From an optimization exercise on the open Yosys and OpenROAD flow, aimed at small area; shortcuts taken in it are not production practice. At most, simulation tests tie the RTL to the original design; equivalence was not proved. Some runs may be left out. An edit can pass the tests and still lose a function that they never use. The RTL of runs 4 and 7 to 9 was laid out without a check of its function. Power figures rest on the tool's default switching activity, not on a simulated workload.

===== flow/run.sh =====
#!/bin/bash
# synth_recipe.tcl (not shown) runs the flow's synth.tcl, then flattens the netlist and writes it again
# the make line also repeats each setting of config.mk as NAME=value (left out here)
make -C /OpenROAD-flow-scripts/flow DESIGN_CONFIG=/design/flow/config.mk WORK_HOME=/design/flow/orfs CLKGATE_MAP_FILE= SYNTH_SCRIPT=/design/flow/synth_recipe.tcl finish

===== flow/config.mk =====
export PLATFORM = sky130hd
export DESIGN_NAME = nasdaq_moldudp_itch
export DESIGN_NICKNAME = nasdaq_moldudp_itch
export VERILOG_FILES = /design/flow/design.v
export SDC_FILE = /design/flow/constraint.sdc
export NUM_CORES = 4
export LEC_CHECK = 0
export CAP_MARGIN = 20
export CORE_MARGIN = 2
export CORE_UTILIZATION = 40
export SLEW_MARGIN = 20

===== flow/constraint.sdc =====
create_clock -name core_clock -period 5.0 [get_ports {clk}]
set_input_delay 1.0000 -clock core_clock [delete_from_list [all_inputs] [get_ports {clk}]]
set_output_delay 1.0000 -clock core_clock [all_outputs]
set_load 0.01 [all_outputs]

===== flow/design.v =====
module moldudp64_handler (
    input  wire        clk,
    input  wire        rst,
    input  wire        udp_payload_valid,
    input  wire [7:0]  udp_payload_data,
    input  wire        udp_payload_start,
    input  wire        udp_payload_end,
    output wire        itch_msg_valid,
    output wire [7:0]  itch_msg_data,
    output wire        itch_msg_start,
    output wire        itch_msg_end,
    output wire [79:0] session_id,
    output wire [63:0] sequence_number,
    output wire [15:0] message_count,
    output wire        session_valid,
    output wire        sequence_gap,
    output wire [31:0] gap_count,
    output wire [31:0] packet_count,
    output wire [31:0] msg_extracted
);
    localparam [2:0] IDLE               = 3'd0,
                     PARSE_SESSION_ID   = 3'd1,
                     PARSE_SEQUENCE_NUM = 3'd2,
                     PARSE_MSG_COUNT    = 3'd3,
                     PARSE_MSG_LEN      = 3'd4,
                     FORWARD_MSG_DATA   = 3'd5,
                     PACKET_END         = 3'd6,
                     ERROR_STATE        = 3'd7;
    reg [2:0]  state;
    reg [79:0] session_id_reg;
    reg [63:0] sequence_num_reg;
    reg [15:0] msg_count_reg;
    reg [63:0] expected_seq;
    reg        seq_initialized;
    reg [15:0] current_msg_len;
    reg [15:0] msg_byte_cnt;
    reg [15:0] msgs_remaining;
    reg [7:0]  header_byte_cnt;
    reg [31:0] pkt_count;
    reg [31:0] msg_count_stat;
    reg [31:0] gap_cnt;
    reg        out_valid;
    reg [7:0]  out_data;
    reg        out_start;
    reg        out_end;
    reg        gap_detected;
    reg        msg_first_byte;
    wire [15:0] new_msg_count = {msg_count_reg[15:8], udp_payload_data};
    always @(posedge clk) begin
        if (rst) begin
            state           <= IDLE;
            header_byte_cnt <= 8'd0;
            msg_byte_cnt    <= 16'd0;
            current_msg_len <= 16'd0;
            msgs_remaining  <= 16'd0;
            pkt_count       <= 32'd0;
            msg_count_stat  <= 32'd0;
            gap_cnt         <= 32'd0;
            seq_initialized <= 1'b0;
            out_valid       <= 1'b0;
            out_start       <= 1'b0;
            out_end         <= 1'b0;
            gap_detected    <= 1'b0;
            msg_first_byte  <= 1'b0;
        end else begin
            out_start    <= 1'b0;
            out_end      <= 1'b0;
            out_valid    <= 1'b0;
            gap_detected <= 1'b0;
            case (state)
                IDLE: begin
                    if (udp_payload_start && udp_payload_valid) begin
                        state <= PARSE_SESSION_ID;
                        session_id_reg[79:72] <= udp_payload_data;
                        header_byte_cnt <= 8'd1;
                    end
                end
                PARSE_SESSION_ID: begin
                    if (udp_payload_valid) begin
                        case (header_byte_cnt)
                            8'd1: session_id_reg[71:64] <= udp_payload_data;
                            8'd2: session_id_reg[63:56] <= udp_payload_data;
                            8'd3: session_id_reg[55:48] <= udp_payload_data;
                            8'd4: session_id_reg[47:40] <= udp_payload_data;
                            8'd5: session_id_reg[39:32] <= udp_payload_data;
                            8'd6: session_id_reg[31:24] <= udp_payload_data;
                            8'd7: session_id_reg[23:16] <= udp_payload_data;
                            8'd8: session_id_reg[15:8]  <= udp_payload_data;
                            8'd9: begin
                                session_id_reg[7:0] <= udp_payload_data;
                                state <= PARSE_SEQUENCE_NUM;
                                header_byte_cnt <= 8'd0;
                            end
                            default: ;
                        endcase
                        if (header_byte_cnt < 8'd9)
                            header_byte_cnt <= header_byte_cnt + 8'd1;
                    end
                    if (udp_payload_end)
                        state <= ERROR_STATE;
                end
                PARSE_SEQUENCE_NUM: begin
                    if (udp_payload_valid) begin
                        case (header_byte_cnt)
                            8'd0: sequence_num_reg[63:56] <= udp_payload_data;
                            8'd1: sequence_num_reg[55:48] <= udp_payload_data;
                            8'd2: sequence_num_reg[47:40] <= udp_payload_data;
                            8'd3: sequence_num_reg[39:32] <= udp_payload_data;
                            8'd4: sequence_num_reg[31:24] <= udp_payload_data;
                            8'd5: sequence_num_reg[23:16] <= udp_payload_data;
                            8'd6: sequence_num_reg[15:8]  <= udp_payload_data;
                            8'd7: begin
                                sequence_num_reg[7:0] <= udp_payload_data;
                                state <= PARSE_MSG_COUNT;
                                header_byte_cnt <= 8'd0;
                            end
                            default: ;
                        endcase
                        if (header_byte_cnt < 8'd7)
                            header_byte_cnt <= header_byte_cnt + 8'd1;
                    end
                    if (udp_payload_end)
                        state <= ERROR_STATE;
                end
                PARSE_MSG_COUNT: begin
                    if (udp_payload_valid) begin
                        case (header_byte_cnt)
                            8'd0: msg_count_reg[15:8] <= udp_payload_data;
                            8'd1: begin
                                msg_count_reg[7:0] <= udp_payload_data;
                                if (seq_initialized) begin
                                    if (sequence_num_reg != expected_seq) begin
                                        gap_detected <= 1'b1;
                                        gap_cnt <= gap_cnt + 32'd1;
                                    end
                                end
                                seq_initialized <= 1'b1;
                                expected_seq <= sequence_num_reg + {48'd0, new_msg_count};
                                msgs_remaining <= new_msg_count;
                                if (new_msg_count == 16'd0) begin
                                    state <= PACKET_END;
                                end else begin
                                    state <= PARSE_MSG_LEN;
                                    header_byte_cnt <= 8'd0;
                                end
                                pkt_count <= pkt_count + 32'd1;
                            end
                            default: ;
                        endcase
                        if (header_byte_cnt < 8'd1)
                            header_byte_cnt <= header_byte_cnt + 8'd1;
                    end
                    if (udp_payload_end)
                        state <= ERROR_STATE;
                end
                PARSE_MSG_LEN: begin
                    if (udp_payload_valid) begin
                        case (header_byte_cnt)
                            8'd0: current_msg_len[15:8] <= udp_payload_data;
                            8'd1: begin
                                current_msg_len[7:0] <= udp_payload_data;
                                if (current_msg_len[15:8] == 8'h00 && udp_payload_data == 8'h00) begin
                                    msgs_remaining <= msgs_remaining - 16'd1;
                                    if (msgs_remaining <= 16'd1)
                                        state <= PACKET_END;
                                    else
                                        header_byte_cnt <= 8'd0;
                                end else begin
                                    state <= FORWARD_MSG_DATA;
                                    msg_byte_cnt <= 16'd0;
                                    msg_first_byte <= 1'b1;
                                end
                            end
                            default: ;
                        endcase
                        if (header_byte_cnt < 8'd1)
                            header_byte_cnt <= header_byte_cnt + 8'd1;
                    end
                    if (udp_payload_end)
                        state <= ERROR_STATE;
                end
                FORWARD_MSG_DATA: begin
                    if (udp_payload_valid) begin
                        out_valid <= 1'b1;
                        out_data <= udp_payload_data;
                        msg_byte_cnt <= msg_byte_cnt + 16'd1;
                        if (msg_first_byte) begin
                            out_start <= 1'b1;
                            msg_first_byte <= 1'b0;
                        end
                        if (msg_byte_cnt >= current_msg_len - 16'd1) begin
                            out_end <= 1'b1;
                            msgs_remaining <= msgs_remaining - 16'd1;
                            msg_count_stat <= msg_count_stat + 32'd1;
                            if (msgs_remaining <= 16'd1) begin
                                state <= PACKET_END;
                            end else begin
                                state <= PARSE_MSG_LEN;
                                header_byte_cnt <= 8'd0;
                            end
                        end
                    end
                    if (udp_payload_end) begin
                        if (msg_byte_cnt < current_msg_len - 16'd1)
                            state <= ERROR_STATE;    
                        else
                            state <= IDLE;
                    end
                end
                PACKET_END: begin
                    if (udp_payload_end || !udp_payload_valid)
                        state <= IDLE;
                end
                ERROR_STATE: begin
                    state <= IDLE;
                end
                default: state <= IDLE;
            endcase
        end
    end
    assign itch_msg_valid  = out_valid;
    assign itch_msg_data   = out_data;
    assign itch_msg_start  = out_start;
    assign itch_msg_end    = out_end;
    assign session_id      = session_id_reg;
    assign sequence_number = sequence_num_reg;
    assign message_count   = msg_count_reg;
    assign session_valid   = seq_initialized;
    assign sequence_gap    = gap_detected;
    assign gap_count       = gap_cnt;
    assign packet_count    = pkt_count;
    assign msg_extracted   = msg_count_stat;
endmodule
module nasdaq_itch_parser (
    input  wire        clk,
    input  wire        rst,
    input  wire        itch_msg_valid,
    input  wire [7:0]  itch_msg_data,
    input  wire        itch_msg_start,
    input  wire        itch_msg_end,
    output reg         msg_valid,
    output wire [7:0]  msg_type,
    output reg         msg_error,
    output reg         add_order_valid,
    output wire [15:0] stock_locate,
    output wire [15:0] tracking_number,
    output wire [47:0] timestamp,
    output wire [63:0] order_ref,
    output wire        buy_sell,
    output wire [31:0] shares,
    output wire [63:0] stock_symbol,
    output wire [31:0] price,
    output reg         order_executed_valid,
    output wire [31:0] exec_shares,
    output wire [63:0] match_number,
    output reg         order_cancel_valid,
    output wire [31:0] cancel_shares,
    output reg         order_delete_valid,
    output reg         order_replace_valid,
    output wire [63:0] original_order_ref,
    output wire [63:0] new_order_ref,
    output wire [31:0] new_shares,
    output wire [31:0] new_price,
    output wire [31:0] total_messages,
    output wire [31:0] filtered_messages
);
    localparam [2:0] IDLE        = 3'd0,
                     READ_TYPE   = 3'd1,
                     COUNT_BYTES = 3'd2,
                     COMPLETE    = 3'd3,
                     ERROR       = 3'd4;
    localparam [7:0] MSG_ADD_ORDER      = 8'h41;   
    localparam [7:0] MSG_ORDER_EXECUTED = 8'h45;   
    localparam [7:0] MSG_ORDER_DELETE   = 8'h44;   
    localparam [7:0] MSG_ORDER_CANCEL   = 8'h58;   
    localparam [7:0] MSG_ORDER_REPLACE  = 8'h55;   
    localparam [7:0] MSG_SYSTEM_EVENT   = 8'h53;   
    localparam [7:0] MSG_STOCK_DIR      = 8'h52;   
    localparam [7:0] MSG_TRADE          = 8'h50;   
    localparam [7:0] MSG_CROSS_TRADE    = 8'h51;   
    localparam ENABLE_SYMBOL_FILTER = 0;
    reg [2:0]  state;
    reg [7:0]  current_msg_type;
    reg [7:0]  expected_length;
    reg [7:0]  byte_counter;
    reg [15:0] stock_locate_reg;
    reg [15:0] tracking_number_reg;
    reg [47:0] timestamp_reg;
    reg [63:0] order_ref_reg;
    reg        buy_sell_reg;
    reg [31:0] shares_reg;
    reg [63:0] stock_symbol_reg;
    reg [31:0] price_reg;
    reg [31:0] exec_shares_reg;
    reg [63:0] match_number_reg;
    reg [31:0] cancel_shares_reg;
    reg [63:0] original_order_ref_reg;
    reg [63:0] new_order_ref_reg;
    reg [31:0] new_shares_reg;
    reg [31:0] new_price_reg;
    reg [31:0] total_msg_counter;
    reg [31:0] filtered_msg_counter;
    function [7:0] get_msg_length;
        input [7:0] t;
        begin
            case (t)
                MSG_SYSTEM_EVENT:   get_msg_length = 8'd12;
                MSG_STOCK_DIR:      get_msg_length = 8'd39;
                MSG_ADD_ORDER:      get_msg_length = 8'd36;
                MSG_ORDER_EXECUTED: get_msg_length = 8'd31;
                MSG_ORDER_CANCEL:   get_msg_length = 8'd23;
                MSG_ORDER_DELETE:   get_msg_length = 8'd19;
                MSG_ORDER_REPLACE:  get_msg_length = 8'd35;
                MSG_TRADE:          get_msg_length = 8'd44;
                MSG_CROSS_TRADE:    get_msg_length = 8'd40;
                default:            get_msg_length = 8'd0;
            endcase
        end
    endfunction
    function is_symbol_filtered;
        input [63:0] sym;
        begin
            if (!ENABLE_SYMBOL_FILTER)
                is_symbol_filtered = 1'b1;
            else
                is_symbol_filtered =
                    sym == 64'h4141504C20202020 || sym == 64'h54534C4120202020 ||
                    sym == 64'h5350592020202020 || sym == 64'h5151512020202020 ||
                    sym == 64'h474F4F474C202020 || sym == 64'h4D53465420202020 ||
                    sym == 64'h414D5A4E20202020 || sym == 64'h4E56444120202020 ||
                    sym == 64'h4248502020202020 || sym == 64'h4342412020202020 ||
                    sym == 64'h43534C2020202020 || sym == 64'h5742432020202020 ||
                    sym == 64'h4E41422020202020 || sym == 64'h414E5A2020202020 ||
                    sym == 64'h5745532020202020 || sym == 64'h574F572020202020;
        end
    endfunction
    wire [8:0] byte_counter_p1 = {1'b0, byte_counter} + 9'd1;
    wire       last_byte       = byte_counter_p1 >= {1'b0, expected_length};
    always @(posedge clk) begin
        if (rst) begin
            state                <= IDLE;
            current_msg_type     <= 8'd0;
            expected_length      <= 8'd0;
            byte_counter         <= 8'd0;
            msg_valid            <= 1'b0;
            msg_error            <= 1'b0;
            add_order_valid      <= 1'b0;
            order_executed_valid <= 1'b0;
            order_cancel_valid   <= 1'b0;
            order_delete_valid   <= 1'b0;
            order_replace_valid  <= 1'b0;
            total_msg_counter    <= 32'd0;
            filtered_msg_counter <= 32'd0;
        end else begin
            msg_valid            <= 1'b0;
            msg_error            <= 1'b0;
            add_order_valid      <= 1'b0;
            order_executed_valid <= 1'b0;
            order_cancel_valid   <= 1'b0;
            order_delete_valid   <= 1'b0;
            order_replace_valid  <= 1'b0;
            case (state)
                IDLE: begin
                    if (itch_msg_start && itch_msg_valid) begin
                        current_msg_type <= itch_msg_data;
                        expected_length  <= get_msg_length(itch_msg_data);
                        byte_counter     <= 8'd1;
                        if (get_msg_length(itch_msg_data) == 8'd0)
                            state <= ERROR;
                        else
                            state <= COUNT_BYTES;
                    end
                end
                READ_TYPE: begin
                    state <= IDLE;
                end
                COUNT_BYTES: begin
                    if (itch_msg_valid) begin
                        if (current_msg_type == MSG_ADD_ORDER) begin
                            case (byte_counter)
                            8'd1: stock_locate_reg[15:8] <= itch_msg_data;
                            8'd2: stock_locate_reg[7:0] <= itch_msg_data;
                            8'd3: tracking_number_reg[15:8] <= itch_msg_data;
                            8'd4: tracking_number_reg[7:0] <= itch_msg_data;
                            8'd5: timestamp_reg[47:40] <= itch_msg_data;
                            8'd6: timestamp_reg[39:32] <= itch_msg_data;
                            8'd7: timestamp_reg[31:24] <= itch_msg_data;
                            8'd8: timestamp_reg[23:16] <= itch_msg_data;
                            8'd9: timestamp_reg[15:8] <= itch_msg_data;
                            8'd10: timestamp_reg[7:0] <= itch_msg_data;
                            8'd11: order_ref_reg[63:56] <= itch_msg_data;
                            8'd12: order_ref_reg[55:48] <= itch_msg_data;
                            8'd13: order_ref_reg[47:40] <= itch_msg_data;
                            8'd14: order_ref_reg[39:32] <= itch_msg_data;
                            8'd15: order_ref_reg[31:24] <= itch_msg_data;
                            8'd16: order_ref_reg[23:16] <= itch_msg_data;
                            8'd17: order_ref_reg[15:8] <= itch_msg_data;
                            8'd18: order_ref_reg[7:0] <= itch_msg_data;
                            8'd19: buy_sell_reg <= (itch_msg_data == 8'h42);
                            8'd20: shares_reg[31:24] <= itch_msg_data;
                            8'd21: shares_reg[23:16] <= itch_msg_data;
                            8'd22: shares_reg[15:8] <= itch_msg_data;
                            8'd23: shares_reg[7:0] <= itch_msg_data;
                            8'd24: stock_symbol_reg[63:56] <= itch_msg_data;
                            8'd25: stock_symbol_reg[55:48] <= itch_msg_data;
                            8'd26: stock_symbol_reg[47:40] <= itch_msg_data;
                            8'd27: stock_symbol_reg[39:32] <= itch_msg_data;
                            8'd28: stock_symbol_reg[31:24] <= itch_msg_data;
                            8'd29: stock_symbol_reg[23:16] <= itch_msg_data;
                            8'd30: stock_symbol_reg[15:8] <= itch_msg_data;
                            8'd31: stock_symbol_reg[7:0] <= itch_msg_data;
                            8'd32: price_reg[31:24] <= itch_msg_data;
                            8'd33: price_reg[23:16] <= itch_msg_data;
                            8'd34: price_reg[15:8] <= itch_msg_data;
                            8'd35: price_reg[7:0] <= itch_msg_data;
                            default: ;
                            endcase
                        end else if (current_msg_type == MSG_ORDER_EXECUTED) begin
                            case (byte_counter)
                            8'd11: order_ref_reg[63:56] <= itch_msg_data;
                            8'd12: order_ref_reg[55:48] <= itch_msg_data;
                            8'd13: order_ref_reg[47:40] <= itch_msg_data;
                            8'd14: order_ref_reg[39:32] <= itch_msg_data;
                            8'd15: order_ref_reg[31:24] <= itch_msg_data;
                            8'd16: order_ref_reg[23:16] <= itch_msg_data;
                            8'd17: order_ref_reg[15:8] <= itch_msg_data;
                            8'd18: order_ref_reg[7:0] <= itch_msg_data;
                            8'd19: exec_shares_reg[31:24] <= itch_msg_data;
                            8'd20: exec_shares_reg[23:16] <= itch_msg_data;
                            8'd21: exec_shares_reg[15:8] <= itch_msg_data;
                            8'd22: exec_shares_reg[7:0] <= itch_msg_data;
                            8'd23: match_number_reg[63:56] <= itch_msg_data;
                            8'd24: match_number_reg[55:48] <= itch_msg_data;
                            8'd25: match_number_reg[47:40] <= itch_msg_data;
                            8'd26: match_number_reg[39:32] <= itch_msg_data;
                            8'd27: match_number_reg[31:24] <= itch_msg_data;
                            8'd28: match_number_reg[23:16] <= itch_msg_data;
                            8'd29: match_number_reg[15:8] <= itch_msg_data;
                            8'd30: match_number_reg[7:0] <= itch_msg_data;
                            default: ;
                            endcase
                        end else if (current_msg_type == MSG_ORDER_CANCEL) begin
                            case (byte_counter)
                            8'd11: order_ref_reg[63:56] <= itch_msg_data;
                            8'd12: order_ref_reg[55:48] <= itch_msg_data;
                            8'd13: order_ref_reg[47:40] <= itch_msg_data;
                            8'd14: order_ref_reg[39:32] <= itch_msg_data;
                            8'd15: order_ref_reg[31:24] <= itch_msg_data;
                            8'd16: order_ref_reg[23:16] <= itch_msg_data;
                            8'd17: order_ref_reg[15:8] <= itch_msg_data;
                            8'd18: order_ref_reg[7:0] <= itch_msg_data;
                            8'd19: cancel_shares_reg[31:24] <= itch_msg_data;
                            8'd20: cancel_shares_reg[23:16] <= itch_msg_data;
                            8'd21: cancel_shares_reg[15:8] <= itch_msg_data;
                            8'd22: cancel_shares_reg[7:0] <= itch_msg_data;
                            default: ;
                            endcase
                        end else if (current_msg_type == MSG_ORDER_DELETE) begin
                            case (byte_counter)
                            8'd11: order_ref_reg[63:56] <= itch_msg_data;
                            8'd12: order_ref_reg[55:48] <= itch_msg_data;
                            8'd13: order_ref_reg[47:40] <= itch_msg_data;
                            8'd14: order_ref_reg[39:32] <= itch_msg_data;
                            8'd15: order_ref_reg[31:24] <= itch_msg_data;
                            8'd16: order_ref_reg[23:16] <= itch_msg_data;
                            8'd17: order_ref_reg[15:8] <= itch_msg_data;
                            8'd18: order_ref_reg[7:0] <= itch_msg_data;
                            default: ;
                            endcase
                        end else if (current_msg_type == MSG_ORDER_REPLACE) begin
                            case (byte_counter)
                            8'd11: original_order_ref_reg[63:56] <= itch_msg_data;
                            8'd12: original_order_ref_reg[55:48] <= itch_msg_data;
                            8'd13: original_order_ref_reg[47:40] <= itch_msg_data;
                            8'd14: original_order_ref_reg[39:32] <= itch_msg_data;
                            8'd15: original_order_ref_reg[31:24] <= itch_msg_data;
                            8'd16: original_order_ref_reg[23:16] <= itch_msg_data;
                            8'd17: original_order_ref_reg[15:8] <= itch_msg_data;
                            8'd18: original_order_ref_reg[7:0] <= itch_msg_data;
                            8'd19: new_order_ref_reg[63:56] <= itch_msg_data;
                            8'd20: new_order_ref_reg[55:48] <= itch_msg_data;
                            8'd21: new_order_ref_reg[47:40] <= itch_msg_data;
                            8'd22: new_order_ref_reg[39:32] <= itch_msg_data;
                            8'd23: new_order_ref_reg[31:24] <= itch_msg_data;
                            8'd24: new_order_ref_reg[23:16] <= itch_msg_data;
                            8'd25: new_order_ref_reg[15:8] <= itch_msg_data;
                            8'd26: new_order_ref_reg[7:0] <= itch_msg_data;
                            8'd27: new_shares_reg[31:24] <= itch_msg_data;
                            8'd28: new_shares_reg[23:16] <= itch_msg_data;
                            8'd29: new_shares_reg[15:8] <= itch_msg_data;
                            8'd30: new_shares_reg[7:0] <= itch_msg_data;
                            8'd31: new_price_reg[31:24] <= itch_msg_data;
                            8'd32: new_price_reg[23:16] <= itch_msg_data;
                            8'd33: new_price_reg[15:8] <= itch_msg_data;
                            8'd34: new_price_reg[7:0] <= itch_msg_data;
                            default: ;
                            endcase
                        end
                        byte_counter <= byte_counter + 8'd1;
                        if (last_byte)
                            state <= COMPLETE;
                    end
                    if (itch_msg_end && !last_byte)
                        state <= ERROR;
                end
                COMPLETE: begin
                    total_msg_counter <= total_msg_counter + 32'd1;
                    if (current_msg_type == MSG_ADD_ORDER) begin
                        if (is_symbol_filtered(stock_symbol_reg)) begin
                            msg_valid <= 1'b1;
                            add_order_valid <= 1'b1;
                            filtered_msg_counter <= filtered_msg_counter + 32'd1;
                        end
                    end else if (current_msg_type == MSG_ORDER_EXECUTED) begin
                        msg_valid <= 1'b1;
                        order_executed_valid <= 1'b1;
                        filtered_msg_counter <= filtered_msg_counter + 32'd1;
                    end else if (current_msg_type == MSG_ORDER_CANCEL) begin
                        msg_valid <= 1'b1;
                        order_cancel_valid <= 1'b1;
                        filtered_msg_counter <= filtered_msg_counter + 32'd1;
                    end else if (current_msg_type == MSG_ORDER_DELETE) begin
                        msg_valid <= 1'b1;
                        order_delete_valid <= 1'b1;
                        filtered_msg_counter <= filtered_msg_counter + 32'd1;
                    end else if (current_msg_type == MSG_ORDER_REPLACE) begin
                        msg_valid <= 1'b1;
                        order_replace_valid <= 1'b1;
                        filtered_msg_counter <= filtered_msg_counter + 32'd1;
                    end
                    state <= IDLE;
                end
                ERROR: begin
                    msg_error <= 1'b1;
                    state <= IDLE;
                end
                default: state <= IDLE;
            endcase
            if (itch_msg_end) begin
                if (state != COMPLETE && state != IDLE && state != ERROR) begin
                    if (!(state == COUNT_BYTES && last_byte)) begin
                        msg_error <= 1'b1;
                        state <= IDLE;
                    end
                end
            end
        end
    end
    assign msg_type           = current_msg_type;
    assign stock_locate       = stock_locate_reg;
    assign tracking_number    = tracking_number_reg;
    assign timestamp          = timestamp_reg;
    assign order_ref          = order_ref_reg;
    assign buy_sell           = buy_sell_reg;
    assign shares             = shares_reg;
    assign stock_symbol       = stock_symbol_reg;
    assign price              = price_reg;
    assign exec_shares        = exec_shares_reg;
    assign match_number       = match_number_reg;
    assign cancel_shares      = cancel_shares_reg;
    assign original_order_ref = original_order_ref_reg;
    assign new_order_ref      = new_order_ref_reg;
    assign new_shares         = new_shares_reg;
    assign new_price          = new_price_reg;
    assign total_messages     = total_msg_counter;
    assign filtered_messages  = filtered_msg_counter;
endmodule
module nasdaq_moldudp_itch (
    input  wire        clk,
    input  wire        rst,
    input  wire        udp_payload_valid,
    input  wire [7:0]  udp_payload_data,
    input  wire        udp_payload_start,
    input  wire        udp_payload_end,
    output wire [79:0] session_id,
    output wire [63:0] sequence_number,
    output wire [15:0] message_count,
    output wire        session_valid,
    output wire        sequence_gap,
    output wire [31:0] gap_count,
    output wire [31:0] packet_count,
    output wire [31:0] msg_extracted,
    output wire        msg_valid,
    output wire [7:0]  msg_type,
    output wire        msg_error,
    output wire        add_order_valid,
    output wire [15:0] stock_locate,
    output wire [15:0] tracking_number,
    output wire [47:0] timestamp,
    output wire [63:0] order_ref,
    output wire        buy_sell,
    output wire [31:0] shares,
    output wire [63:0] stock_symbol,
    output wire [31:0] price,
    output wire        order_executed_valid,
    output wire [31:0] exec_shares,
    output wire [63:0] match_number,
    output wire        order_cancel_valid,
    output wire [31:0] cancel_shares,
    output wire        order_delete_valid,
    output wire        order_replace_valid,
    output wire [63:0] original_order_ref,
    output wire [63:0] new_order_ref,
    output wire [31:0] new_shares,
    output wire [31:0] new_price,
    output wire [31:0] total_messages,
    output wire [31:0] filtered_messages
);
    wire       mold_itch_valid;
    wire [7:0] mold_itch_data;
    wire       mold_itch_start;
    wire       mold_itch_end;
    moldudp64_handler moldudp64_inst (
        .clk               (clk),
        .rst               (rst),
        .udp_payload_valid (udp_payload_valid),
        .udp_payload_data  (udp_payload_data),
        .udp_payload_start (udp_payload_start),
        .udp_payload_end   (udp_payload_end),
        .itch_msg_valid    (mold_itch_valid),
        .itch_msg_data     (mold_itch_data),
        .itch_msg_start    (mold_itch_start),
        .itch_msg_end      (mold_itch_end),
        .session_id        (session_id),
        .sequence_number   (sequence_number),
        .message_count     (message_count),
        .session_valid     (session_valid),
        .sequence_gap      (sequence_gap),
        .gap_count         (gap_count),
        .packet_count      (packet_count),
        .msg_extracted     (msg_extracted)
    );
    nasdaq_itch_parser nasdaq_itch_inst (
        .clk                  (clk),
        .rst                  (rst),
        .itch_msg_valid       (mold_itch_valid),
        .itch_msg_data        (mold_itch_data),
        .itch_msg_start       (mold_itch_start),
        .itch_msg_end         (mold_itch_end),
        .msg_valid            (msg_valid),
        .msg_type             (msg_type),
        .msg_error            (msg_error),
        .add_order_valid      (add_order_valid),
        .stock_locate         (stock_locate),
        .tracking_number      (tracking_number),
        .timestamp            (timestamp),
        .order_ref            (order_ref),
        .buy_sell             (buy_sell),
        .shares               (shares),
        .stock_symbol         (stock_symbol),
        .price                (price),
        .order_executed_valid (order_executed_valid),
        .exec_shares          (exec_shares),
        .match_number         (match_number),
        .order_cancel_valid   (order_cancel_valid),
        .cancel_shares        (cancel_shares),
        .order_delete_valid   (order_delete_valid),
        .order_replace_valid  (order_replace_valid),
        .original_order_ref   (original_order_ref),
        .new_order_ref        (new_order_ref),
        .new_shares           (new_shares),
        .new_price            (new_price),
        .total_messages       (total_messages),
        .filtered_messages    (filtered_messages)
    );
endmodule

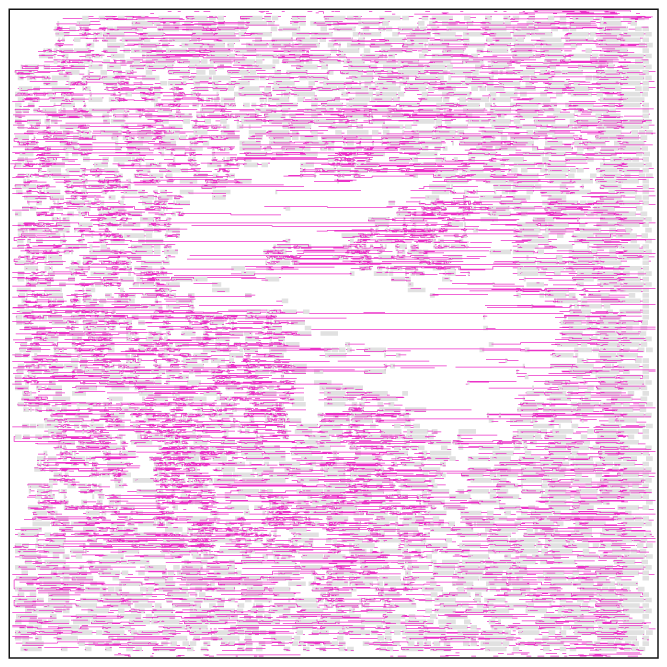
run_1/met1.png
Drawn at 2 px/um.
main direction: horizontal
share of all routed wire: 38%
wire length on this layer: 53.6 mm

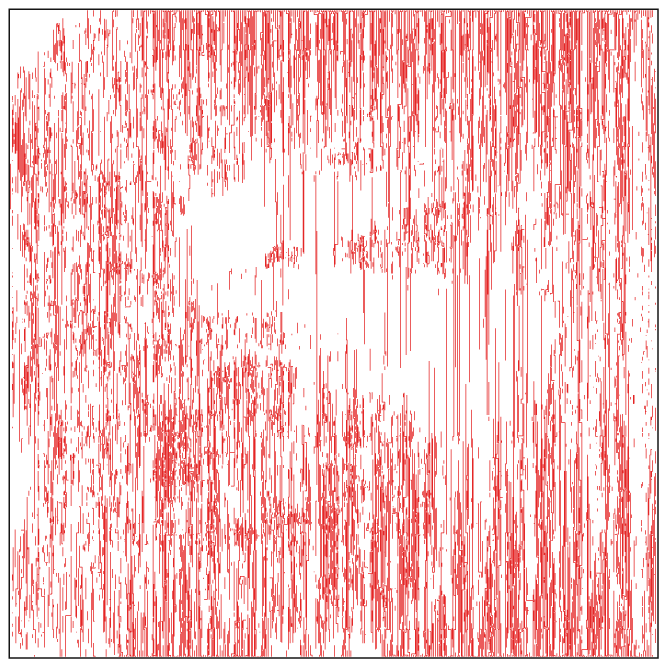
run_1/met2.png
Drawn at 2 px/um.
nets with wire on the layer: 3362
main direction: vertical
share of all routed wire: 50%
longest straight run: 144 um
wire length on this layer: 69.8 mm
DRT Wirelength: 140 mm
Via Count: 28212
met2 Use GR: 44.2%

==> results.json, run 1 <==
{
  "status": "no timing/DRC/antenna violations",
  "grt_max_degree": 168,
  "slew_viol_final": 0,
  "path_max_fanout": 17,
  "initial_utilization_pct": 40.2,
  "final_common_cell": "clkdlybuf4s50_1",
  "io_buffers": 942,
  "clock_buffers": 141,
  "tns_ps": 0,
  "multi_input_area_um2": 10400,
  "power_frac_seq_pct": 51.9,
  "pwr-share-comb_pct": 4.8,
  "synth-seq-cells": 1081,
  "nFillCells": 8474,
  "worstMarginPinSlew_ps": 1090,
  "synth_top_family_by_area": "simple AND/OR/NAND/NOR gates",
  "rr_startpoint": "moldudp64_inst.current_msg_len[2]$_SDFFE_PP0P_",
  "wl_met1_mm": 53.6,
  "dominant-cell-class": "sequential cells",
  "switching_share_pct": 22.4,
  "hold_viol": 0,
  "rsz0062_at_grt": "no",
  "end_kind": "register",
  "hold_depth": 2,
  "drtAntennaViolNets": 0,
  "cts.repair.resized": 0,
  "gr-total-overflow": 0,
  "use_met3_pct": 7.27,
  "yosysSeqAreaShare_pct": 73.2,
  "clock_sinks": 1081,
  "critical_path.startpoint_type": "register",
  "yosys.cell_types.count": 72,
  "seq_area_um2": 29900,
  "layout-drive-gt1-share_pct": 6.59,
  "n_all_buffers": 1006,
  "cts_buffer_depth": 3,
  "nMultiInputCombCells": 1685,
  "grt_pass1_vias": 26586,
  "worst_slack_ps": 886,
  "synth.area.mux_share_pct": 0.527,
  "synth.area.top_cells": "edfxtp_1, dfxtp_1, xnor2_1",
  "drt_iter0_markers": 2269,
  "finalSetupViolations": 0,
  "use_met1_pct": 30.9,
  "switchingPower_w": 0.00420,
  "hold_start": "nasdaq_itch_inst.expected_length[5]$_SDFFE_PP0P_",
  "final-clk-cell-share_pct": 6.37,
  "insertion_delay_ps": 710,
  "yosys.area.top_type": "edfxtp_1",
  "final_util_pct": 54.8,
  "dp_slack_ps": 619
}
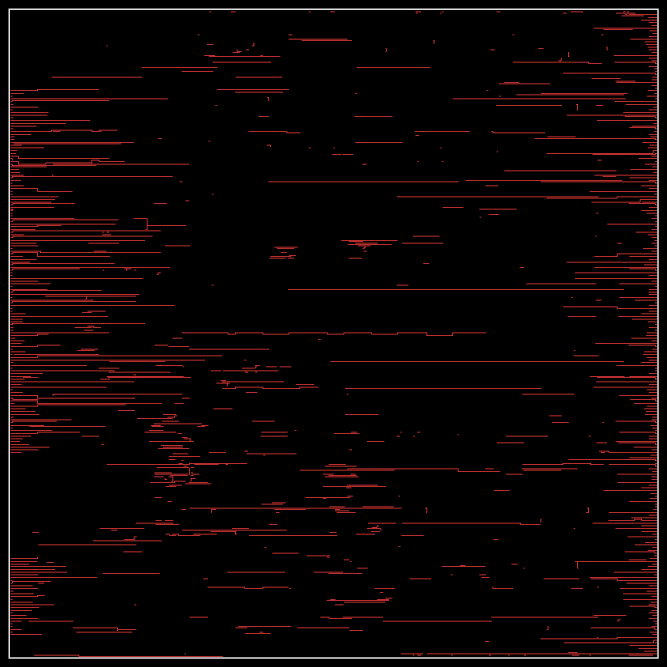
run_1/met3.png
Drawn at 2 px/um.
wire length on this layer: 11800 um
longest straight run: 168 um
share of all routed wire: 8.4%

## run 1: worst max-delay path: stages, from the launching register on
cell and delay, ps:
dfxtp_1 350, nor3_1 290, nand2b_1 130, nor4_1 330, nand2b_1 190, nor4_1 270, xnor2_1 170, ha_1 280
a21oi_1 150, o21a_1 130, a2bb2oi_1 480, nand2_1 290, nor3_1 200, buf_4 250, nor3_1 80, buf_4 160
a311oi_1 240
## run 1: synthesized netlist by cell type (60+ instances only)
| cell | count |
|---|---|
| nand4_1 | 89 |
| nor2_1 | 309 |
| dfxtp_1 | 256 |
| nand2_1 | 184 |
| inv_1 | 60 |
| a21oi_1 | 130 |
| nand3_1 | 91 |
| xor2_1 | 70 |
| o21ai_0 | 80 |
| clkbuf_1 | 87 |
| nor3_1 | 65 |
| xnor2_1 | 176 |
| edfxtp_1 | 825 |
## run 1: per-stage QoR
stage / instances / instance area (um2)
final: 5409 / 55700
after global routing: 5409 / 55700
after CTS: 5407 / 55700
after detailed placement: 5201 / 52200
after global placement: 5199 / 52100
after floorplan: 2922 / 40900
## run 1: power groups by stage
| stage | combinational (W) | sequential, W | clock, W |
|---|---|---|---|
| after global routing | 0.000997 | 0.00974 | 0.00860 |
| after global placement | 0.000890 | 0.00993 | 0 |
| after floorplan | 0.000627 | 0.00989 | 0 |
| after CTS | 0.000898 | 0.00973 | 0.00825 |
| final | 0.000908 | 0.00974 | 0.00811 |
| after detailed placement | 0.000893 | 0.00993 | 0 |
## run 1: worst max path at each step
stage	start	to	slack, ps
detailed placement	udp_payload_data[1]	moldudp64_inst.expected_seq[62]$_DFFE_PP_	620
CTS	moldudp64_inst.current_msg_len[2]$_SDFFE_PP0P_	moldudp64_inst.header_byte_cnt[0]$_SDFFE_PP0P_	920
global placement	udp_payload_data[1]	moldudp64_inst.msgs_remaining[3]$_SDFFE_PP0P_	770
floorplan	rst	moldudp64_inst.expected_seq[0]$_DFFE_PP_	100
global route	moldudp64_inst.current_msg_len[2]$_SDFFE_PP0P_	moldudp64_inst.header_byte_cnt[0]$_SDFFE_PP0P_	520
finish	moldudp64_inst.current_msg_len[2]$_SDFFE_PP0P_	moldudp64_inst.header_byte_cnt[0]$_SDFFE_PP0P_	890
## run 1: cells by family after synthesis
family	after synthesis
XOR/XNOR	246
adder cells (fa/ha/maj)	59
AO/OA/AOI/OAI	352
AND/OR/NAND/NOR	1007
flip-flops	1081
buffers and inverters	156
multiplexers	21
--- run 2 (changed files replaced; the others as in run 1) ---
removed: flow/run.sh
==> flow/design.v <==
module moldudp64_handler (
    input  wire        clk,
    input  wire        rst,
    input  wire        udp_payload_valid,
    input  wire [7:0]  udp_payload_data,
    input  wire        udp_payload_start,
    input  wire        udp_payload_end,
    output wire        itch_msg_valid,
    output wire [7:0]  itch_msg_data,
    output wire        itch_msg_start,
    output wire        itch_msg_end,
    output wire [79:0] session_id,
    output wire [63:0] sequence_number,
    output wire [15:0] message_count,
    output wire        session_valid,
    output wire        sequence_gap,
    output wire [31:0] gap_count,
    output wire [31:0] packet_count,
    output wire [31:0] msg_extracted
);
    localparam [2:0] IDLE               = 3'd0,
                     PARSE_SESSION_ID   = 3'd1,
                     PARSE_SEQUENCE_NUM = 3'd2,
                     PARSE_MSG_COUNT    = 3'd3,
                     PARSE_MSG_LEN      = 3'd4,
                     FORWARD_MSG_DATA   = 3'd5,
                     PACKET_END         = 3'd6,
                     ERROR_STATE        = 3'd7;
    reg [2:0]  state;
    reg [79:0] session_id_reg;
    reg [63:0] sequence_num_reg;
    reg [15:0] msg_count_reg;
    reg [63:0] expected_seq;
    reg        seq_initialized;
    reg [15:0] msg_rem;
    reg [15:0] msgs_remaining;
    reg [3:0]  header_byte_cnt;
    reg [31:0] pkt_count;
    reg [31:0] msg_count_stat;
    reg [31:0] gap_cnt;
    reg        out_valid;
    reg [7:0]  out_data;
    reg        out_start;
    reg        out_end;
    reg        gap_detected;
    reg        msg_first_byte;
    wire [15:0] new_msg_count = {msg_count_reg[15:8], udp_payload_data};
    wire [15:0] new_msg_len   = {msg_rem[15:8], udp_payload_data};
    wire        msg_last      = (msg_rem == 16'd0);
    wire        one_left      = (msgs_remaining[15:1] == 15'd0);
    always @(posedge clk) begin
        if (rst) begin
            state           <= IDLE;
            pkt_count       <= 32'd0;
            msg_count_stat  <= 32'd0;
            gap_cnt         <= 32'd0;
            seq_initialized <= 1'b0;
            out_valid       <= 1'b0;
            out_start       <= 1'b0;
            out_end         <= 1'b0;
            gap_detected    <= 1'b0;
        end else begin
            out_start    <= 1'b0;
            out_end      <= 1'b0;
            out_valid    <= 1'b0;
            gap_detected <= 1'b0;
            case (state)
                IDLE: begin
                    if (udp_payload_start && udp_payload_valid) begin
                        state <= PARSE_SESSION_ID;
                        session_id_reg[79:72] <= udp_payload_data;
                        header_byte_cnt <= 4'd1;
                    end
                end
                PARSE_SESSION_ID: begin
                    if (udp_payload_valid) begin
                        case (header_byte_cnt)
                            4'd1: session_id_reg[71:64] <= udp_payload_data;
                            4'd2: session_id_reg[63:56] <= udp_payload_data;
                            4'd3: session_id_reg[55:48] <= udp_payload_data;
                            4'd4: session_id_reg[47:40] <= udp_payload_data;
                            4'd5: session_id_reg[39:32] <= udp_payload_data;
                            4'd6: session_id_reg[31:24] <= udp_payload_data;
                            4'd7: session_id_reg[23:16] <= udp_payload_data;
                            4'd8: session_id_reg[15:8]  <= udp_payload_data;
                            default: session_id_reg[7:0] <= udp_payload_data;
                        endcase
                        if (header_byte_cnt == 4'd9) begin
                            state <= PARSE_SEQUENCE_NUM;
                            header_byte_cnt <= 4'd0;
                        end else begin
                            header_byte_cnt <= header_byte_cnt + 4'd1;
                        end
                    end
                    if (udp_payload_end)
                        state <= ERROR_STATE;
                end
                PARSE_SEQUENCE_NUM: begin
                    if (udp_payload_valid) begin
                        case (header_byte_cnt[2:0])
                            3'd0: sequence_num_reg[63:56] <= udp_payload_data;
                            3'd1: sequence_num_reg[55:48] <= udp_payload_data;
                            3'd2: sequence_num_reg[47:40] <= udp_payload_data;
                            3'd3: sequence_num_reg[39:32] <= udp_payload_data;
                            3'd4: sequence_num_reg[31:24] <= udp_payload_data;
                            3'd5: sequence_num_reg[23:16] <= udp_payload_data;
                            3'd6: sequence_num_reg[15:8]  <= udp_payload_data;
                            3'd7: sequence_num_reg[7:0]   <= udp_payload_data;
                        endcase
                        if (header_byte_cnt[2:0] == 3'd7) begin
                            state <= PARSE_MSG_COUNT;
                            header_byte_cnt <= 4'd0;
                        end else begin
                            header_byte_cnt <= header_byte_cnt + 4'd1;
                        end
                    end
                    if (udp_payload_end)
                        state <= ERROR_STATE;
                end
                PARSE_MSG_COUNT: begin
                    if (udp_payload_valid) begin
                        if (!header_byte_cnt[0]) begin
                            msg_count_reg[15:8] <= udp_payload_data;
                            header_byte_cnt <= 4'd1;
                        end else begin
                            msg_count_reg[7:0] <= udp_payload_data;
                            if (seq_initialized && sequence_num_reg != expected_seq) begin
                                gap_detected <= 1'b1;
                                gap_cnt <= gap_cnt + 32'd1;
                            end
                            seq_initialized <= 1'b1;
                            expected_seq <= sequence_num_reg + {48'd0, new_msg_count};
                            msgs_remaining <= new_msg_count;
                            if (new_msg_count == 16'd0) begin
                                state <= PACKET_END;
                            end else begin
                                state <= PARSE_MSG_LEN;
                                header_byte_cnt <= 4'd0;
                            end
                            pkt_count <= pkt_count + 32'd1;
                        end
                    end
                    if (udp_payload_end)
                        state <= ERROR_STATE;
                end
                PARSE_MSG_LEN: begin
                    if (udp_payload_valid) begin
                        if (!header_byte_cnt[0]) begin
                            msg_rem[15:8] <= udp_payload_data;
                            header_byte_cnt <= 4'd1;
                        end else begin
                            msg_rem <= new_msg_len - 16'd1;
                            if (new_msg_len == 16'd0) begin
                                msgs_remaining <= msgs_remaining - 16'd1;
                                if (one_left)
                                    state <= PACKET_END;
                                else
                                    header_byte_cnt <= 4'd0;
                            end else begin
                                state <= FORWARD_MSG_DATA;
                                msg_first_byte <= 1'b1;
                            end
                        end
                    end
                    if (udp_payload_end)
                        state <= ERROR_STATE;
                end
                FORWARD_MSG_DATA: begin
                    if (udp_payload_valid) begin
                        out_valid <= 1'b1;
                        out_data <= udp_payload_data;
                        msg_rem <= msg_rem - 16'd1;
                        if (msg_first_byte) begin
                            out_start <= 1'b1;
                            msg_first_byte <= 1'b0;
                        end
                        if (msg_last) begin
                            out_end <= 1'b1;
                            msgs_remaining <= msgs_remaining - 16'd1;
                            msg_count_stat <= msg_count_stat + 32'd1;
                            if (one_left) begin
                                state <= PACKET_END;
                            end else begin
                                state <= PARSE_MSG_LEN;
                                header_byte_cnt <= 4'd0;
                            end
                        end
                    end
                    if (udp_payload_end) begin
                        if (!msg_last)
                            state <= ERROR_STATE;
                        else
                            state <= IDLE;
                    end
                end
                PACKET_END: begin
                    if (udp_payload_end || !udp_payload_valid)
                        state <= IDLE;
                end
                default: begin
                    state <= IDLE;
                end
            endcase
        end
    end
    assign itch_msg_valid  = out_valid;
    assign itch_msg_data   = out_data;
    assign itch_msg_start  = out_start;
    assign itch_msg_end    = out_end;
    assign session_id      = session_id_reg;
    assign sequence_number = sequence_num_reg;
    assign message_count   = msg_count_reg;
    assign session_valid   = seq_initialized;
    assign sequence_gap    = gap_detected;
    assign gap_count       = gap_cnt;
    assign packet_count    = pkt_count;
    assign msg_extracted   = msg_count_stat;
endmodule
module nasdaq_itch_parser (
    input  wire        clk,
    input  wire        rst,
    input  wire        itch_msg_valid,
    input  wire [7:0]  itch_msg_data,
    input  wire        itch_msg_start,
    input  wire        itch_msg_end,
    output wire        msg_valid,
    output wire [7:0]  msg_type,
    output reg         msg_error,
    output wire        add_order_valid,
    output wire [15:0] stock_locate,
    output wire [15:0] tracking_number,
    output wire [47:0] timestamp,
    output wire [63:0] order_ref,
    output wire        buy_sell,
    output wire [31:0] shares,
    output wire [63:0] stock_symbol,
    output wire [31:0] price,
    output wire        order_executed_valid,
    output wire [31:0] exec_shares,
    output wire [63:0] match_number,
    output wire        order_cancel_valid,
    output wire [31:0] cancel_shares,
    output wire        order_delete_valid,
    output wire        order_replace_valid,
    output wire [63:0] original_order_ref,
    output wire [63:0] new_order_ref,
    output wire [31:0] new_shares,
    output wire [31:0] new_price,
    output wire [31:0] total_messages,
    output wire [31:0] filtered_messages
);
    localparam [1:0] IDLE        = 2'd0,
                     COUNT_BYTES = 2'd1,
                     COMPLETE    = 2'd2,
                     ERROR       = 2'd3;
    localparam [7:0] MSG_ADD_ORDER      = 8'h41;   
    localparam [7:0] MSG_ORDER_EXECUTED = 8'h45;   
    localparam [7:0] MSG_ORDER_DELETE   = 8'h44;   
    localparam [7:0] MSG_ORDER_CANCEL   = 8'h58;   
    localparam [7:0] MSG_ORDER_REPLACE  = 8'h55;   
    localparam [7:0] MSG_SYSTEM_EVENT   = 8'h53;   
    localparam [7:0] MSG_STOCK_DIR      = 8'h52;   
    localparam [7:0] MSG_TRADE          = 8'h50;   
    localparam [7:0] MSG_CROSS_TRADE    = 8'h51;   
    reg [1:0]   state;
    reg [7:0]   current_msg_type;
    reg [5:0]   byte_counter;       
    reg [279:0] msg_buf;            
    reg         report;             
    reg [31:0]  total_msg_counter;
    reg [31:0]  filtered_msg_counter;
    function [5:0] last_pos;
        input [7:0] t;
        begin
            case (t)
                MSG_SYSTEM_EVENT:   last_pos = 6'd11;
                MSG_STOCK_DIR:      last_pos = 6'd38;
                MSG_ADD_ORDER:      last_pos = 6'd35;
                MSG_ORDER_EXECUTED: last_pos = 6'd30;
                MSG_ORDER_CANCEL:   last_pos = 6'd22;
                MSG_ORDER_DELETE:   last_pos = 6'd18;
                MSG_ORDER_REPLACE:  last_pos = 6'd34;
                MSG_TRADE:          last_pos = 6'd43;
                MSG_CROSS_TRADE:    last_pos = 6'd39;
                default:            last_pos = 6'd0;
            endcase
        end
    endfunction
    wire is_a = current_msg_type == MSG_ADD_ORDER;
    wire is_e = current_msg_type == MSG_ORDER_EXECUTED;
    wire is_x = current_msg_type == MSG_ORDER_CANCEL;
    wire is_d = current_msg_type == MSG_ORDER_DELETE;
    wire is_u = current_msg_type == MSG_ORDER_REPLACE;
    wire reported_type = is_a | is_e | is_x | is_d | is_u;
    wire last_byte = byte_counter == last_pos(current_msg_type);
    integer k;
    always @(posedge clk) begin
        if (rst) begin
            state                <= IDLE;
            msg_error            <= 1'b0;
            report               <= 1'b0;
            total_msg_counter    <= 32'd0;
            filtered_msg_counter <= 32'd0;
        end else begin
            msg_error <= 1'b0;
            report    <= 1'b0;
            case (state)
                IDLE: begin
                    if (itch_msg_start && itch_msg_valid) begin
                        current_msg_type <= itch_msg_data;
                        byte_counter     <= 6'd1;
                        if (last_pos(itch_msg_data) == 6'd0)
                            state <= ERROR;
                        else
                            state <= COUNT_BYTES;
                    end
                end
                COUNT_BYTES: begin
                    if (itch_msg_valid) begin
                        byte_counter <= byte_counter + 6'd1;
                        if (last_byte)
                            state <= COMPLETE;
                    end
                    if (itch_msg_end && !last_byte) begin
                        msg_error <= 1'b1;
                        state <= IDLE;
                    end
                end
                COMPLETE: begin
                    total_msg_counter <= total_msg_counter + 32'd1;
                    if (reported_type) begin
                        report <= 1'b1;
                        filtered_msg_counter <= filtered_msg_counter + 32'd1;
                    end
                    state <= IDLE;
                end
                default: begin
                    msg_error <= 1'b1;
                    state <= IDLE;
                end
            endcase
        end
    end
    always @(posedge clk) begin
        if (state == COUNT_BYTES && itch_msg_valid) begin
            for (k = 1; k <= 35; k = k + 1)
                if (byte_counter == k)
                    msg_buf[8*k-1 -: 8] <= itch_msg_data;
        end
    end
    assign msg_valid            = report;
    assign add_order_valid      = report & is_a;
    assign order_executed_valid = report & is_e;
    assign order_cancel_valid   = report & is_x;
    assign order_delete_valid   = report & is_d;
    assign order_replace_valid  = report & is_u;
    assign msg_type           = current_msg_type;
    assign stock_locate       = {msg_buf[7:0], msg_buf[15:8]};
    assign tracking_number    = {msg_buf[23:16], msg_buf[31:24]};
    assign timestamp          = {msg_buf[39:32], msg_buf[47:40], msg_buf[55:48], msg_buf[63:56], msg_buf[71:64], msg_buf[79:72]};
    assign order_ref          = {msg_buf[87:80], msg_buf[95:88], msg_buf[103:96], msg_buf[111:104], msg_buf[119:112], msg_buf[127:120], msg_buf[135:128], msg_buf[143:136]};
    assign buy_sell           = msg_buf[151:144] == 8'h42;
    assign shares             = {msg_buf[159:152], msg_buf[167:160], msg_buf[175:168], msg_buf[183:176]};
    assign stock_symbol       = {msg_buf[191:184], msg_buf[199:192], msg_buf[207:200], msg_buf[215:208], msg_buf[223:216], msg_buf[231:224], msg_buf[239:232], msg_buf[247:240]};
    assign price              = {msg_buf[255:248], msg_buf[263:256], msg_buf[271:264], msg_buf[279:272]};
    assign exec_shares        = {msg_buf[151:144], msg_buf[159:152], msg_buf[167:160], msg_buf[175:168]};
    assign match_number       = {msg_buf[183:176], msg_buf[191:184], msg_buf[199:192], msg_buf[207:200], msg_buf[215:208], msg_buf[223:216], msg_buf[231:224], msg_buf[239:232]};
    assign cancel_shares      = {msg_buf[151:144], msg_buf[159:152], msg_buf[167:160], msg_buf[175:168]};
    assign original_order_ref = {msg_buf[87:80], msg_buf[95:88], msg_buf[103:96], msg_buf[111:104], msg_buf[119:112], msg_buf[127:120], msg_buf[135:128], msg_buf[143:136]};
    assign new_order_ref      = {msg_buf[151:144], msg_buf[159:152], msg_buf[167:160], msg_buf[175:168], msg_buf[183:176], msg_buf[191:184], msg_buf[199:192], msg_buf[207:200]};
    assign new_shares         = {msg_buf[215:208], msg_buf[223:216], msg_buf[231:224], msg_buf[239:232]};
    assign new_price          = {msg_buf[247:240], msg_buf[255:248], msg_buf[263:256], msg_buf[271:264]};
    assign total_messages     = total_msg_counter;
    assign filtered_messages  = filtered_msg_counter;
endmodule
module nasdaq_moldudp_itch (
    input  wire        clk,
    input  wire        rst,
    input  wire        udp_payload_valid,
    input  wire [7:0]  udp_payload_data,
    input  wire        udp_payload_start,
    input  wire        udp_payload_end,
    output wire [79:0] session_id,
    output wire [63:0] sequence_number,
    output wire [15:0] message_count,
    output wire        session_valid,
    output wire        sequence_gap,
    output wire [31:0] gap_count,
    output wire [31:0] packet_count,
    output wire [31:0] msg_extracted,
    output wire        msg_valid,
    output wire [7:0]  msg_type,
    output wire        msg_error,
    output wire        add_order_valid,
    output wire [15:0] stock_locate,
    output wire [15:0] tracking_number,
    output wire [47:0] timestamp,
    output wire [63:0] order_ref,
    output wire        buy_sell,
    output wire [31:0] shares,
    output wire [63:0] stock_symbol,
    output wire [31:0] price,
    output wire        order_executed_valid,
    output wire [31:0] exec_shares,
    output wire [63:0] match_number,
    output wire        order_cancel_valid,
    output wire [31:0] cancel_shares,
    output wire        order_delete_valid,
    output wire        order_replace_valid,
    output wire [63:0] original_order_ref,
    output wire [63:0] new_order_ref,
    output wire [31:0] new_shares,
    output wire [31:0] new_price,
    output wire [31:0] total_messages,
    output wire [31:0] filtered_messages
);
    wire       mold_itch_valid;
    wire [7:0] mold_itch_data;
    wire       mold_itch_start;
    wire       mold_itch_end;
    moldudp64_handler moldudp64_inst (
        .clk               (clk),
        .rst               (rst),
        .udp_payload_valid (udp_payload_valid),
        .udp_payload_data  (udp_payload_data),
        .udp_payload_start (udp_payload_start),
        .udp_payload_end   (udp_payload_end),
        .itch_msg_valid    (mold_itch_valid),
        .itch_msg_data     (mold_itch_data),
        .itch_msg_start    (mold_itch_start),
        .itch_msg_end      (mold_itch_end),
        .session_id        (session_id),
        .sequence_number   (sequence_number),
        .message_count     (message_count),
        .session_valid     (session_valid),
        .sequence_gap      (sequence_gap),
        .gap_count         (gap_count),
        .packet_count      (packet_count),
        .msg_extracted     (msg_extracted)
    );
    nasdaq_itch_parser nasdaq_itch_inst (
        .clk                  (clk),
        .rst                  (rst),
        .itch_msg_valid       (mold_itch_valid),
        .itch_msg_data        (mold_itch_data),
        .itch_msg_start       (mold_itch_start),
        .itch_msg_end         (mold_itch_end),
        .msg_valid            (msg_valid),
        .msg_type             (msg_type),
        .msg_error            (msg_error),
        .add_order_valid      (add_order_valid),
        .stock_locate         (stock_locate),
        .tracking_number      (tracking_number),
        .timestamp            (timestamp),
        .order_ref            (order_ref),
        .buy_sell             (buy_sell),
        .shares               (shares),
        .stock_symbol         (stock_symbol),
        .price                (price),
        .order_executed_valid (order_executed_valid),
        .exec_shares          (exec_shares),
        .match_number         (match_number),
        .order_cancel_valid   (order_cancel_valid),
        .cancel_shares        (cancel_shares),
        .order_delete_valid   (order_delete_valid),
        .order_replace_valid  (order_replace_valid),
        .original_order_ref   (original_order_ref),
        .new_order_ref        (new_order_ref),
        .new_shares           (new_shares),
        .new_price            (new_price),
        .total_messages       (total_messages),
        .filtered_messages    (filtered_messages)
    );
endmodule
==> flow/flow/run.sh <==
#!/bin/bash
# Standard ORFS layout (standard.sh), with two layout-only changes:
#  - port buffers use the smallest buffer cell instead of clkdlybuf4s50_1;
#  - buffers that Yosys inserted (e.g. to split nets that feed several output
#    ports) are removed at floorplan, since every port gets its own buffer anyway.
# Synthesis is the standard synthesis, unchanged.
set -euo pipefail
export BUFFER_PORTS_ARGS="-buffer_cell sky130_fd_sc_hd__buf_1"
export REMOVE_ABC_BUFFERS=1
bash standard.sh > standard_flow.log 2>&1
==> flow/standard.sh <==
#!/bin/bash
# synth_recipe.tcl (not shown) runs the flow's synth.tcl, then flattens the netlist and writes it again
# the make line also repeats each setting of config.mk as NAME=value (left out here)
make -C /OpenROAD-flow-scripts/flow DESIGN_CONFIG=/design/flow/config.mk WORK_HOME=/design/flow/orfs CLKGATE_MAP_FILE= SYNTH_SCRIPT=/design/flow/synth_recipe.tcl "${@:-finish}"
==> flow/config.mk <==
export PLATFORM = sky130hd
export DESIGN_NAME = nasdaq_moldudp_itch
export DESIGN_NICKNAME = nasdaq_moldudp_itch
export VERILOG_FILES = /design/flow/design.v
export SDC_FILE = /design/flow/constraint.sdc
export NUM_CORES = 4
export LEC_CHECK = 0
export CAP_MARGIN = 20
export CORE_MARGIN = 2
export CORE_UTILIZATION = 40
export CTS_BUF_LIST = sky130_fd_sc_hd__clkbuf_4
export SLEW_MARGIN = 20
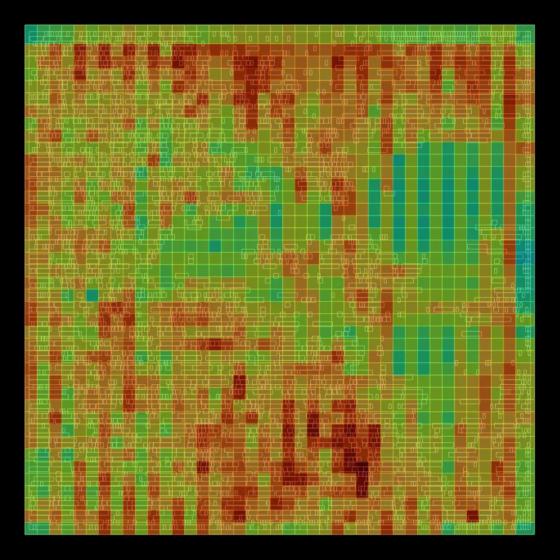
run_2/final_congestion.png
All-Layer GR Usage: 30.1%
GRT busiest layer: met2
met3 usage in global routing: 12.8%
Core Util, Final: 46.7%

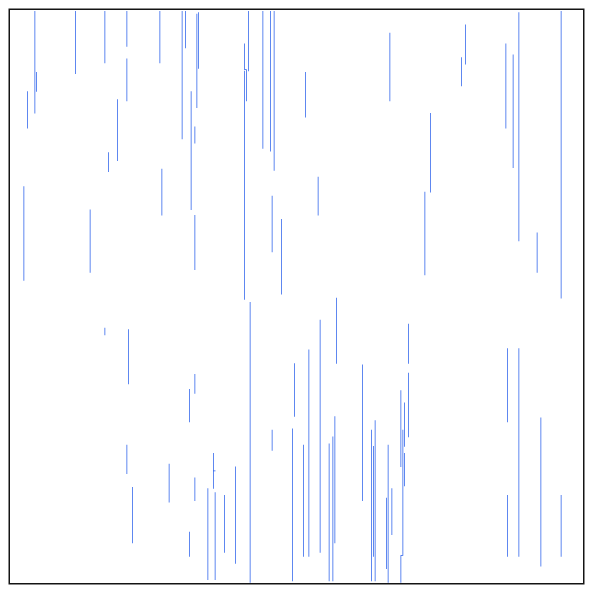
run_2/met4.png
Drawn at 2 px/um.
wire length on this layer: 3600 um
share of all routed wire: 2.8%
longest straight run: 144 um
main direction: vertical
Via Count: 24033
DRT Wirelength: 128 mm

==> run 2 against run 1 <==
Against the previous run: non-clock buffer count fell by 25; setup slack improved by 510 ps; final cell count fell by 15%; first-iteration DRC count fell by 5.2%; synthesized area fell by 22%; synthesized cell count fell by 11%; register-to-register slack improved by 540 ps; clock power fell by 35%.
==> results.json, run 2 <==
{
  "status": "no timing/DRC/antenna violations",
  "yosys-top-cells-count": "edfxtp_1, buf_4, nor2_1, dfxtp_1, nand2_1",
  "postPlaceCellArea_um2": 34500,
  "power_frac_seq_pct": 53.5,
  "synth_top_family_by_area": "simple AND/OR/NAND/NOR gates",
  "clock_sinks": 735,
  "synth-seq-cells": 735,
  "hold_viol": 0,
  "yosysSeqAreaShare_pct": 63.7,
  "slew_viol_final": 0,
  "initial_utilization_pct": 40.4,
  "tns_ps": 0,
  "rsz0062_at_grt": "no",
  "endpoint": "order_delete_valid",
  "grt_max_degree": 93,
  "switchingPower_w": 0.00322,
  "synth.area.top_cells": "edfxtp_1, dfxtp_1, buf_4",
  "place_inst": 4240,
  "cts.repair.resized": 0,
  "layout-drive-gt1-share_pct": 10.6,
  "gr-total-overflow": 0,
  "final_area_um2": 36900,
  "pwr-share-comb_pct": 4.8,
  "synth.area.mux_share_pct": 0.611,
  "rr_startpoint": "moldudp64_inst.sequence_num_reg[0]$_DFFE_PP_",
  "hold_start": "udp_payload_data[0]",
  "crit_path_start": "nasdaq_itch_inst.current_msg_type[3]$_DFFE_PP_",
  "switching_share_pct": 25.5,
  "final_common_cell": "buf_1",
  "path_max_fanout": 15,
  "yosys.cell_types.count": 69,
  "stdcell_count": 4586,
  "end_kind": "primary output",
  "yosys.area.top_type": "edfxtp_1",
  "finalSetupViolations": 0
}
run 2: cell types whose count changed after synthesis, sizes merged, moves of 24 or more:
cell    delta
edfxtp   -262
nand3     -24
dfxtp     -84
xor2      +55
buf      +310
clkbuf    -24
nor2      -63
a21oi     -58
run 2: how the worst min path moves through the flow:
stage          slack, ps                                       end  cells after the start
2_1_floorplan        420       moldudp64_inst.out_start$_SDFF_PP0_                      1
3_3_place_gp         480    moldudp64_inst.gap_cnt[6]$_SDFFE_PP0P_                      2
3_5_place_dp         480    moldudp64_inst.gap_cnt[6]$_SDFFE_PP0P_                      2
4_1_cts              220  moldudp64_inst.expected_seq[0]$_DFFE_PP_                      2
5_1_grt              280  moldudp64_inst.expected_seq[0]$_DFFE_PP_                      2
6_report             360  moldudp64_inst.expected_seq[0]$_DFFE_PP_                      2
run 2: stage by stage:
step	worst slack [ps]	hold WS [ps]	util [%]
2_1_floorplan	1000	420	-
3_3_place_gp	969	479	43.7
4_1_cts	1270	225	46.7
3_5_place_dp	922	481	43.7
6_report	1390	360	46.7
5_1_grt	1170	284	46.7
run 2: cells by family after synthesis:
group,Yosys count
multiplexers,18
adder cells (fa/ha/maj),35
AND/OR/NAND/NOR,852
XOR/XNOR,279
flip-flops,735
buffers and inverters,444
AO/OA/AOI/OAI,227
run 2: cell type report:
class                           instances  area [um2]  area share [%]
Antenna cell                            5        12.5          0.0339
Clock buffer                          275        2060            5.59
Clock inverter                         66         364           0.986
Inverter                               63         236           0.640
Multi-Input combinational cell       1411        8750            23.7
Sequential cell                       735       20300            55.1
Tap cell                             1050        1310            3.56
Timing Repair Buffer                  981        3830            10.4
run 2: power by group through the flow:
stage / combinational [W] / sequential (W) / clock (W)
after floorplan: 0.000341 / 0.00687 / 0
after global placement: 0.000606 / 0.00688 / 0
after detailed placement: 0.000608 / 0.00688 / 0
after CTS: 0.000611 / 0.00674 / 0.00538
after global routing: 0.000679 / 0.00675 / 0.00566
final: 0.000612 / 0.00675 / 0.00526
run 2: per-layer routing:
layer / vias up / wire, um / global-route usage [%] / part of all wire (%)
met5: - / 0 / 0 / 0
met1: 11979 / 51200 / 38.2 / 40
met4: 0 / 3600 / 9.82 / 2.8
met3: 189 / 14500 / 12.8 / 11
li1: 10654 / - / - / -
met2: 1211 / 58300 / 46.2 / 46
run 2: critical path, stage by stage, from the launching register on:
cell	delay, ps
edfxtp_1	590
or3b_2	590
nor4_1	200
buf_1	260
==> run 3, diff against run 2 <==
==> flow/run.sh (new file) <==
#!/bin/bash
# synth_recipe.tcl (not shown) runs the flow's synth.tcl, then flattens the netlist and writes it again
# the make line also repeats each setting of config.mk as NAME=value (left out here)
make -C /OpenROAD-flow-scripts/flow DESIGN_CONFIG=/design/flow/config.mk WORK_HOME=/design/flow/orfs CLKGATE_MAP_FILE= SYNTH_SCRIPT=/design/flow/synth_recipe.tcl finish
--- a/flow/config.mk
+++ b/flow/config.mk
@@ -9,4 +9,3 @@
 export CORE_MARGIN = 2
 export CORE_UTILIZATION = 40
-export CTS_BUF_LIST = sky130_fd_sc_hd__clkbuf_4
 export SLEW_MARGIN = 20
removed: flow/flow/run.sh
removed: flow/standard.sh
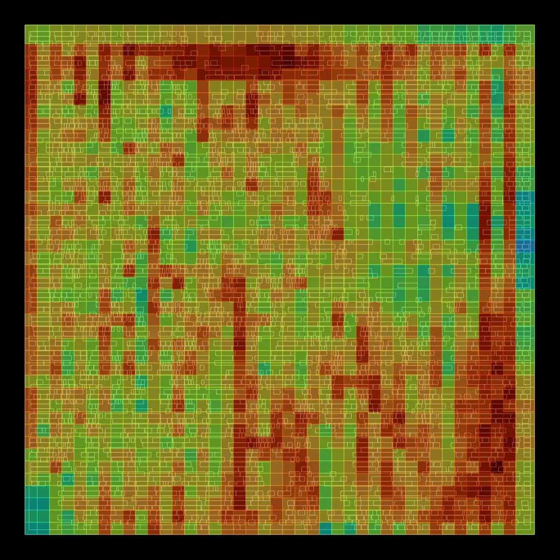
run_3/final_congestion.png
Core Util, Final: 54.6%
met3 usage in global routing: 11.9%
routed len/inst: 30.1 um

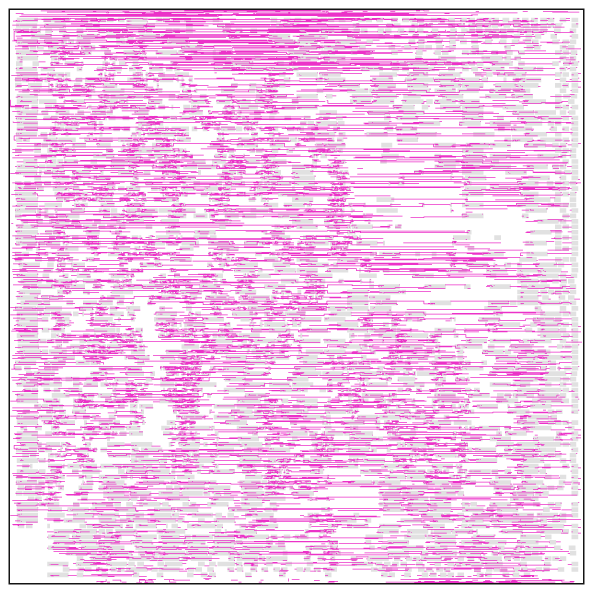
run_3/met1.png
Drawn at 2 px/um.
longest straight run: 158 um
nets with wire on the layer: 2975

==> run 3 against run 2 <==
Against the previous run: total power is 7.3% higher; highest routed layer is now met5; final cell count is 4.4% lower; clock skew is 76 ps lower; synthesized area stayed put; first-iteration DRC count is 7.7% lower; core utilization is 7.8 points higher.
==> results.json, run 3 <==
{
  "gr-total-overflow": 0,
  "hold_depth": 2,
  "nFillCells": 6590,
  "slew_viol_final": 0,
  "grt_usage_pct": 31.1,
  "worstMarginPinSlew_ps": 1100,
  "layout-drive-gt1-share_pct": 6.09,
  "grt_pass1_vias": 22704,
  "yosys.cell_count.top_type": "edfxtp_1",
  "insertion_delay_ps": 640,
  "gr-usage-met2_pct": 50.2,
  "yosys-top-cells-count": "edfxtp_1, buf_4, nor2_1, dfxtp_1, nand2_1",
  "drtAntennaViolNets": 0,
  "final_common_cell": "clkdlybuf4s50_1",
  "end_kind": "primary output",
  "critical_path.startpoint_type": "register",
  "cts_buffer_depth": 3,
  "path_max_fanout": 15,
  "finalSetupViolations": 0,
  "use_met1_pct": 37.6,
  "busiest_layer": "met2",
  "clock_sinks": 735,
  "hold_viol": 0,
  "path_cells": "or3b_2, nor4_1, clkdlybuf4s50_1",
  "rsz0062_at_grt": "no",
  "final_cell_mix": "clkdlybuf4s50_1, edfxtp_1, nor2_1",
  "cp_slowest_cell": "clkdlybuf4s50_1",
  "yosysSeqAreaShare_pct": 63.7,
  "slowest_delay_ps": 700,
  "status": "no timing/DRC/antenna violations",
  "yosys.cell_types.count": 69,
  "synth.area.top_cells": "edfxtp_1, dfxtp_1, buf_4",
  "grt_max_degree": 77,
  "dr_total_vias": 23461,
  "synth-seq-cells": 735
}
## run 3: cell type report
| type | instances | area, um2 | area share (%) |
|---|---|---|---|
| Antenna cell | 1 | 2.50 | 0.00581 |
| Inverter | 63 | 236 | 0.549 |
| Sequential cell | 735 | 20300 | 47.2 |
| Clock buffer | 100 | 2160 | 5.01 |
| Multi-Input combinational cell | 1411 | 8760 | 20.3 |
| Timing Repair Buffer | 977 | 9690 | 22.5 |
| Tap cell | 1050 | 1310 | 3.05 |
| Clock inverter | 48 | 583 | 1.35 |
## run 3: worst paths after layout
check	startpoint	endpoint	slack, ps
worst min-delay path	moldudp64_inst.msg_count_stat[5]$_SDFFE_PP0P_	moldudp64_inst.msg_count_stat[5]$_SDFFE_PP0P_	500
worst max register to register	moldudp64_inst.sequence_num_reg[2]$_DFFE_PP_	moldudp64_inst.gap_cnt[31]$_SDFFE_PP0P_	1340
worst max-delay path	nasdaq_itch_inst.current_msg_type[3]$_DFFE_PP_	order_delete_valid	1210
worst min register to register	moldudp64_inst.msg_count_stat[5]$_SDFFE_PP0P_	moldudp64_inst.msg_count_stat[5]$_SDFFE_PP0P_	500
## run 3: power breakdown
group | total, W | switching, W | internal [W]
logic | 0.000620 | 0.000402 | 0.000218
registers | 0.00676 | 0.000118 | 0.00664
clock network | 0.00617 | 0.00255 | 0.00362
## run 3: worst max-delay path: cells and delay by family (launching register included)
kind          cells  cell delay [ps]
buf+inv           1              700
flops             1              620
simple gates      2              860
## run 3: cell families after synthesis
kind of cell / Yosys count / share of synthesized area, %
AND/OR/NAND/NOR: 852 / 13.4
flip-flops: 735 / 63.7
buffers and inverters: 444 / 8.90
XOR/XNOR: 279 / 7.65
AO/OA/AOI/OAI: 227 / 4.28
adder cells (fa/ha/maj): 35 / 1.39
multiplexers: 18 / 0.611
## run 3: through the flow
stage	setup WS, ps	cells	power (W)	hold slack (ps)	instance area [um2]
finish	1210	4385	0.0135	502	43100
global route	1130	4384	0.0139	522	43100
CTS	1180	4384	0.0137	501	43100
detailed placement	685	4236	0.00751	494	40300
global placement	779	4236	0.00749	486	40300
floorplan	1040	2590	0.00725	420	31900
## run 3: routing by layer
metal / up-vias / wire length, um / part of all wire (%)
li1: 10280 / - / -
met1: 11804 / 50600 / 38
met2: 1175 / 61900 / 47
met3: 198 / 14000 / 11
met4: 4 / 5280 / 4.0
met5: - / 224 / 0.17
==> run 4, diff against run 3 <==
--- a/flow/design.v
+++ b/flow/design.v
@@ -49,4 +49,17 @@
     wire        msg_last      = (msg_rem == 16'd0);
     wire        one_left      = (msgs_remaining[15:1] == 15'd0);
+    wire        count_done    = state == PARSE_MSG_COUNT && udp_payload_valid && header_byte_cnt[0];
+    wire        gap_found     = count_done && seq_initialized && sequence_num_reg != expected_seq;
+    wire        msg_done      = state == FORWARD_MSG_DATA && udp_payload_valid && msg_last;
+    function [31:0] incr;
+        input [31:0] c;
+        input        inc;
+        integer      i;
+        begin
+            incr[0] = c[0] ^ inc;
+            for (i = 1; i < 32; i = i + 1)
+                incr[i] = c[i] ^ (inc & (&(c | ~((32'd1 << i) - 32'd1))));
+        end
+    endfunction
     always @(posedge clk) begin
         if (rst) begin
@@ -64,5 +77,8 @@
             out_end      <= 1'b0;
             out_valid    <= 1'b0;
-            gap_detected <= 1'b0;
+            gap_detected <= gap_found;
+            pkt_count      <= incr(pkt_count, count_done);
+            gap_cnt        <= incr(gap_cnt, gap_found);
+            msg_count_stat <= incr(msg_count_stat, msg_done);
             case (state)
                 IDLE: begin
@@ -125,8 +141,4 @@
                         end else begin
                             msg_count_reg[7:0] <= udp_payload_data;
-                            if (seq_initialized && sequence_num_reg != expected_seq) begin
-                                gap_detected <= 1'b1;
-                                gap_cnt <= gap_cnt + 32'd1;
-                            end
                             seq_initialized <= 1'b1;
                             expected_seq <= sequence_num_reg + {48'd0, new_msg_count};
@@ -138,5 +150,4 @@
                                 header_byte_cnt <= 4'd0;
                             end
-                            pkt_count <= pkt_count + 32'd1;
                         end
                     end
@@ -178,5 +189,4 @@
                             out_end <= 1'b1;
                             msgs_remaining <= msgs_remaining - 16'd1;
-                            msg_count_stat <= msg_count_stat + 32'd1;
                             if (one_left) begin
                                 state <= PACKET_END;
@@ -295,4 +305,14 @@
     wire last_byte = byte_counter == last_pos(current_msg_type);
     integer k;
+    function [31:0] incr;
+        input [31:0] c;
+        input        inc;
+        integer      i;
+        begin
+            incr[0] = c[0] ^ inc;
+            for (i = 1; i < 32; i = i + 1)
+                incr[i] = c[i] ^ (inc & (&(c | ~((32'd1 << i) - 32'd1))));
+        end
+    endfunction
     always @(posedge clk) begin
         if (rst) begin
@@ -305,4 +325,6 @@
             msg_error <= 1'b0;
             report    <= 1'b0;
+            total_msg_counter    <= incr(total_msg_counter, state == COMPLETE);
+            filtered_msg_counter <= incr(filtered_msg_counter, state == COMPLETE && reported_type);
             case (state)
                 IDLE: begin
@@ -328,9 +350,5 @@
                 end
                 COMPLETE: begin
-                    total_msg_counter <= total_msg_counter + 32'd1;
-                    if (reported_type) begin
-                        report <= 1'b1;
-                        filtered_msg_counter <= filtered_msg_counter + 32'd1;
-                    end
+                    report <= reported_type;
                     state <= IDLE;
                 end
==> flow/flow/run.sh (new file) <==
#!/bin/bash
# Standard ORFS layout (standard.sh), with two layout-only changes:
#  - port buffers use the smallest buffer cell instead of clkdlybuf4s50_1;
#  - buffers that Yosys inserted (e.g. to split nets that feed several output
#    ports) are removed at floorplan, since every port gets its own buffer anyway.
# Synthesis is the standard synthesis, unchanged.
set -euo pipefail
export BUFFER_PORTS_ARGS="-buffer_cell sky130_fd_sc_hd__buf_1"
export REMOVE_ABC_BUFFERS=1
bash standard.sh > standard_flow.log 2>&1
==> flow/standard.sh (new file) <==
#!/bin/bash
# synth_recipe.tcl (not shown) runs the flow's synth.tcl, then flattens the netlist and writes it again
# the make line also repeats each setting of config.mk as NAME=value (left out here)
make -C /OpenROAD-flow-scripts/flow DESIGN_CONFIG=/design/flow/config.mk WORK_HOME=/design/flow/orfs CLKGATE_MAP_FILE= SYNTH_SCRIPT=/design/flow/synth_recipe.tcl "${@:-finish}"
--- a/flow/config.mk
+++ b/flow/config.mk
@@ -9,3 +9,4 @@
 export CORE_MARGIN = 2
 export CORE_UTILIZATION = 40
+export CTS_BUF_LIST = sky130_fd_sc_hd__clkbuf_4
 export SLEW_MARGIN = 20
removed: flow/run.sh
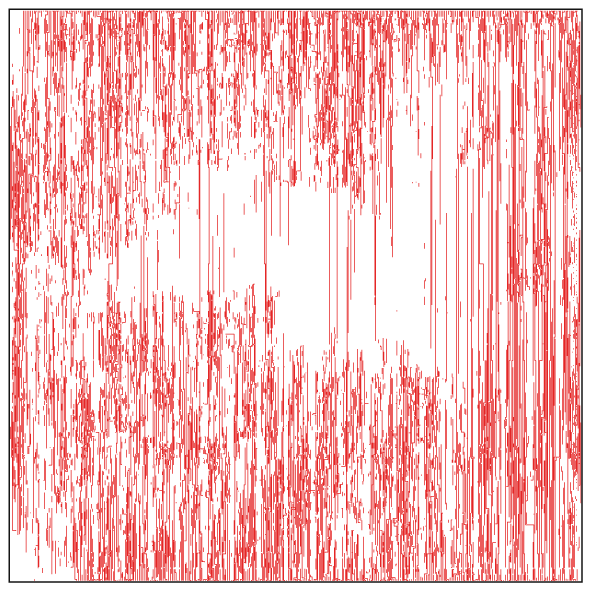
run_4/met2.png
Drawn at 2 px/um.
share of all routed wire: 45%
wire length on this layer: 58.9 mm
longest straight run: 195 um
nets with wire on the layer: 2994
main direction: vertical
DRT Wirelength: 131 mm
Via Count: 23508
met2 Use GR: 47.6%

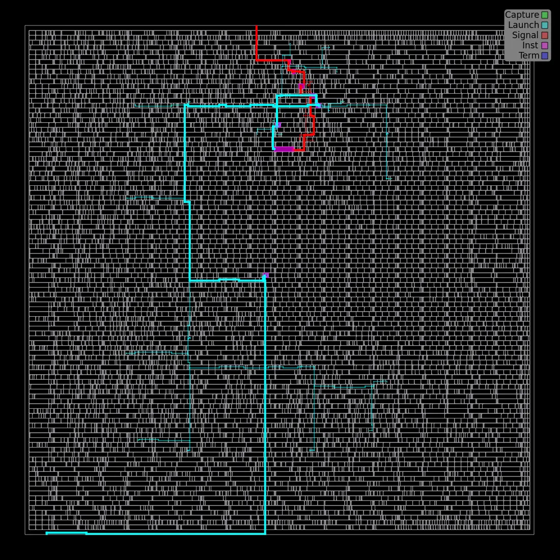
run_4/final_worst_path.png
Layout Cells excl Fill: 4522
post-layout min period: 3950 ps
Core Util, Final: 46.7%

==> run 4 against run 3 <==
Against the previous run: combinational power fell by 27%; first-iteration DRC count increased by 0.65%; critical path depth is 1 higher; largest cell class unchanged.
==> results.json, run 4 <==
{
  "crit_path_start": "nasdaq_itch_inst.current_msg_type[3]$_DFFE_PP_",
  "cts_hold_buf": 0,
  "final_area_um2": 36800,
  "crit_cells": 4,
  "synth-seq-cells": 735,
  "synth.area.top_cells": "edfxtp_1, dfxtp_1, buf_4",
  "hold_viol": 0,
  "nMultiInputCombCells": 1373,
  "final-clk-cell-share_pct": 6.72,
  "ff2ff_setup_slack_ps": 1530,
  "end_kind": "primary output",
  "status": "no timing/DRC/antenna violations",
  "yosys-top-cells-count": "edfxtp_1, buf_4, nor2_1, dfxtp_1, xor2_1",
  "layout-drive-gt1-share_pct": 11.0,
  "cp_top_family": "simple AND/OR/NAND/NOR gates",
  "path_max_fanout": 11,
  "critical_path.startpoint_type": "register",
  "yosys.cell_types.count": 74,
  "drtAntennaViolNets": 0,
  "slowest_delay_ps": 750,
  "n_all_buffers": 977,
  "postPlaceCellArea_um2": 34300,
  "insertion_delay_ps": 1050,
  "multi_input_area_um2": 8660,
  "wire_per_inst_um": 28.9,
  "gr-total-overflow": 0,
  "dp_slack_ps": 1030,
  "clock_sinks": 735,
  "seq_area_um2": 20300,
  "n_antenna_cell": 2,
  "cp_slowest_cell": "nor4b_1",
  "path_cells": "nor4b_1, nand4b_1, nor3_1, buf_1",
  "reg2reg_to": "moldudp64_inst.state[1]$_SDFFE_PP0P_",
  "multi_input_area_share_pct": 23.5,
  "grt_max_degree": 98,
  "n_sequential_cell": 735,
  "grt_usage_pct": 31.1,
  "nWellTaps": 1050,
  "yosys.cell_count.top_type": "edfxtp_1",
  "cts_buffer_depth": 3,
  "drt_iter0_markers": 1998,
  "cp_num_buf_inv": 1,
  "area_share_nonclk_buffers_pct": 10.5,
  "endpoint": "add_order_valid",
  "dominant-cell-class": "sequential cells",
  "yosys.area.top_type": "edfxtp_1",
  "initial_utilization_pct": 40.3,
  "cts.repair.resized": 0,
  "nNonClkInverters": 37,
  "slew_viol_final": 0,
  "final_common_cell": "buf_1",
  "clock_buffers": 270,
  "period_share_pct": 79.0,
  "worst_slack_ps": 1050,
  "tns_ps": 0,
  "worstMarginPinSlew_ps": 1130
}
run 4: cells by family (layout without fill, tap and decap cells):
kind of cell	count (synthesis)	count (layout)	share of synthesized area, %
AOI/OAI and AO/OA	193	193	3.83
xor gates and xnor gates	269	269	7.42
adders and majority gates	38	38	1.52
buffers and inverters	415	1362	8.70
DFF	735	735	64.1
muxes	20	20	0.698
other	0	2	0
and+or+nand+nor	853	853	13.7
run 4: report_power, final:
| part | switching [W] | leakage [nW] | total (W) | internal, W |
|---|---|---|---|---|
| sequential | 0.0000730 | 6.45 | 0.00666 | 0.00659 |
| combinational | 0.000308 | 4.47 | 0.000453 | 0.000146 |
| clock | 0.00269 | 1.46 | 0.00529 | 0.00260 |
run 4: layer usage:
| metal | vias to the layer above | track usage [%] | part of all wire, % |
|---|---|---|---|
| li1 | 10393 | - | - |
| met1 | 11707 | 36.2 | 37 |
| met2 | 1188 | 47.6 | 45 |
| met3 | 216 | 16.7 | 13 |
| met4 | 4 | 12.9 | 4.2 |
| met5 | - | 1.74 | 0.17 |
run 4: worst min-delay path by stage:
stage / endpoint / depth (start not counted) / startpoint / slack (ps)
global placement: nasdaq_itch_inst.filtered_msg_counter[8]$_SDFF_PP0_ / 2 / nasdaq_itch_inst.filtered_msg_counter[8]$_SDFF_PP0_ / 480
global route: moldudp64_inst.expected_seq[0]$_DFFE_PP_ / 2 / udp_payload_data[0] / 280
CTS: moldudp64_inst.expected_seq[0]$_DFFE_PP_ / 2 / udp_payload_data[0] / 210
finish: moldudp64_inst.expected_seq[0]$_DFFE_PP_ / 2 / udp_payload_data[0] / 350
detailed placement: nasdaq_itch_inst.filtered_msg_counter[25]$_SDFF_PP0_ / 2 / nasdaq_itch_inst.filtered_msg_counter[25]$_SDFF_PP0_ / 490
floorplan: moldudp64_inst.out_start$_SDFF_PP0_ / 1 / moldudp64_inst.msg_first_byte$_DFFE_PP_ / 440
run 4: worst reg2reg max path, stage by stage, from the launching register on:
cell and delay [ps]:
edfxtp_1 390, inv_1 90, ha_1 170, nor3b_1 540
nand4_1 540, nor2_1 290, o31ai_1 120, o41ai_1 800
o311ai_0 280, o31ai_1 130
run 4: metrics by stage:
stage               power [W]  std cells  hold slack [ps]
global route           0.0129       4522              280
global placement      0.00724       4171              482
detailed placement    0.00724       4171              489
finish                 0.0124       4522              352
CTS                    0.0125       4519              211
floorplan             0.00702       2145              443
==> run 5, diff against run 4 <==
--- a/flow/design.v
+++ b/flow/design.v
@@ -47,5 +47,5 @@
     wire [15:0] new_msg_count = {msg_count_reg[15:8], udp_payload_data};
     wire [15:0] new_msg_len   = {msg_rem[15:8], udp_payload_data};
-    wire        msg_last      = (msg_rem == 16'd0);
+    wire        msg_last      = (msg_rem == 16'd1);
     wire        one_left      = (msgs_remaining[15:1] == 15'd0);
     wire        count_done    = state == PARSE_MSG_COUNT && udp_payload_valid && header_byte_cnt[0];
@@ -161,5 +161,5 @@
                             header_byte_cnt <= 4'd1;
                         end else begin
-                            msg_rem <= new_msg_len - 16'd1;
+                            msg_rem <= new_msg_len;
                             if (new_msg_len == 16'd0) begin
                                 msgs_remaining <= msgs_remaining - 16'd1;
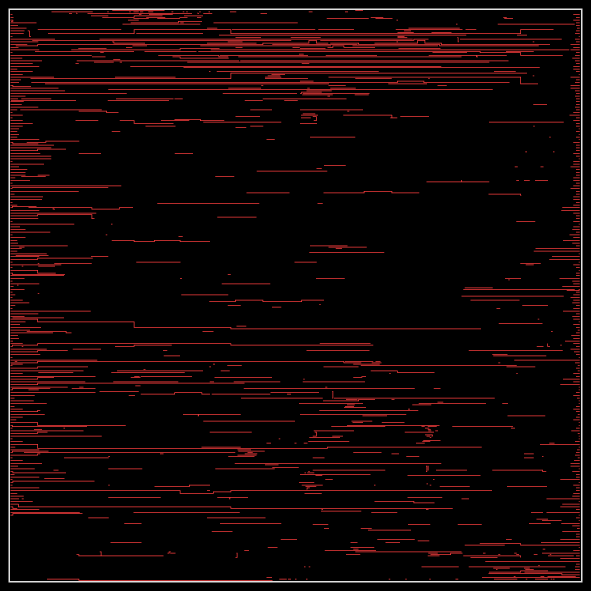
run_5/met3.png
Drawn at 2 px/um.
nets with wire on the layer: 654
longest straight run: 192 um

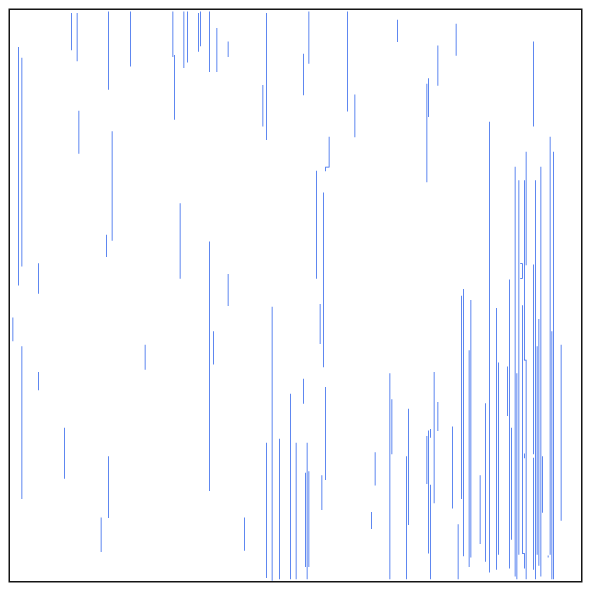
run_5/met4.png
Drawn at 2 px/um.
main direction: vertical
share of all routed wire: 5.0%
longest straight run: 225 um
Via Count: 23212
DRT Wirelength: 129 mm

==> run 5 against run 4 <==
Against the previous run: still clean on timing, DRC and antenna; cell area rose by 0.28%; total power rose by 1.5%; clock power increased by 2%; synthesized cell count shrank 1.8%.
==> results.json, run 5 <==
{
  "stdcell_count": 4500,
  "cts_hold_buf": 0,
  "dp_slack_ps": 981,
  "rsz0062_at_grt": "no",
  "internal-power_w": 0.00947,
  "layout-drive-gt1-share_pct": 11.1,
  "end_kind": "primary output",
  "slowest_delay_ps": 460,
  "p_comb_w": 0.000511,
  "grt_pass1_vias": 21582,
  "wl_met1_mm": 50.9,
  "pg_seq_w": 0.00670,
  "drt_iter0_markers": 2122,
  "synth-seq-cells": 735,
  "period_share_pct": 78.6,
  "slew_viol_final": 0,
  "insertion_delay_ps": 1070,
  "cp_slowest_cell": "or3b_1",
  "switchingPower_w": 0.00312,
  "clock_sinks": 735,
  "path_max_fanout": 4,
  "top_layer": "met5",
  "io_buffers": 942,
  "final_cell_mix": "buf_1, edfxtp_1, clkbuf_4",
  "yosys.cell_count.top_type": "edfxtp_1",
  "worstMarginPinSlew_ps": 1070,
  "switching_share_pct": 24.8,
  "holdWs_ps": 263,
  "power_frac_seq_pct": 53.2,
  "final_common_cell": "buf_1",
  "yosys-top-cells-count": "edfxtp_1, buf_4, nor2_1, dfxtp_1, xor2_1",
  "fin_crit_ps": 3930,
  "pg_clk_w": 0.00538,
  "wl_met3_mm": 14.5,
  "yosys.cell_types.count": 87,
  "hold_viol": 0,
  "initial_utilization_pct": 40.3,
  "status": "no timing/DRC/antenna violations",
  "wl_met2_mm": 56.9,
  "yosysSeqAreaShare_pct": 64.2,
  "drtAntennaViolNets": 0,
  "pwr-share-comb_pct": 4.1,
  "worst_slack_ps": 1070,
  "cap_violations": 0,
  "cp_num_buf_inv": 1,
  "critical_path.startpoint_type": "register",
  "grt_usage_pct": 30.6,
  "power-top-group": "registers",
  "wire_per_inst_um": 28.6,
  "finalSetupViolations": 0,
  "synth.area.top_cells": "edfxtp_1, dfxtp_1, buf_4",
  "cts.repair.resized": 0,
  "clkPwrFrac_pct": 42.7,
  "yosys.area.top_type": "edfxtp_1",
  "path_cells": "or3b_1, nor2_1, nand2_1, nor4_1, buf_1",
  "cp.required_ps": 4000
}
[run 5: cell types whose count changed after synthesis, moves of 12 or more]
cell,change
and2_1,-13
mux2_2,-13
nand4_1,-15
clkbuf_1,-16
nor2_1,-20
nand2b_1,-12
a21oi_1,-19
mux2_1,+15
[run 5: final cells by class]
type	count	area (um2)
well taps	1050	1310
diodes	10	25.0
clock buffers	267	2000
repair buffers	982	3880
fillers	7382	41800
clock inverters	89	553
inverters	47	176
flip-flops and latches	735	20300
multi-input cells	1320	8590
[run 5: logic make-up (layout without fill, tap and decap cells)]
| logic type | Yosys count | after routing | synth area share, % |
|---|---|---|---|
| compound gates | 166 | 166 | 3.37 |
| xor+xnor | 281 | 281 | 7.76 |
| fa+ha+maj | 36 | 36 | 1.44 |
| buf+inv | 422 | 1385 | 8.79 |
| flops | 735 | 735 | 64.2 |
| mux | 20 | 20 | 0.722 |
| other cells | 0 | 10 | 0 |
| simple gates | 817 | 817 | 13.7 |
[run 5: per-layer routing]
| layer | global-route usage [%] | up-vias |
|---|---|---|
| li1 | - | 10227 |
| met1 | 38.4 | 11502 |
| met2 | 45.4 | 1247 |
| met3 | 13.2 | 234 |
| met4 | 14.8 | 2 |
| met5 | 0 | - |
[run 5: per-stage QoR]
stage	setup TNS (ps)	total power (W)	instance area, um2	utilization, %
after global routing	0	0.0131	36900	46.8
final	0	0.0126	36900	46.9
after global placement	0	0.00733	34300	43.5
after CTS	0	0.0127	36800	46.8
after detailed placement	0	0.00734	34300	43.5
after floorplan	-118560	0.00711	29100	-
[run 5: worst paths after layout]
check                                                    startpoint                                                 to  slack [ps]  cells after the start
hold reg to reg   nasdaq_itch_inst.total_msg_counter[10]$_SDFF_PP0_  nasdaq_itch_inst.total_msg_counter[10]$_SDFF_PP0_         500                      2
setup / recovery     nasdaq_itch_inst.current_msg_type[5]$_DFFE_PP_                                 order_delete_valid        1070                      5
setup reg to reg       moldudp64_inst.sequence_num_reg[0]$_DFFE_PP_          moldudp64_inst.expected_seq[40]$_DFFE_PP_        1550                     11
hold / removal                                                  rst               moldudp64_inst.state[0]$_SDFFE_PP0P_         260                      2
==> run 6, diff against run 5 <==
--- a/flow/config.mk
+++ b/flow/config.mk
@@ -9,4 +9,6 @@
 export CORE_MARGIN = 2
 export CORE_UTILIZATION = 40
-export CTS_BUF_LIST = sky130_fd_sc_hd__clkbuf_4
+export CTS_BUF_LIST = sky130_fd_sc_hd__clkbuf_8
+export CTS_CLUSTER_DIAMETER = 60
+export CTS_CLUSTER_SIZE = 16
 export SLEW_MARGIN = 20
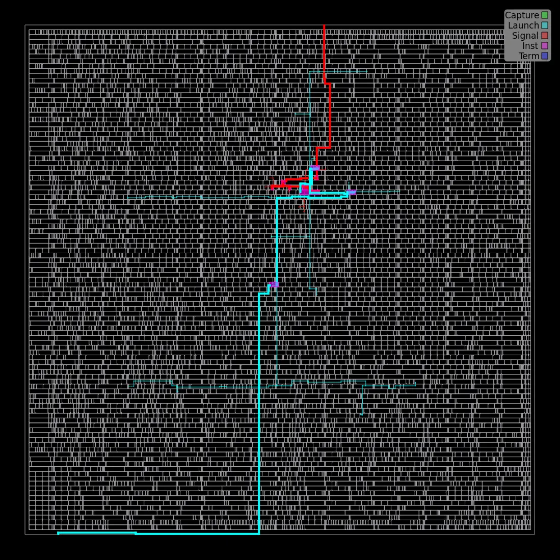
run_6/final_worst_path.png
post-layout min period: 3580 ps
final setup margin: 1420 ps

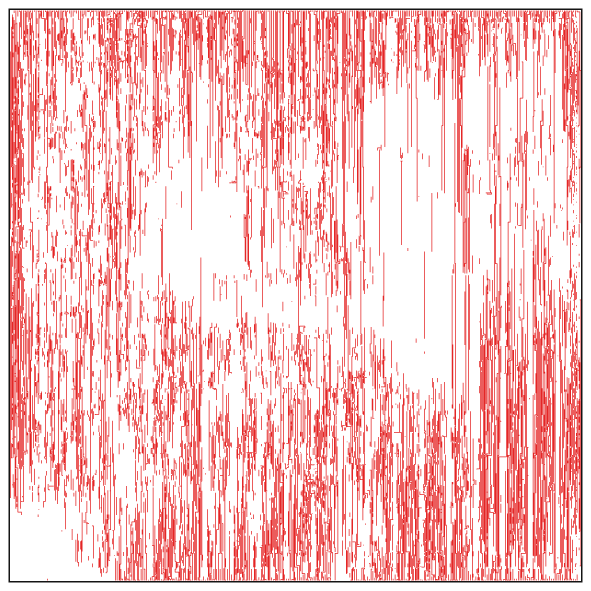
run_6/met2.png
Drawn at 2 px/um.
share of all routed wire: 44%
nets with wire on the layer: 2794
wire length on this layer: 55.5 mm
met2 Use GR: 44.4%
DRT Wirelength: 126 mm
Via Count: 22365

==> run 6 against run 5 <==
Against the previous run: still clean; core utilization fell by 1.5 points; critical path depth unchanged; synthesized cell count unchanged; global-route usage is 0.82 points lower; clock power shrank about 30%; routed wire length down 2.0%; die area unchanged; worst hold slack improved by 240 ps; non-clock buffer count unchanged; total power fell by 13%; via count fell by 3.6%; largest power group unchanged.
==> results.json, run 6 <==
{
  "cts.repair.resized": 0,
  "yosysSeqAreaShare_pct": 64.2,
  "rr_startpoint": "moldudp64_inst.sequence_num_reg[0]$_DFFE_PP_",
  "yosys.cell_types.count": 87,
  "hold_start": "nasdaq_itch_inst.total_msg_counter[10]$_SDFF_PP0_",
  "final_util_pct": 45.3,
  "final_cell_mix": "buf_1, edfxtp_1, nor2_1",
  "yosys-top-cells-count": "edfxtp_1, buf_4, nor2_1, dfxtp_1, xor2_1",
  "cap_violations": 0,
  "yosys.area.top_type": "edfxtp_1",
  "slew_viol_final": 0,
  "initial_utilization_pct": 40.3,
  "wire_per_inst_um": 29.7,
  "io_buffers": 942,
  "crit_path_start": "nasdaq_itch_inst.current_msg_type[5]$_DFFE_PP_",
  "clock_sinks": 735,
  "final_area_um2": 35700,
  "grt_pass1_vias": 20503,
  "grt_max_degree": 188,
  "synth.area.top_cells": "edfxtp_1, dfxtp_1, buf_4",
  "wl_met3_mm": 14.5,
  "wl_met2_mm": 55.5,
  "ff2ff_setup_slack_ps": 1430,
  "top_layer": "met5",
  "cp.required_ps": 4000,
  "wl_met1_mm": 49.6,
  "drtAntennaViolNets": 0,
  "worstMarginPinSlew_ps": 1090,
  "path_max_fanout": 4,
  "syn_avg_cell_area_um2": 12.8,
  "grt_usage_pct": 29.8,
  "cts_buffer_depth": 3,
  "status": "no timing/DRC/antenna violations",
  "cp.arrival_ps": 2580,
  "finalSetupViolations": 0,
  "synth-seq-cells": 735,
  "nFillCells": 7338,
  "hpwlAfterDp_mm": 96.6,
  "yosys.cell_count.top_type": "edfxtp_1",
  "cts_hold_buf": 0,
  "period_share_pct": 71.5,
  "postPlaceCellArea_um2": 34300,
  "drt_iter0_markers": 1986,
  "critical_path.startpoint_type": "register",
  "final_common_cell": "buf_1",
  "hold_viol": 0,
  "end_kind": "primary output"
}
[run 6: cell type report]
cell class | count | area [um2] | area share [%]
repair buffers | 982 | 3880 | 10.9
flip-flops and latches | 735 | 20300 | 57.0
clock inverters | 41 | 372 | 1.04
multi-input cells | 1320 | 8590 | 24.1
diodes | 5 | 12.5 | 0.0351
clock buffers | 72 | 991 | 2.78
well taps | 1050 | 1310 | 3.68
inverters | 47 | 176 | 0.494
[run 6: report_power, final]
group,internal (W),switching (W)
sequential,0.00660,0.0000937
clock,0.00160,0.00219
combinational,0.000171,0.000337
total,0.00837,0.00262
[run 6: routing by layer]
layer | global-route usage (%) | vias up
li1 | - | 9801
met1 | 37.3 | 11150
met2 | 44.4 | 1223
met3 | 13.1 | 189
met4 | 13.7 | 2
met5 | 1.16 | -
[run 6: kinds of logic (layout without fill, tap and decap cells)]
| kind of cell | after synthesis | after routing | share of synthesized area [%] |
|---|---|---|---|
| fa+ha+maj | 36 | 36 | 1.44 |
| compound gates | 166 | 166 | 3.37 |
| xor+xnor | 281 | 281 | 7.76 |
| flops | 735 | 735 | 64.2 |
| simple gates | 817 | 817 | 13.7 |
| buf+inv | 422 | 1142 | 8.79 |
| other cells | 0 | 5 | 0 |
| mux | 20 | 20 | 0.722 |
[run 6: stage by stage]
| step | TNS, ps | worst slack [ps] | hold WS (ps) | std cells |
|---|---|---|---|---|
| after floorplan | -118560 | -1650 | 443 | 2102 |
| after global placement | 0 | 950 | 477 | 4130 |
| after detailed placement | 0 | 981 | 490 | 4132 |
| after CTS | 0 | 1370 | 505 | 4245 |
| after global routing | 0 | 1280 | 541 | 4249 |
| final | 0 | 1420 | 501 | 4252 |
[run 6: critical path, stage by stage, from the launching register on]
cell and delay [ps]:
edfxtp_1 430, or3b_1 460, nor2_1 280, nand2_1 120, nor4_1 340, buf_1 290
[run 6: final timing paths]
check                                                       to  cells after the start
max reg2reg          moldudp64_inst.expected_seq[40]$_DFFE_PP_                     11
min          nasdaq_itch_inst.total_msg_counter[10]$_SDFF_PP0_                      2
max                                         order_delete_valid                      5
min reg2reg  nasdaq_itch_inst.total_msg_counter[10]$_SDFF_PP0_                      2
==> run 7, diff against run 6 <==
--- a/flow/design.v
+++ b/flow/design.v
@@ -47,5 +47,5 @@
     wire [15:0] new_msg_count = {msg_count_reg[15:8], udp_payload_data};
     wire [15:0] new_msg_len   = {msg_rem[15:8], udp_payload_data};
-    wire        msg_last      = (msg_rem == 16'd1);
+    wire        msg_last      = (msg_rem == 16'd0);
     wire        one_left      = (msgs_remaining[15:1] == 15'd0);
     wire        count_done    = state == PARSE_MSG_COUNT && udp_payload_valid && header_byte_cnt[0];
@@ -55,9 +55,12 @@
         input [31:0] c;
         input        inc;
+        reg          t;
         integer      i;
         begin
-            incr[0] = c[0] ^ inc;
-            for (i = 1; i < 32; i = i + 1)
-                incr[i] = c[i] ^ (inc & (&(c | ~((32'd1 << i) - 32'd1))));
+            t = inc;
+            for (i = 0; i < 32; i = i + 1) begin
+                incr[i] = c[i] ^ t;
+                t = t & c[i];
+            end
         end
     endfunction
@@ -161,5 +164,5 @@
                             header_byte_cnt <= 4'd1;
                         end else begin
-                            msg_rem <= new_msg_len;
+                            msg_rem <= new_msg_len - 16'd1;
                             if (new_msg_len == 16'd0) begin
                                 msgs_remaining <= msgs_remaining - 16'd1;
@@ -308,9 +311,12 @@
         input [31:0] c;
         input        inc;
+        reg          t;
         integer      i;
         begin
-            incr[0] = c[0] ^ inc;
-            for (i = 1; i < 32; i = i + 1)
-                incr[i] = c[i] ^ (inc & (&(c | ~((32'd1 << i) - 32'd1))));
+            t = inc;
+            for (i = 0; i < 32; i = i + 1) begin
+                incr[i] = c[i] ^ t;
+                t = t & c[i];
+            end
         end
     endfunction
--- a/flow/config.mk
+++ b/flow/config.mk
@@ -9,6 +9,4 @@
 export CORE_MARGIN = 2
 export CORE_UTILIZATION = 40
-export CTS_BUF_LIST = sky130_fd_sc_hd__clkbuf_8
-export CTS_CLUSTER_DIAMETER = 60
-export CTS_CLUSTER_SIZE = 16
+export CTS_BUF_LIST = sky130_fd_sc_hd__clkbuf_4
 export SLEW_MARGIN = 20
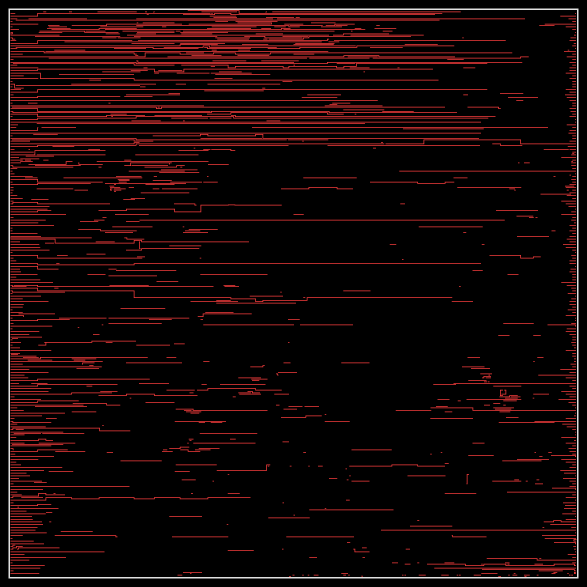
run_7/met3.png
Drawn at 2 px/um.
main direction: horizontal
longest straight run: 235 um

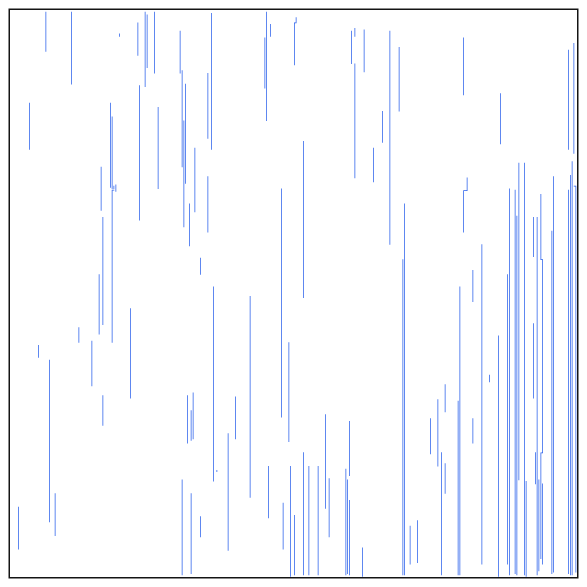
run_7/met4.png
Drawn at 2 px/um.
longest straight run: 207 um
share of all routed wire: 5.1%
wire length on this layer: 6820 um
main direction: vertical

==> run 7 against run 6 <==
Against the previous run: largest power group unchanged; sequential power about the same; now fails the layout checks on negative setup slack; highest routed layer unchanged; critical endpoint is now moldudp64_inst.gap_cnt[31]$_SDFF_PP0_; die area down 1.4%; combinational power up 76%; sequential share of layout area down 5.9 points; critical path depth up 36; via count up 3.0%; synthesized area down 1.4%.
==> results.json, run 7 <==
{
  "holdPathEnd": "moldudp64_inst.state[1]$_SDFFE_PP0P_",
  "reg2regPathDepth": 41,
  "reg2reg_to": "moldudp64_inst.gap_cnt[31]$_SDFF_PP0_",
  "critical_path.startpoint_type": "register",
  "ff2ff_setup_slack_ps": -1890,
  "holdWs_ps": 457,
  "stdcell_count": 4425,
  "layout-drive-gt1-share_pct": 21.7,
  "cts_hold_buf": 0,
  "multi_input_area_um2": 10300,
  "postPlaceCellArea_um2": 35000,
  "synth.area.top_cells": "edfxtp_1, dfxtp_1, ha_1",
  "cp_slowest_cell": "edfxtp_1",
  "period_share_pct": 138,
  "failed_checks": "negative setup slack",
  "final_util_pct": 51.4,
  "slowest_delay_ps": 410,
  "slew_viol_final": 0,
  "yosysSeqAreaShare_pct": 65.1,
  "drtAntennaViolNets": 0,
  "worst_slack_ps": -1890,
  "worstMarginPinSlew_ps": 1170,
  "place_inst": 4051,
  "nFillCells": 6728,
  "grt_usage_pct": 32.3,
  "status": "finished with violations",
  "drt-total-wl_mm": 133,
  "cpMostUsedCell": "ha_4",
  "drt_iter0_markers": 2133,
  "initial_utilization_pct": 40.3,
  "use_met1_pct": 36.6,
  "cts.repair.resized": 341,
  "busiest_layer": "met2",
  "hold_viol": 0,
  "path_max_fanout": 2,
  "finalSetupViolations": 45,
  "synth-seq-cells": 735,
  "final_common_cell": "buf_1",
  "hold_start": "udp_payload_end",
  "gr-usage-met2_pct": 49.9,
  "cap_violations": 0
}
## run 7: layout make-up
type | instances | share of cell area [%]
clock buffers | 277 | 5.22
multi-input cells | 1107 | 26.0
well taps | 1040 | 3.27
inverters | 33 | 0.317
clock inverters | 70 | 1.01
repair buffers | 1158 | 13.1
diodes | 5 | 0.0314
flip-flops and latches | 735 | 51.1
## run 7: logic make-up (layout without fill, tap and decap cells)
kind of cell / Yosys count / in the layout / synth area share, %
buffers and inverters: 411 / 1538 / 8.79
muxes: 2 / 2 / 0.0640
other: 0 / 5 / 0
adders and majority gates: 189 / 189 / 7.59
AOI/OAI and AO/OA: 159 / 159 / 3.38
xor gates and xnor gates: 165 / 165 / 4.62
and+or+nand+nor: 592 / 592 / 10.5
DFF: 735 / 735 / 65.1
## run 7: critical path, delay by kind of cell (launching register included)
| family | cells | cell delay [ps] |
|---|---|---|
| and+or+nand+nor | 6 | 860 |
| buffers and inverters | 2 | 310 |
| adders and majority gates | 31 | 4820 |
| xor gates and xnor gates | 2 | 300 |
| DFF | 1 | 410 |
## run 7: metal layers
layer  wire [um]  vias to the layer above
met5          77                        -
met4        6820                        8
met3       17700                      259
met2       59800                     1403
met1       48200                    11504
li1            -                     9864
## run 7: how the worst max path moves through the flow
stage,startpoint,slack (ps),cells past startpoint,to
after floorplan,moldudp64_inst.state[1]$_SDFFE_PP0P_,-1920,35,moldudp64_inst.msg_count_stat[30]$_SDFF_PP0_
after global placement,moldudp64_inst.sequence_num_reg[45]$_DFFE_PP_,-2750,41,moldudp64_inst.gap_cnt[31]$_SDFF_PP0_
after detailed placement,moldudp64_inst.sequence_num_reg[38]$_DFFE_PP_,-2860,41,moldudp64_inst.gap_cnt[31]$_SDFF_PP0_
after CTS,moldudp64_inst.sequence_num_reg[29]$_DFFE_PP_,-1760,41,moldudp64_inst.gap_cnt[31]$_SDFF_PP0_
after global routing,moldudp64_inst.sequence_num_reg[11]$_DFFE_PP_,-2070,41,moldudp64_inst.gap_cnt[31]$_SDFF_PP0_
final,moldudp64_inst.sequence_num_reg[23]$_DFFE_PP_,-1890,41,moldudp64_inst.gap_cnt[31]$_SDFF_PP0_
## run 7: report_power, final
group	switching [W]	internal [W]
clock network	0.00268	0.00264
registers	0.0000658	0.00665
logic	0.000571	0.000321
total	0.00332	0.00962
==> run 8, diff against run 7 <==
--- a/flow/design.v
+++ b/flow/design.v
@@ -7,7 +7,8 @@
     input  wire        udp_payload_end,
     output wire        itch_msg_valid,
-    output wire [7:0]  itch_msg_data,
     output wire        itch_msg_start,
     output wire        itch_msg_end,
+    output wire        itch_next_valid,
+    output wire        itch_next_start,
     output wire [79:0] session_id,
     output wire [63:0] sequence_number,
@@ -40,5 +41,4 @@
     reg [31:0] gap_cnt;
     reg        out_valid;
-    reg [7:0]  out_data;
     reg        out_start;
     reg        out_end;
@@ -47,5 +47,5 @@
     wire [15:0] new_msg_count = {msg_count_reg[15:8], udp_payload_data};
     wire [15:0] new_msg_len   = {msg_rem[15:8], udp_payload_data};
-    wire        msg_last      = (msg_rem == 16'd0);
+    wire        msg_last      = (msg_rem == 16'd1);
     wire        one_left      = (msgs_remaining[15:1] == 15'd0);
     wire        count_done    = state == PARSE_MSG_COUNT && udp_payload_valid && header_byte_cnt[0];
@@ -55,12 +55,9 @@
         input [31:0] c;
         input        inc;
-        reg          t;
         integer      i;
         begin
-            t = inc;
-            for (i = 0; i < 32; i = i + 1) begin
-                incr[i] = c[i] ^ t;
-                t = t & c[i];
-            end
+            incr[0] = c[0] ^ inc;
+            for (i = 1; i < 32; i = i + 1)
+                incr[i] = c[i] ^ (inc & (&(c | ~((32'd1 << i) - 32'd1))));
         end
     endfunction
@@ -164,5 +161,5 @@
                             header_byte_cnt <= 4'd1;
                         end else begin
-                            msg_rem <= new_msg_len - 16'd1;
+                            msg_rem <= new_msg_len;
                             if (new_msg_len == 16'd0) begin
                                 msgs_remaining <= msgs_remaining - 16'd1;
@@ -183,5 +180,4 @@
                     if (udp_payload_valid) begin
                         out_valid <= 1'b1;
-                        out_data <= udp_payload_data;
                         msg_rem <= msg_rem - 16'd1;
                         if (msg_first_byte) begin
@@ -218,5 +214,6 @@
     end
     assign itch_msg_valid  = out_valid;
-    assign itch_msg_data   = out_data;
+    assign itch_next_valid = !rst && state == FORWARD_MSG_DATA && udp_payload_valid;
+    assign itch_next_start = itch_next_valid && msg_first_byte;
     assign itch_msg_start  = out_start;
     assign itch_msg_end    = out_end;
@@ -234,7 +231,9 @@
     input  wire        rst,
     input  wire        itch_msg_valid,
-    input  wire [7:0]  itch_msg_data,
     input  wire        itch_msg_start,
     input  wire        itch_msg_end,
+    input  wire        itch_next_valid,
+    input  wire        itch_next_start,
+    input  wire [7:0]  itch_next_data,
     output wire        msg_valid,
     output wire [7:0]  msg_type,
@@ -311,17 +310,44 @@
         input [31:0] c;
         input        inc;
-        reg          t;
         integer      i;
         begin
-            t = inc;
-            for (i = 0; i < 32; i = i + 1) begin
-                incr[i] = c[i] ^ t;
-                t = t & c[i];
-            end
+            incr[0] = c[0] ^ inc;
+            for (i = 1; i < 32; i = i + 1)
+                incr[i] = c[i] ^ (inc & (&(c | ~((32'd1 << i) - 32'd1))));
         end
     endfunction
+    reg [1:0] next_state;
+    reg [5:0] next_counter;
+    always @(*) begin
+        next_state   = state;
+        next_counter = byte_counter;
+        case (state)
+            IDLE: begin
+                if (itch_msg_start && itch_msg_valid) begin
+                    next_counter = 6'd1;
+                    if (last_pos(current_msg_type) == 6'd0)
+                        next_state = ERROR;
+                    else
+                        next_state = COUNT_BYTES;
+                end
+            end
+            COUNT_BYTES: begin
+                if (itch_msg_valid) begin
+                    next_counter = byte_counter + 6'd1;
+                    if (last_byte)
+                        next_state = COMPLETE;
+                end
+                if (itch_msg_end && !last_byte)
+                    next_state = IDLE;
+            end
+            default: next_state = IDLE;
+        endcase
+        if (rst)
+            next_state = IDLE;
+    end
     always @(posedge clk) begin
+        state        <= next_state;
+        byte_counter <= next_counter;
         if (rst) begin
-            state                <= IDLE;
             msg_error            <= 1'b0;
             report               <= 1'b0;
@@ -329,46 +355,18 @@
             filtered_msg_counter <= 32'd0;
         end else begin
-            msg_error <= 1'b0;
-            report    <= 1'b0;
+            msg_error <= state == ERROR ||
+                         (state == COUNT_BYTES && itch_msg_end && !last_byte);
+            report    <= state == COMPLETE && reported_type;
             total_msg_counter    <= incr(total_msg_counter, state == COMPLETE);
             filtered_msg_counter <= incr(filtered_msg_counter, state == COMPLETE && reported_type);
-            case (state)
-                IDLE: begin
-                    if (itch_msg_start && itch_msg_valid) begin
-                        current_msg_type <= itch_msg_data;
-                        byte_counter     <= 6'd1;
-                        if (last_pos(itch_msg_data) == 6'd0)
-                            state <= ERROR;
-                        else
-                            state <= COUNT_BYTES;
-                    end
-                end
-                COUNT_BYTES: begin
-                    if (itch_msg_valid) begin
-                        byte_counter <= byte_counter + 6'd1;
-                        if (last_byte)
-                            state <= COMPLETE;
-                    end
-                    if (itch_msg_end && !last_byte) begin
-                        msg_error <= 1'b1;
-                        state <= IDLE;
-                    end
-                end
-                COMPLETE: begin
-                    report <= reported_type;
-                    state <= IDLE;
-                end
-                default: begin
-                    msg_error <= 1'b1;
-                    state <= IDLE;
-                end
-            endcase
         end
     end
     always @(posedge clk) begin
-        if (state == COUNT_BYTES && itch_msg_valid) begin
+        if (next_state == IDLE && itch_next_start)
+            current_msg_type <= itch_next_data;
+        if (next_state == COUNT_BYTES && itch_next_valid) begin
             for (k = 1; k <= 35; k = k + 1)
-                if (byte_counter == k)
-                    msg_buf[8*k-1 -: 8] <= itch_msg_data;
+                if (next_counter == k)
+                    msg_buf[8*k-1 -: 8] <= itch_next_data;
         end
     end
@@ -440,5 +438,6 @@
 );
     wire       mold_itch_valid;
-    wire [7:0] mold_itch_data;
+    wire       mold_next_valid;
+    wire       mold_next_start;
     wire       mold_itch_start;
     wire       mold_itch_end;
@@ -451,5 +450,6 @@
         .udp_payload_end   (udp_payload_end),
         .itch_msg_valid    (mold_itch_valid),
-        .itch_msg_data     (mold_itch_data),
+        .itch_next_valid   (mold_next_valid),
+        .itch_next_start   (mold_next_start),
         .itch_msg_start    (mold_itch_start),
         .itch_msg_end      (mold_itch_end),
@@ -467,5 +467,7 @@
         .rst                  (rst),
         .itch_msg_valid       (mold_itch_valid),
-        .itch_msg_data        (mold_itch_data),
+        .itch_next_valid      (mold_next_valid),
+        .itch_next_start      (mold_next_start),
+        .itch_next_data       (udp_payload_data),
         .itch_msg_start       (mold_itch_start),
         .itch_msg_end         (mold_itch_end),
--- a/flow/config.mk
+++ b/flow/config.mk
@@ -9,4 +9,6 @@
 export CORE_MARGIN = 2
 export CORE_UTILIZATION = 40
-export CTS_BUF_LIST = sky130_fd_sc_hd__clkbuf_4
+export CTS_BUF_LIST = sky130_fd_sc_hd__clkbuf_16
+export CTS_CLUSTER_DIAMETER = 60
+export CTS_CLUSTER_SIZE = 24
 export SLEW_MARGIN = 20
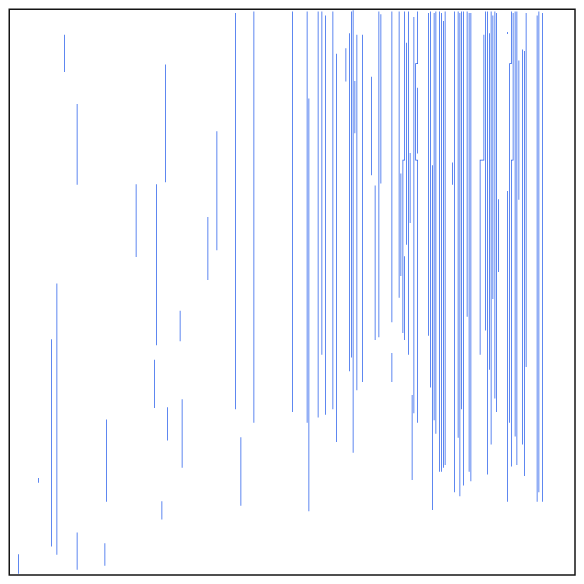
run_8/met4.png
Drawn at 2 px/um.
nets with wire on the layer: 74
main direction: vertical

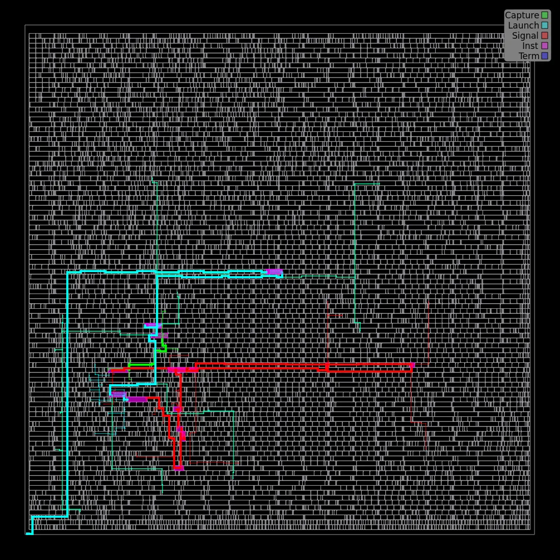
run_8/final_worst_path.png
Layout Cells excl Fill: 4200
Core Util, Final: 46.8%
final setup margin: 471 ps
post-layout min period: 4530 ps
setup TNS: 0 ps

==> run 8 against run 7 <==
Against the previous run: worst hold slack improved by 47 ps; highest routed layer unchanged; routed wire length fell by 2.8%; non-clock buffer count decreased by 177; critical path type unchanged; the run now finishes clean; largest cell class unchanged; count of clock-buffer cells in the layout decreased by 221; largest power group unchanged.
==> results.json, run 8 <==
{
  "status": "no timing/DRC/antenna violations",
  "end_kind": "register",
  "final_cell_mix": "buf_1, edfxtp_1, nor2_1",
  "cp_num_buf_inv": 1,
  "syn_avg_cell_area_um2": 12.6,
  "final_area_um2": 35600,
  "synth_compound_area_share_pct": 3.58,
  "drt-total-wl_mm": 129,
  "hpwlAfterDp_mm": 96.2,
  "initial_utilization_pct": 40.6,
  "crit_cells": 9,
  "rsz0062_at_grt": "no",
  "place_inst": 4094,
  "synth.area.mux_share_pct": 0.166,
  "yosysSeqAreaShare_pct": 64.8,
  "cpMostUsedCell": "o31ai_1",
  "yosys.area.top_type": "edfxtp_1",
  "reg2regPathDepth": 9,
  "synth_xor_area_share_pct": 8.07,
  "worstMarginPinSlew_ps": 1040,
  "clock_sinks": 727,
  "path_cells": "or4b_4, o31ai_1, o31ai_1, o22a_1, or3_4, a221oi_4, nand4_2, buf_4, nor2_1",
  "drt_iter0_markers": 1941,
  "slowest_delay_ps": 760,
  "io_buffers": 942,
  "yosys-top-cells-count": "edfxtp_1, buf_4, nor2_1, xnor2_1, dfxtp_1",
  "final_common_cell": "buf_1",
  "cts_buffer_depth": 3,
  "n_antenna_cell": 0,
  "wire_per_inst_um": 30.7,
  "cts.repair.resized": 0,
  "synth-simple-area-share_pct": 13.1,
  "dr_total_vias": 22104,
  "period_share_pct": 90.6,
  "cp.arrival_ps": 4790
}
run 8: cell types whose count changed after synthesis, sizes merged, moves of 17 or more:
cell / change
nand2: +54
ha: -157
o21ai: +24
inv: +20
and4: +17
nand4: +32
and3: -17
nor2b: -144
xor2: +61
nor2: +167
nand3: +41
xnor2: +59
run 8: per-stage QoR:
stage	setup WS, ps	TNS (ps)	hold slack [ps]	total power [W]
2_1_floorplan	-3730	-268770	460	0.00680
3_3_place_gp	558	0	465	0.00702
3_5_place_dp	476	0	490	0.00702
4_1_cts	445	0	502	0.0120
5_1_grt	297	0	532	0.0122
6_report	471	0	503	0.0119
run 8: worst register-to-register path, stage by stage (launching register included):
cell and delay [ps]:
edfxtp_1 540, or4b_4 630, o31ai_1 250, o31ai_1 100, o22a_1 250, or3_4 420, a221oi_4 430, nand4_2 420
buf_4 330, nor2_1 760
run 8: metal layers:
metal	track usage, %	vias to the layer above	share of wire, %
li1	-	9738	-
met1	37.0	10993	37
met2	46.8	1165	44
met3	9.13	206	9.4
met4	26.2	2	10
met5	0	-	0.010
run 8: area by class of cell:
type	count	area, um2
multi-input combinational	1303	8140
inverter	53	199
clock inverter	50	679
timing repair buffer	981	3870
clock buffer	56	1400
fill	7129	40600
sequential	727	20000
tap	1030	1290
run 8: cell families after synthesis:
group                      after synthesis
AOI/OAI and AO/OA                      180
xor gates and xnor gates               285
adders and majority gates               32
buffers and inverters                  423
DFF                                    727
muxes                                    5
and+or+nand+nor                        801
run 8: power by group:
| group | switching [W] | internal [W] |
|---|---|---|
| registers | 0.0000312 | 0.00650 |
| logic | 0.000268 | 0.0000873 |
| clock network | 0.00260 | 0.00242 |
run 8: worst paths after layout:
| check | startpoint | end | slack (ps) |
|---|---|---|---|
| setup / recovery | nasdaq_itch_inst.current_msg_type[3]$_DFFE_PP_ | nasdaq_itch_inst.msg_buf[39]$_DFFE_PP_ | 470 |
| hold / removal | moldudp64_inst.gap_cnt[31]$_SDFF_PP0_ | moldudp64_inst.gap_cnt[31]$_SDFF_PP0_ | 500 |
| setup reg to reg | nasdaq_itch_inst.current_msg_type[3]$_DFFE_PP_ | nasdaq_itch_inst.msg_buf[39]$_DFFE_PP_ | 470 |
| hold reg to reg | moldudp64_inst.gap_cnt[31]$_SDFF_PP0_ | moldudp64_inst.gap_cnt[31]$_SDFF_PP0_ | 500 |
==> run 9, diff against run 8 <==
--- a/flow/config.mk
+++ b/flow/config.mk
@@ -9,6 +9,6 @@
 export CORE_MARGIN = 2
 export CORE_UTILIZATION = 40
-export CTS_BUF_LIST = sky130_fd_sc_hd__clkbuf_16
-export CTS_CLUSTER_DIAMETER = 60
-export CTS_CLUSTER_SIZE = 24
+export CTS_BUF_LIST = sky130_fd_sc_hd__clkbuf_8
+export CTS_CLUSTER_DIAMETER = 50
+export CTS_CLUSTER_SIZE = 20
 export SLEW_MARGIN = 20
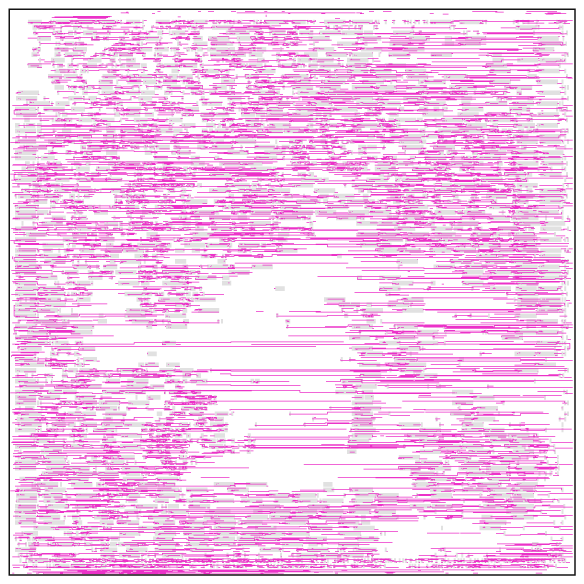
run_9/met1.png
Drawn at 2 px/um.
nets with wire on the layer: 2851
main direction: horizontal
Via Count: 22213
DRT Wirelength: 129 mm

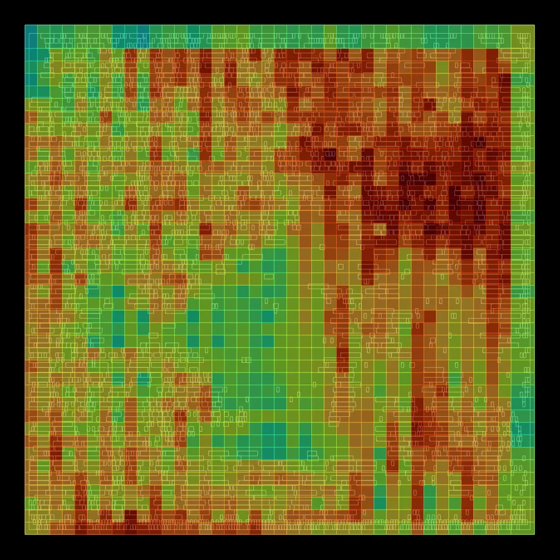
run_9/final_congestion.png
routed len/inst: 30.5 um
Core Util, Final: 46.5%

==> run 9 against run 8 <==
Against the previous run: still clean on timing, DRC and antenna; routed wire length grew 0.25%; synthesized cell count did not move; combinational power is essentially flat; maximum frequency rose by 0.19%; final cell count grew 1.0%; die area stayed put; total power decreased by 3.9%; cell area down 0.56%; count of clock-buffer cells in the layout increased by 24; core utilization down 0.26 points; critical path type unchanged; highest routed layer is now met4.
==> results.json, run 9 <==
{
  "slew_viol_final": 0,
  "use_met1_pct": 37.7,
  "finalSetupViolations": 0,
  "gr-total-overflow": 0,
  "cpMostUsedCell": "o31ai_1",
  "cp_slowest_cell": "nor2_1",
  "switching_share_pct": 25.5,
  "cp_num_buf_inv": 1,
  "reg2regPathDepth": 9,
  "cp.required_ps": 5300,
  "yosys-top-cells-count": "edfxtp_1, buf_4, nor2_1, xnor2_1, dfxtp_1",
  "drtAntennaViolNets": 0,
  "path_max_fanout": 8,
  "io_buffers": 942,
  "synth-seq-cells": 727,
  "cap_violations": 0,
  "cp_top_family": "simple AND/OR/NAND/NOR gates",
  "total_power_w": 0.0114,
  "use_met3_pct": 9.04,
  "pwr-share-comb_pct": 3.1,
  "power_frac_seq_pct": 57.1,
  "worst_slack_ps": 479,
  "yosys.area.top_type": "edfxtp_1",
  "final_common_cell": "buf_1",
  "holdWs_ps": 506,
  "dp_slack_ps": 476,
  "place_inst": 4094,
  "clock_sinks": 727,
  "status": "no timing/DRC/antenna violations",
  "hpwlAfterDp_mm": 96.2,
  "synth.area.top_cells": "edfxtp_1, dfxtp_1, buf_4",
  "busiest_layer": "met2",
  "drt_iter0_markers": 2162,
  "cp.arrival_ps": 4820,
  "grt_pass1_vias": 20292,
  "rsz0062_at_grt": "no",
  "cts_hold_buf": 0,
  "yosys.cell_count.top_type": "edfxtp_1",
  "stdcell_count": 4242,
  "end_kind": "register",
  "layout-drive-gt1-share_pct": 6.70,
  "grt_max_degree": 96,
  "path_cells": "or4b_4, o31ai_1, o31ai_1, o22a_1, or3_4, a221oi_4, nand4_2, buf_4, nor2_1",
  "critical_path.startpoint_type": "register",
  "yosys.cell_types.count": 73,
  "final_cell_mix": "buf_1, edfxtp_1, nor2_1",
  "internal-power_w": 0.00853,
  "slowest_delay_ps": 740,
  "period_share_pct": 90.4,
  "insertion_delay_ps": 720,
  "yosysSeqAreaShare_pct": 64.8,
  "switchingPower_w": 0.00292,
  "worstMarginPinSlew_ps": 1070,
  "syn_avg_cell_area_um2": 12.6,
  "cts_buffer_depth": 3,
  "hold_viol": 0
}
run 9: cells by family (layout without fill, tap and decap cells):
group	count (synthesis)	in the layout	synth area share [%]
other	0	2	0
DFF	727	727	64.8
buffers and inverters	423	1180	8.96
muxes	5	5	0.166
AOI/OAI and AO/OA	180	180	3.58
xor gates and xnor gates	285	285	8.07
and+or+nand+nor	801	801	13.1
adders and majority gates	32	32	1.32
run 9: layer usage:
layer | up-vias | part of all wire (%)
met5 | - | 0
met3 | 230 | 9.5
met1 | 10992 | 37
met4 | 0 | 9.8
li1 | 9785 | -
met2 | 1206 | 44
run 9: worst register-to-register path: stages (launching register included):
cell	delay [ps]
edfxtp_1	550
or4b_4	630
o31ai_1	250
o31ai_1	110
o22a_1	250
or3_4	420
a221oi_4	430
nand4_2	420
buf_4	320
nor2_1	740
run 9: stage by stage:
stage,instance area [um2],TNS (ps)
2_1_floorplan,28400,-268770
3_3_place_gp,33500,0
3_5_place_dp,33500,0
4_1_cts,35400,0
5_1_grt,35400,0
6_report,35400,0
run 9: power groups by stage:
stage	combinational, W	clock [W]	sequential [W]
finish	0.000356	0.00456	0.00653
global route	0.000383	0.00486	0.00653
CTS	0.000354	0.00466	0.00653
detailed placement	0.000353	0	0.00666
global placement	0.000351	0	0.00666
floorplan	0.000131	0	0.00667
run 9: final cells by class:
class	count	area, um2
Fill cell	7172	40800
Sequential cell	727	20000
Multi-Input combinational cell	1303	8140
Timing Repair Buffer	981	3870
Tap cell	1030	1290
Clock buffer	80	1100
Clock inverter	66	776
Inverter	53	199
Antenna cell	2	5.00
run 9: final timing paths:
check,start,to,slack (ps)
setup / recovery,nasdaq_itch_inst.current_msg_type[3]$_DFFE_PP_,nasdaq_itch_inst.msg_buf[33]$_DFFE_PP_,480
hold / removal,moldudp64_inst.gap_cnt[31]$_SDFF_PP0_,moldudp64_inst.gap_cnt[31]$_SDFF_PP0_,510
setup reg to reg,nasdaq_itch_inst.current_msg_type[3]$_DFFE_PP_,nasdaq_itch_inst.msg_buf[33]$_DFFE_PP_,480
hold reg to reg,moldudp64_inst.gap_cnt[31]$_SDFF_PP0_,moldudp64_inst.gap_cnt[31]$_SDFF_PP0_,510

==> gallery <==
Met1 routing.
Drawn at 2 px/um.
(a)
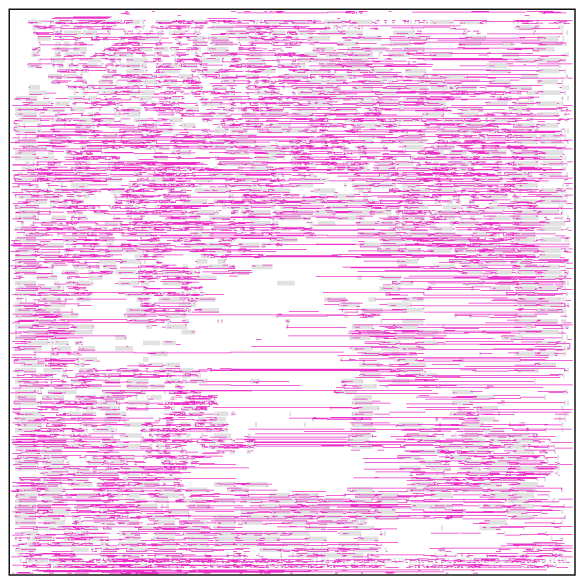
(b)
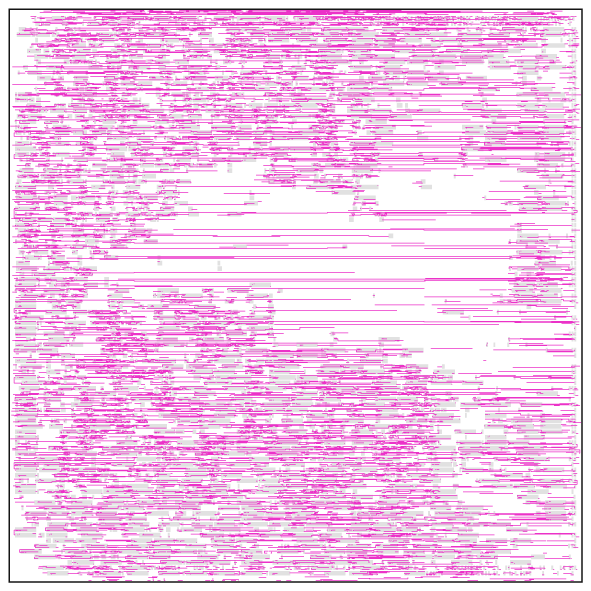
(c)
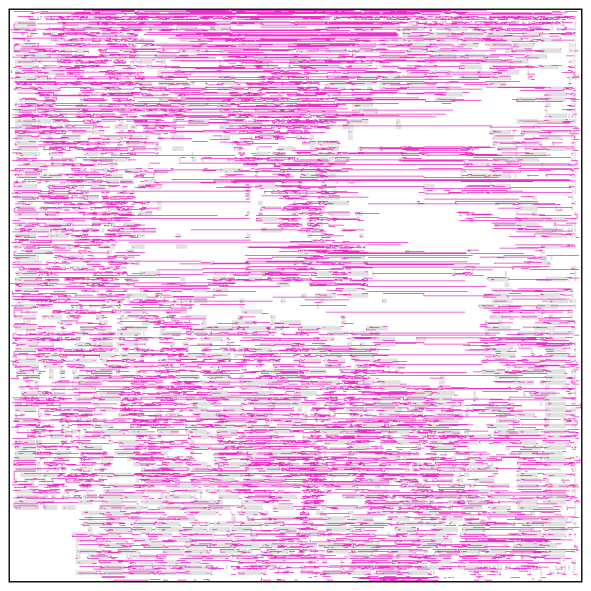
(d)
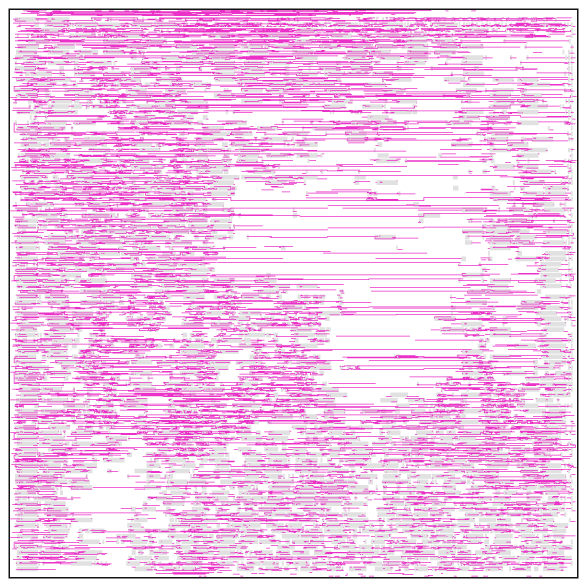
| picture | from |
|---|---|
| (a) | run 8 |
| (b) | run 4 |
| (d) | run 7 |
| (c) | run 5 |

Key to (b):
main direction: horizontal
longest straight run: 215 um
share of all routed wire: 37%
nets with wire on the layer: 3016
wire length on this layer: 48.6 mm

port drivers added, routing unchanged:
No port has a modelled driver above. Below, the same layouts with a new extraction and two added sets of constraints. Step 1: set_driving_cell puts a clkbuf_16 on clk and a buf_2 on each other input, an assumption about the parent block. Step 2 also shifts input and output timing later by t, the mid clock arrival at the registers, as if the neighbouring blocks saw the same clock. a / b / c = ideal / step 1 / step 2; a / b = the first two.
run	t, ns	setup WS [ns]	latest minus earliest clock arrival (ns)	slew at the worst register clock pin (ns)	worst slew at a driven data input, ns
run 1	0.764	0.886 / 0.886 / 0.594	0.023 / 0.024	0.06 / 0.06	0.10
run 2	1.068	1.394 / 1.333 / 0.766	0.106 / 0.106	0.08 / 0.08	0.10
run 3	0.690	1.211 / 1.144 / 0.604	0.029 / 0.029	0.07 / 0.07	0.08
run 4	1.062	1.051 / 0.994 / 0.960	0.104 / 0.103	0.08 / 0.08	0.09
run 5	1.083	1.068 / 1.010 / 0.840	0.094 / 0.094	0.08 / 0.08	0.11
run 6	0.728	1.424 / 1.365 / 0.760	0.037 / 0.037	0.10 / 0.10	0.14
run 7	1.073	-1.886 / -1.886 / -2.455	0.100 / 0.099	0.08 / 0.08	0.08
run 8	0.709	0.471 / 0.471 / 0.471	0.040 / 0.040	0.09 / 0.09	0.06
run 9	0.758	0.479 / 0.479 / 0.479	0.052 / 0.051	0.12 / 0.12	0.06
For run 6, which loses most, drivers alone change the setup slack by -0.059 ns; drivers and shift together by -0.664 ns.
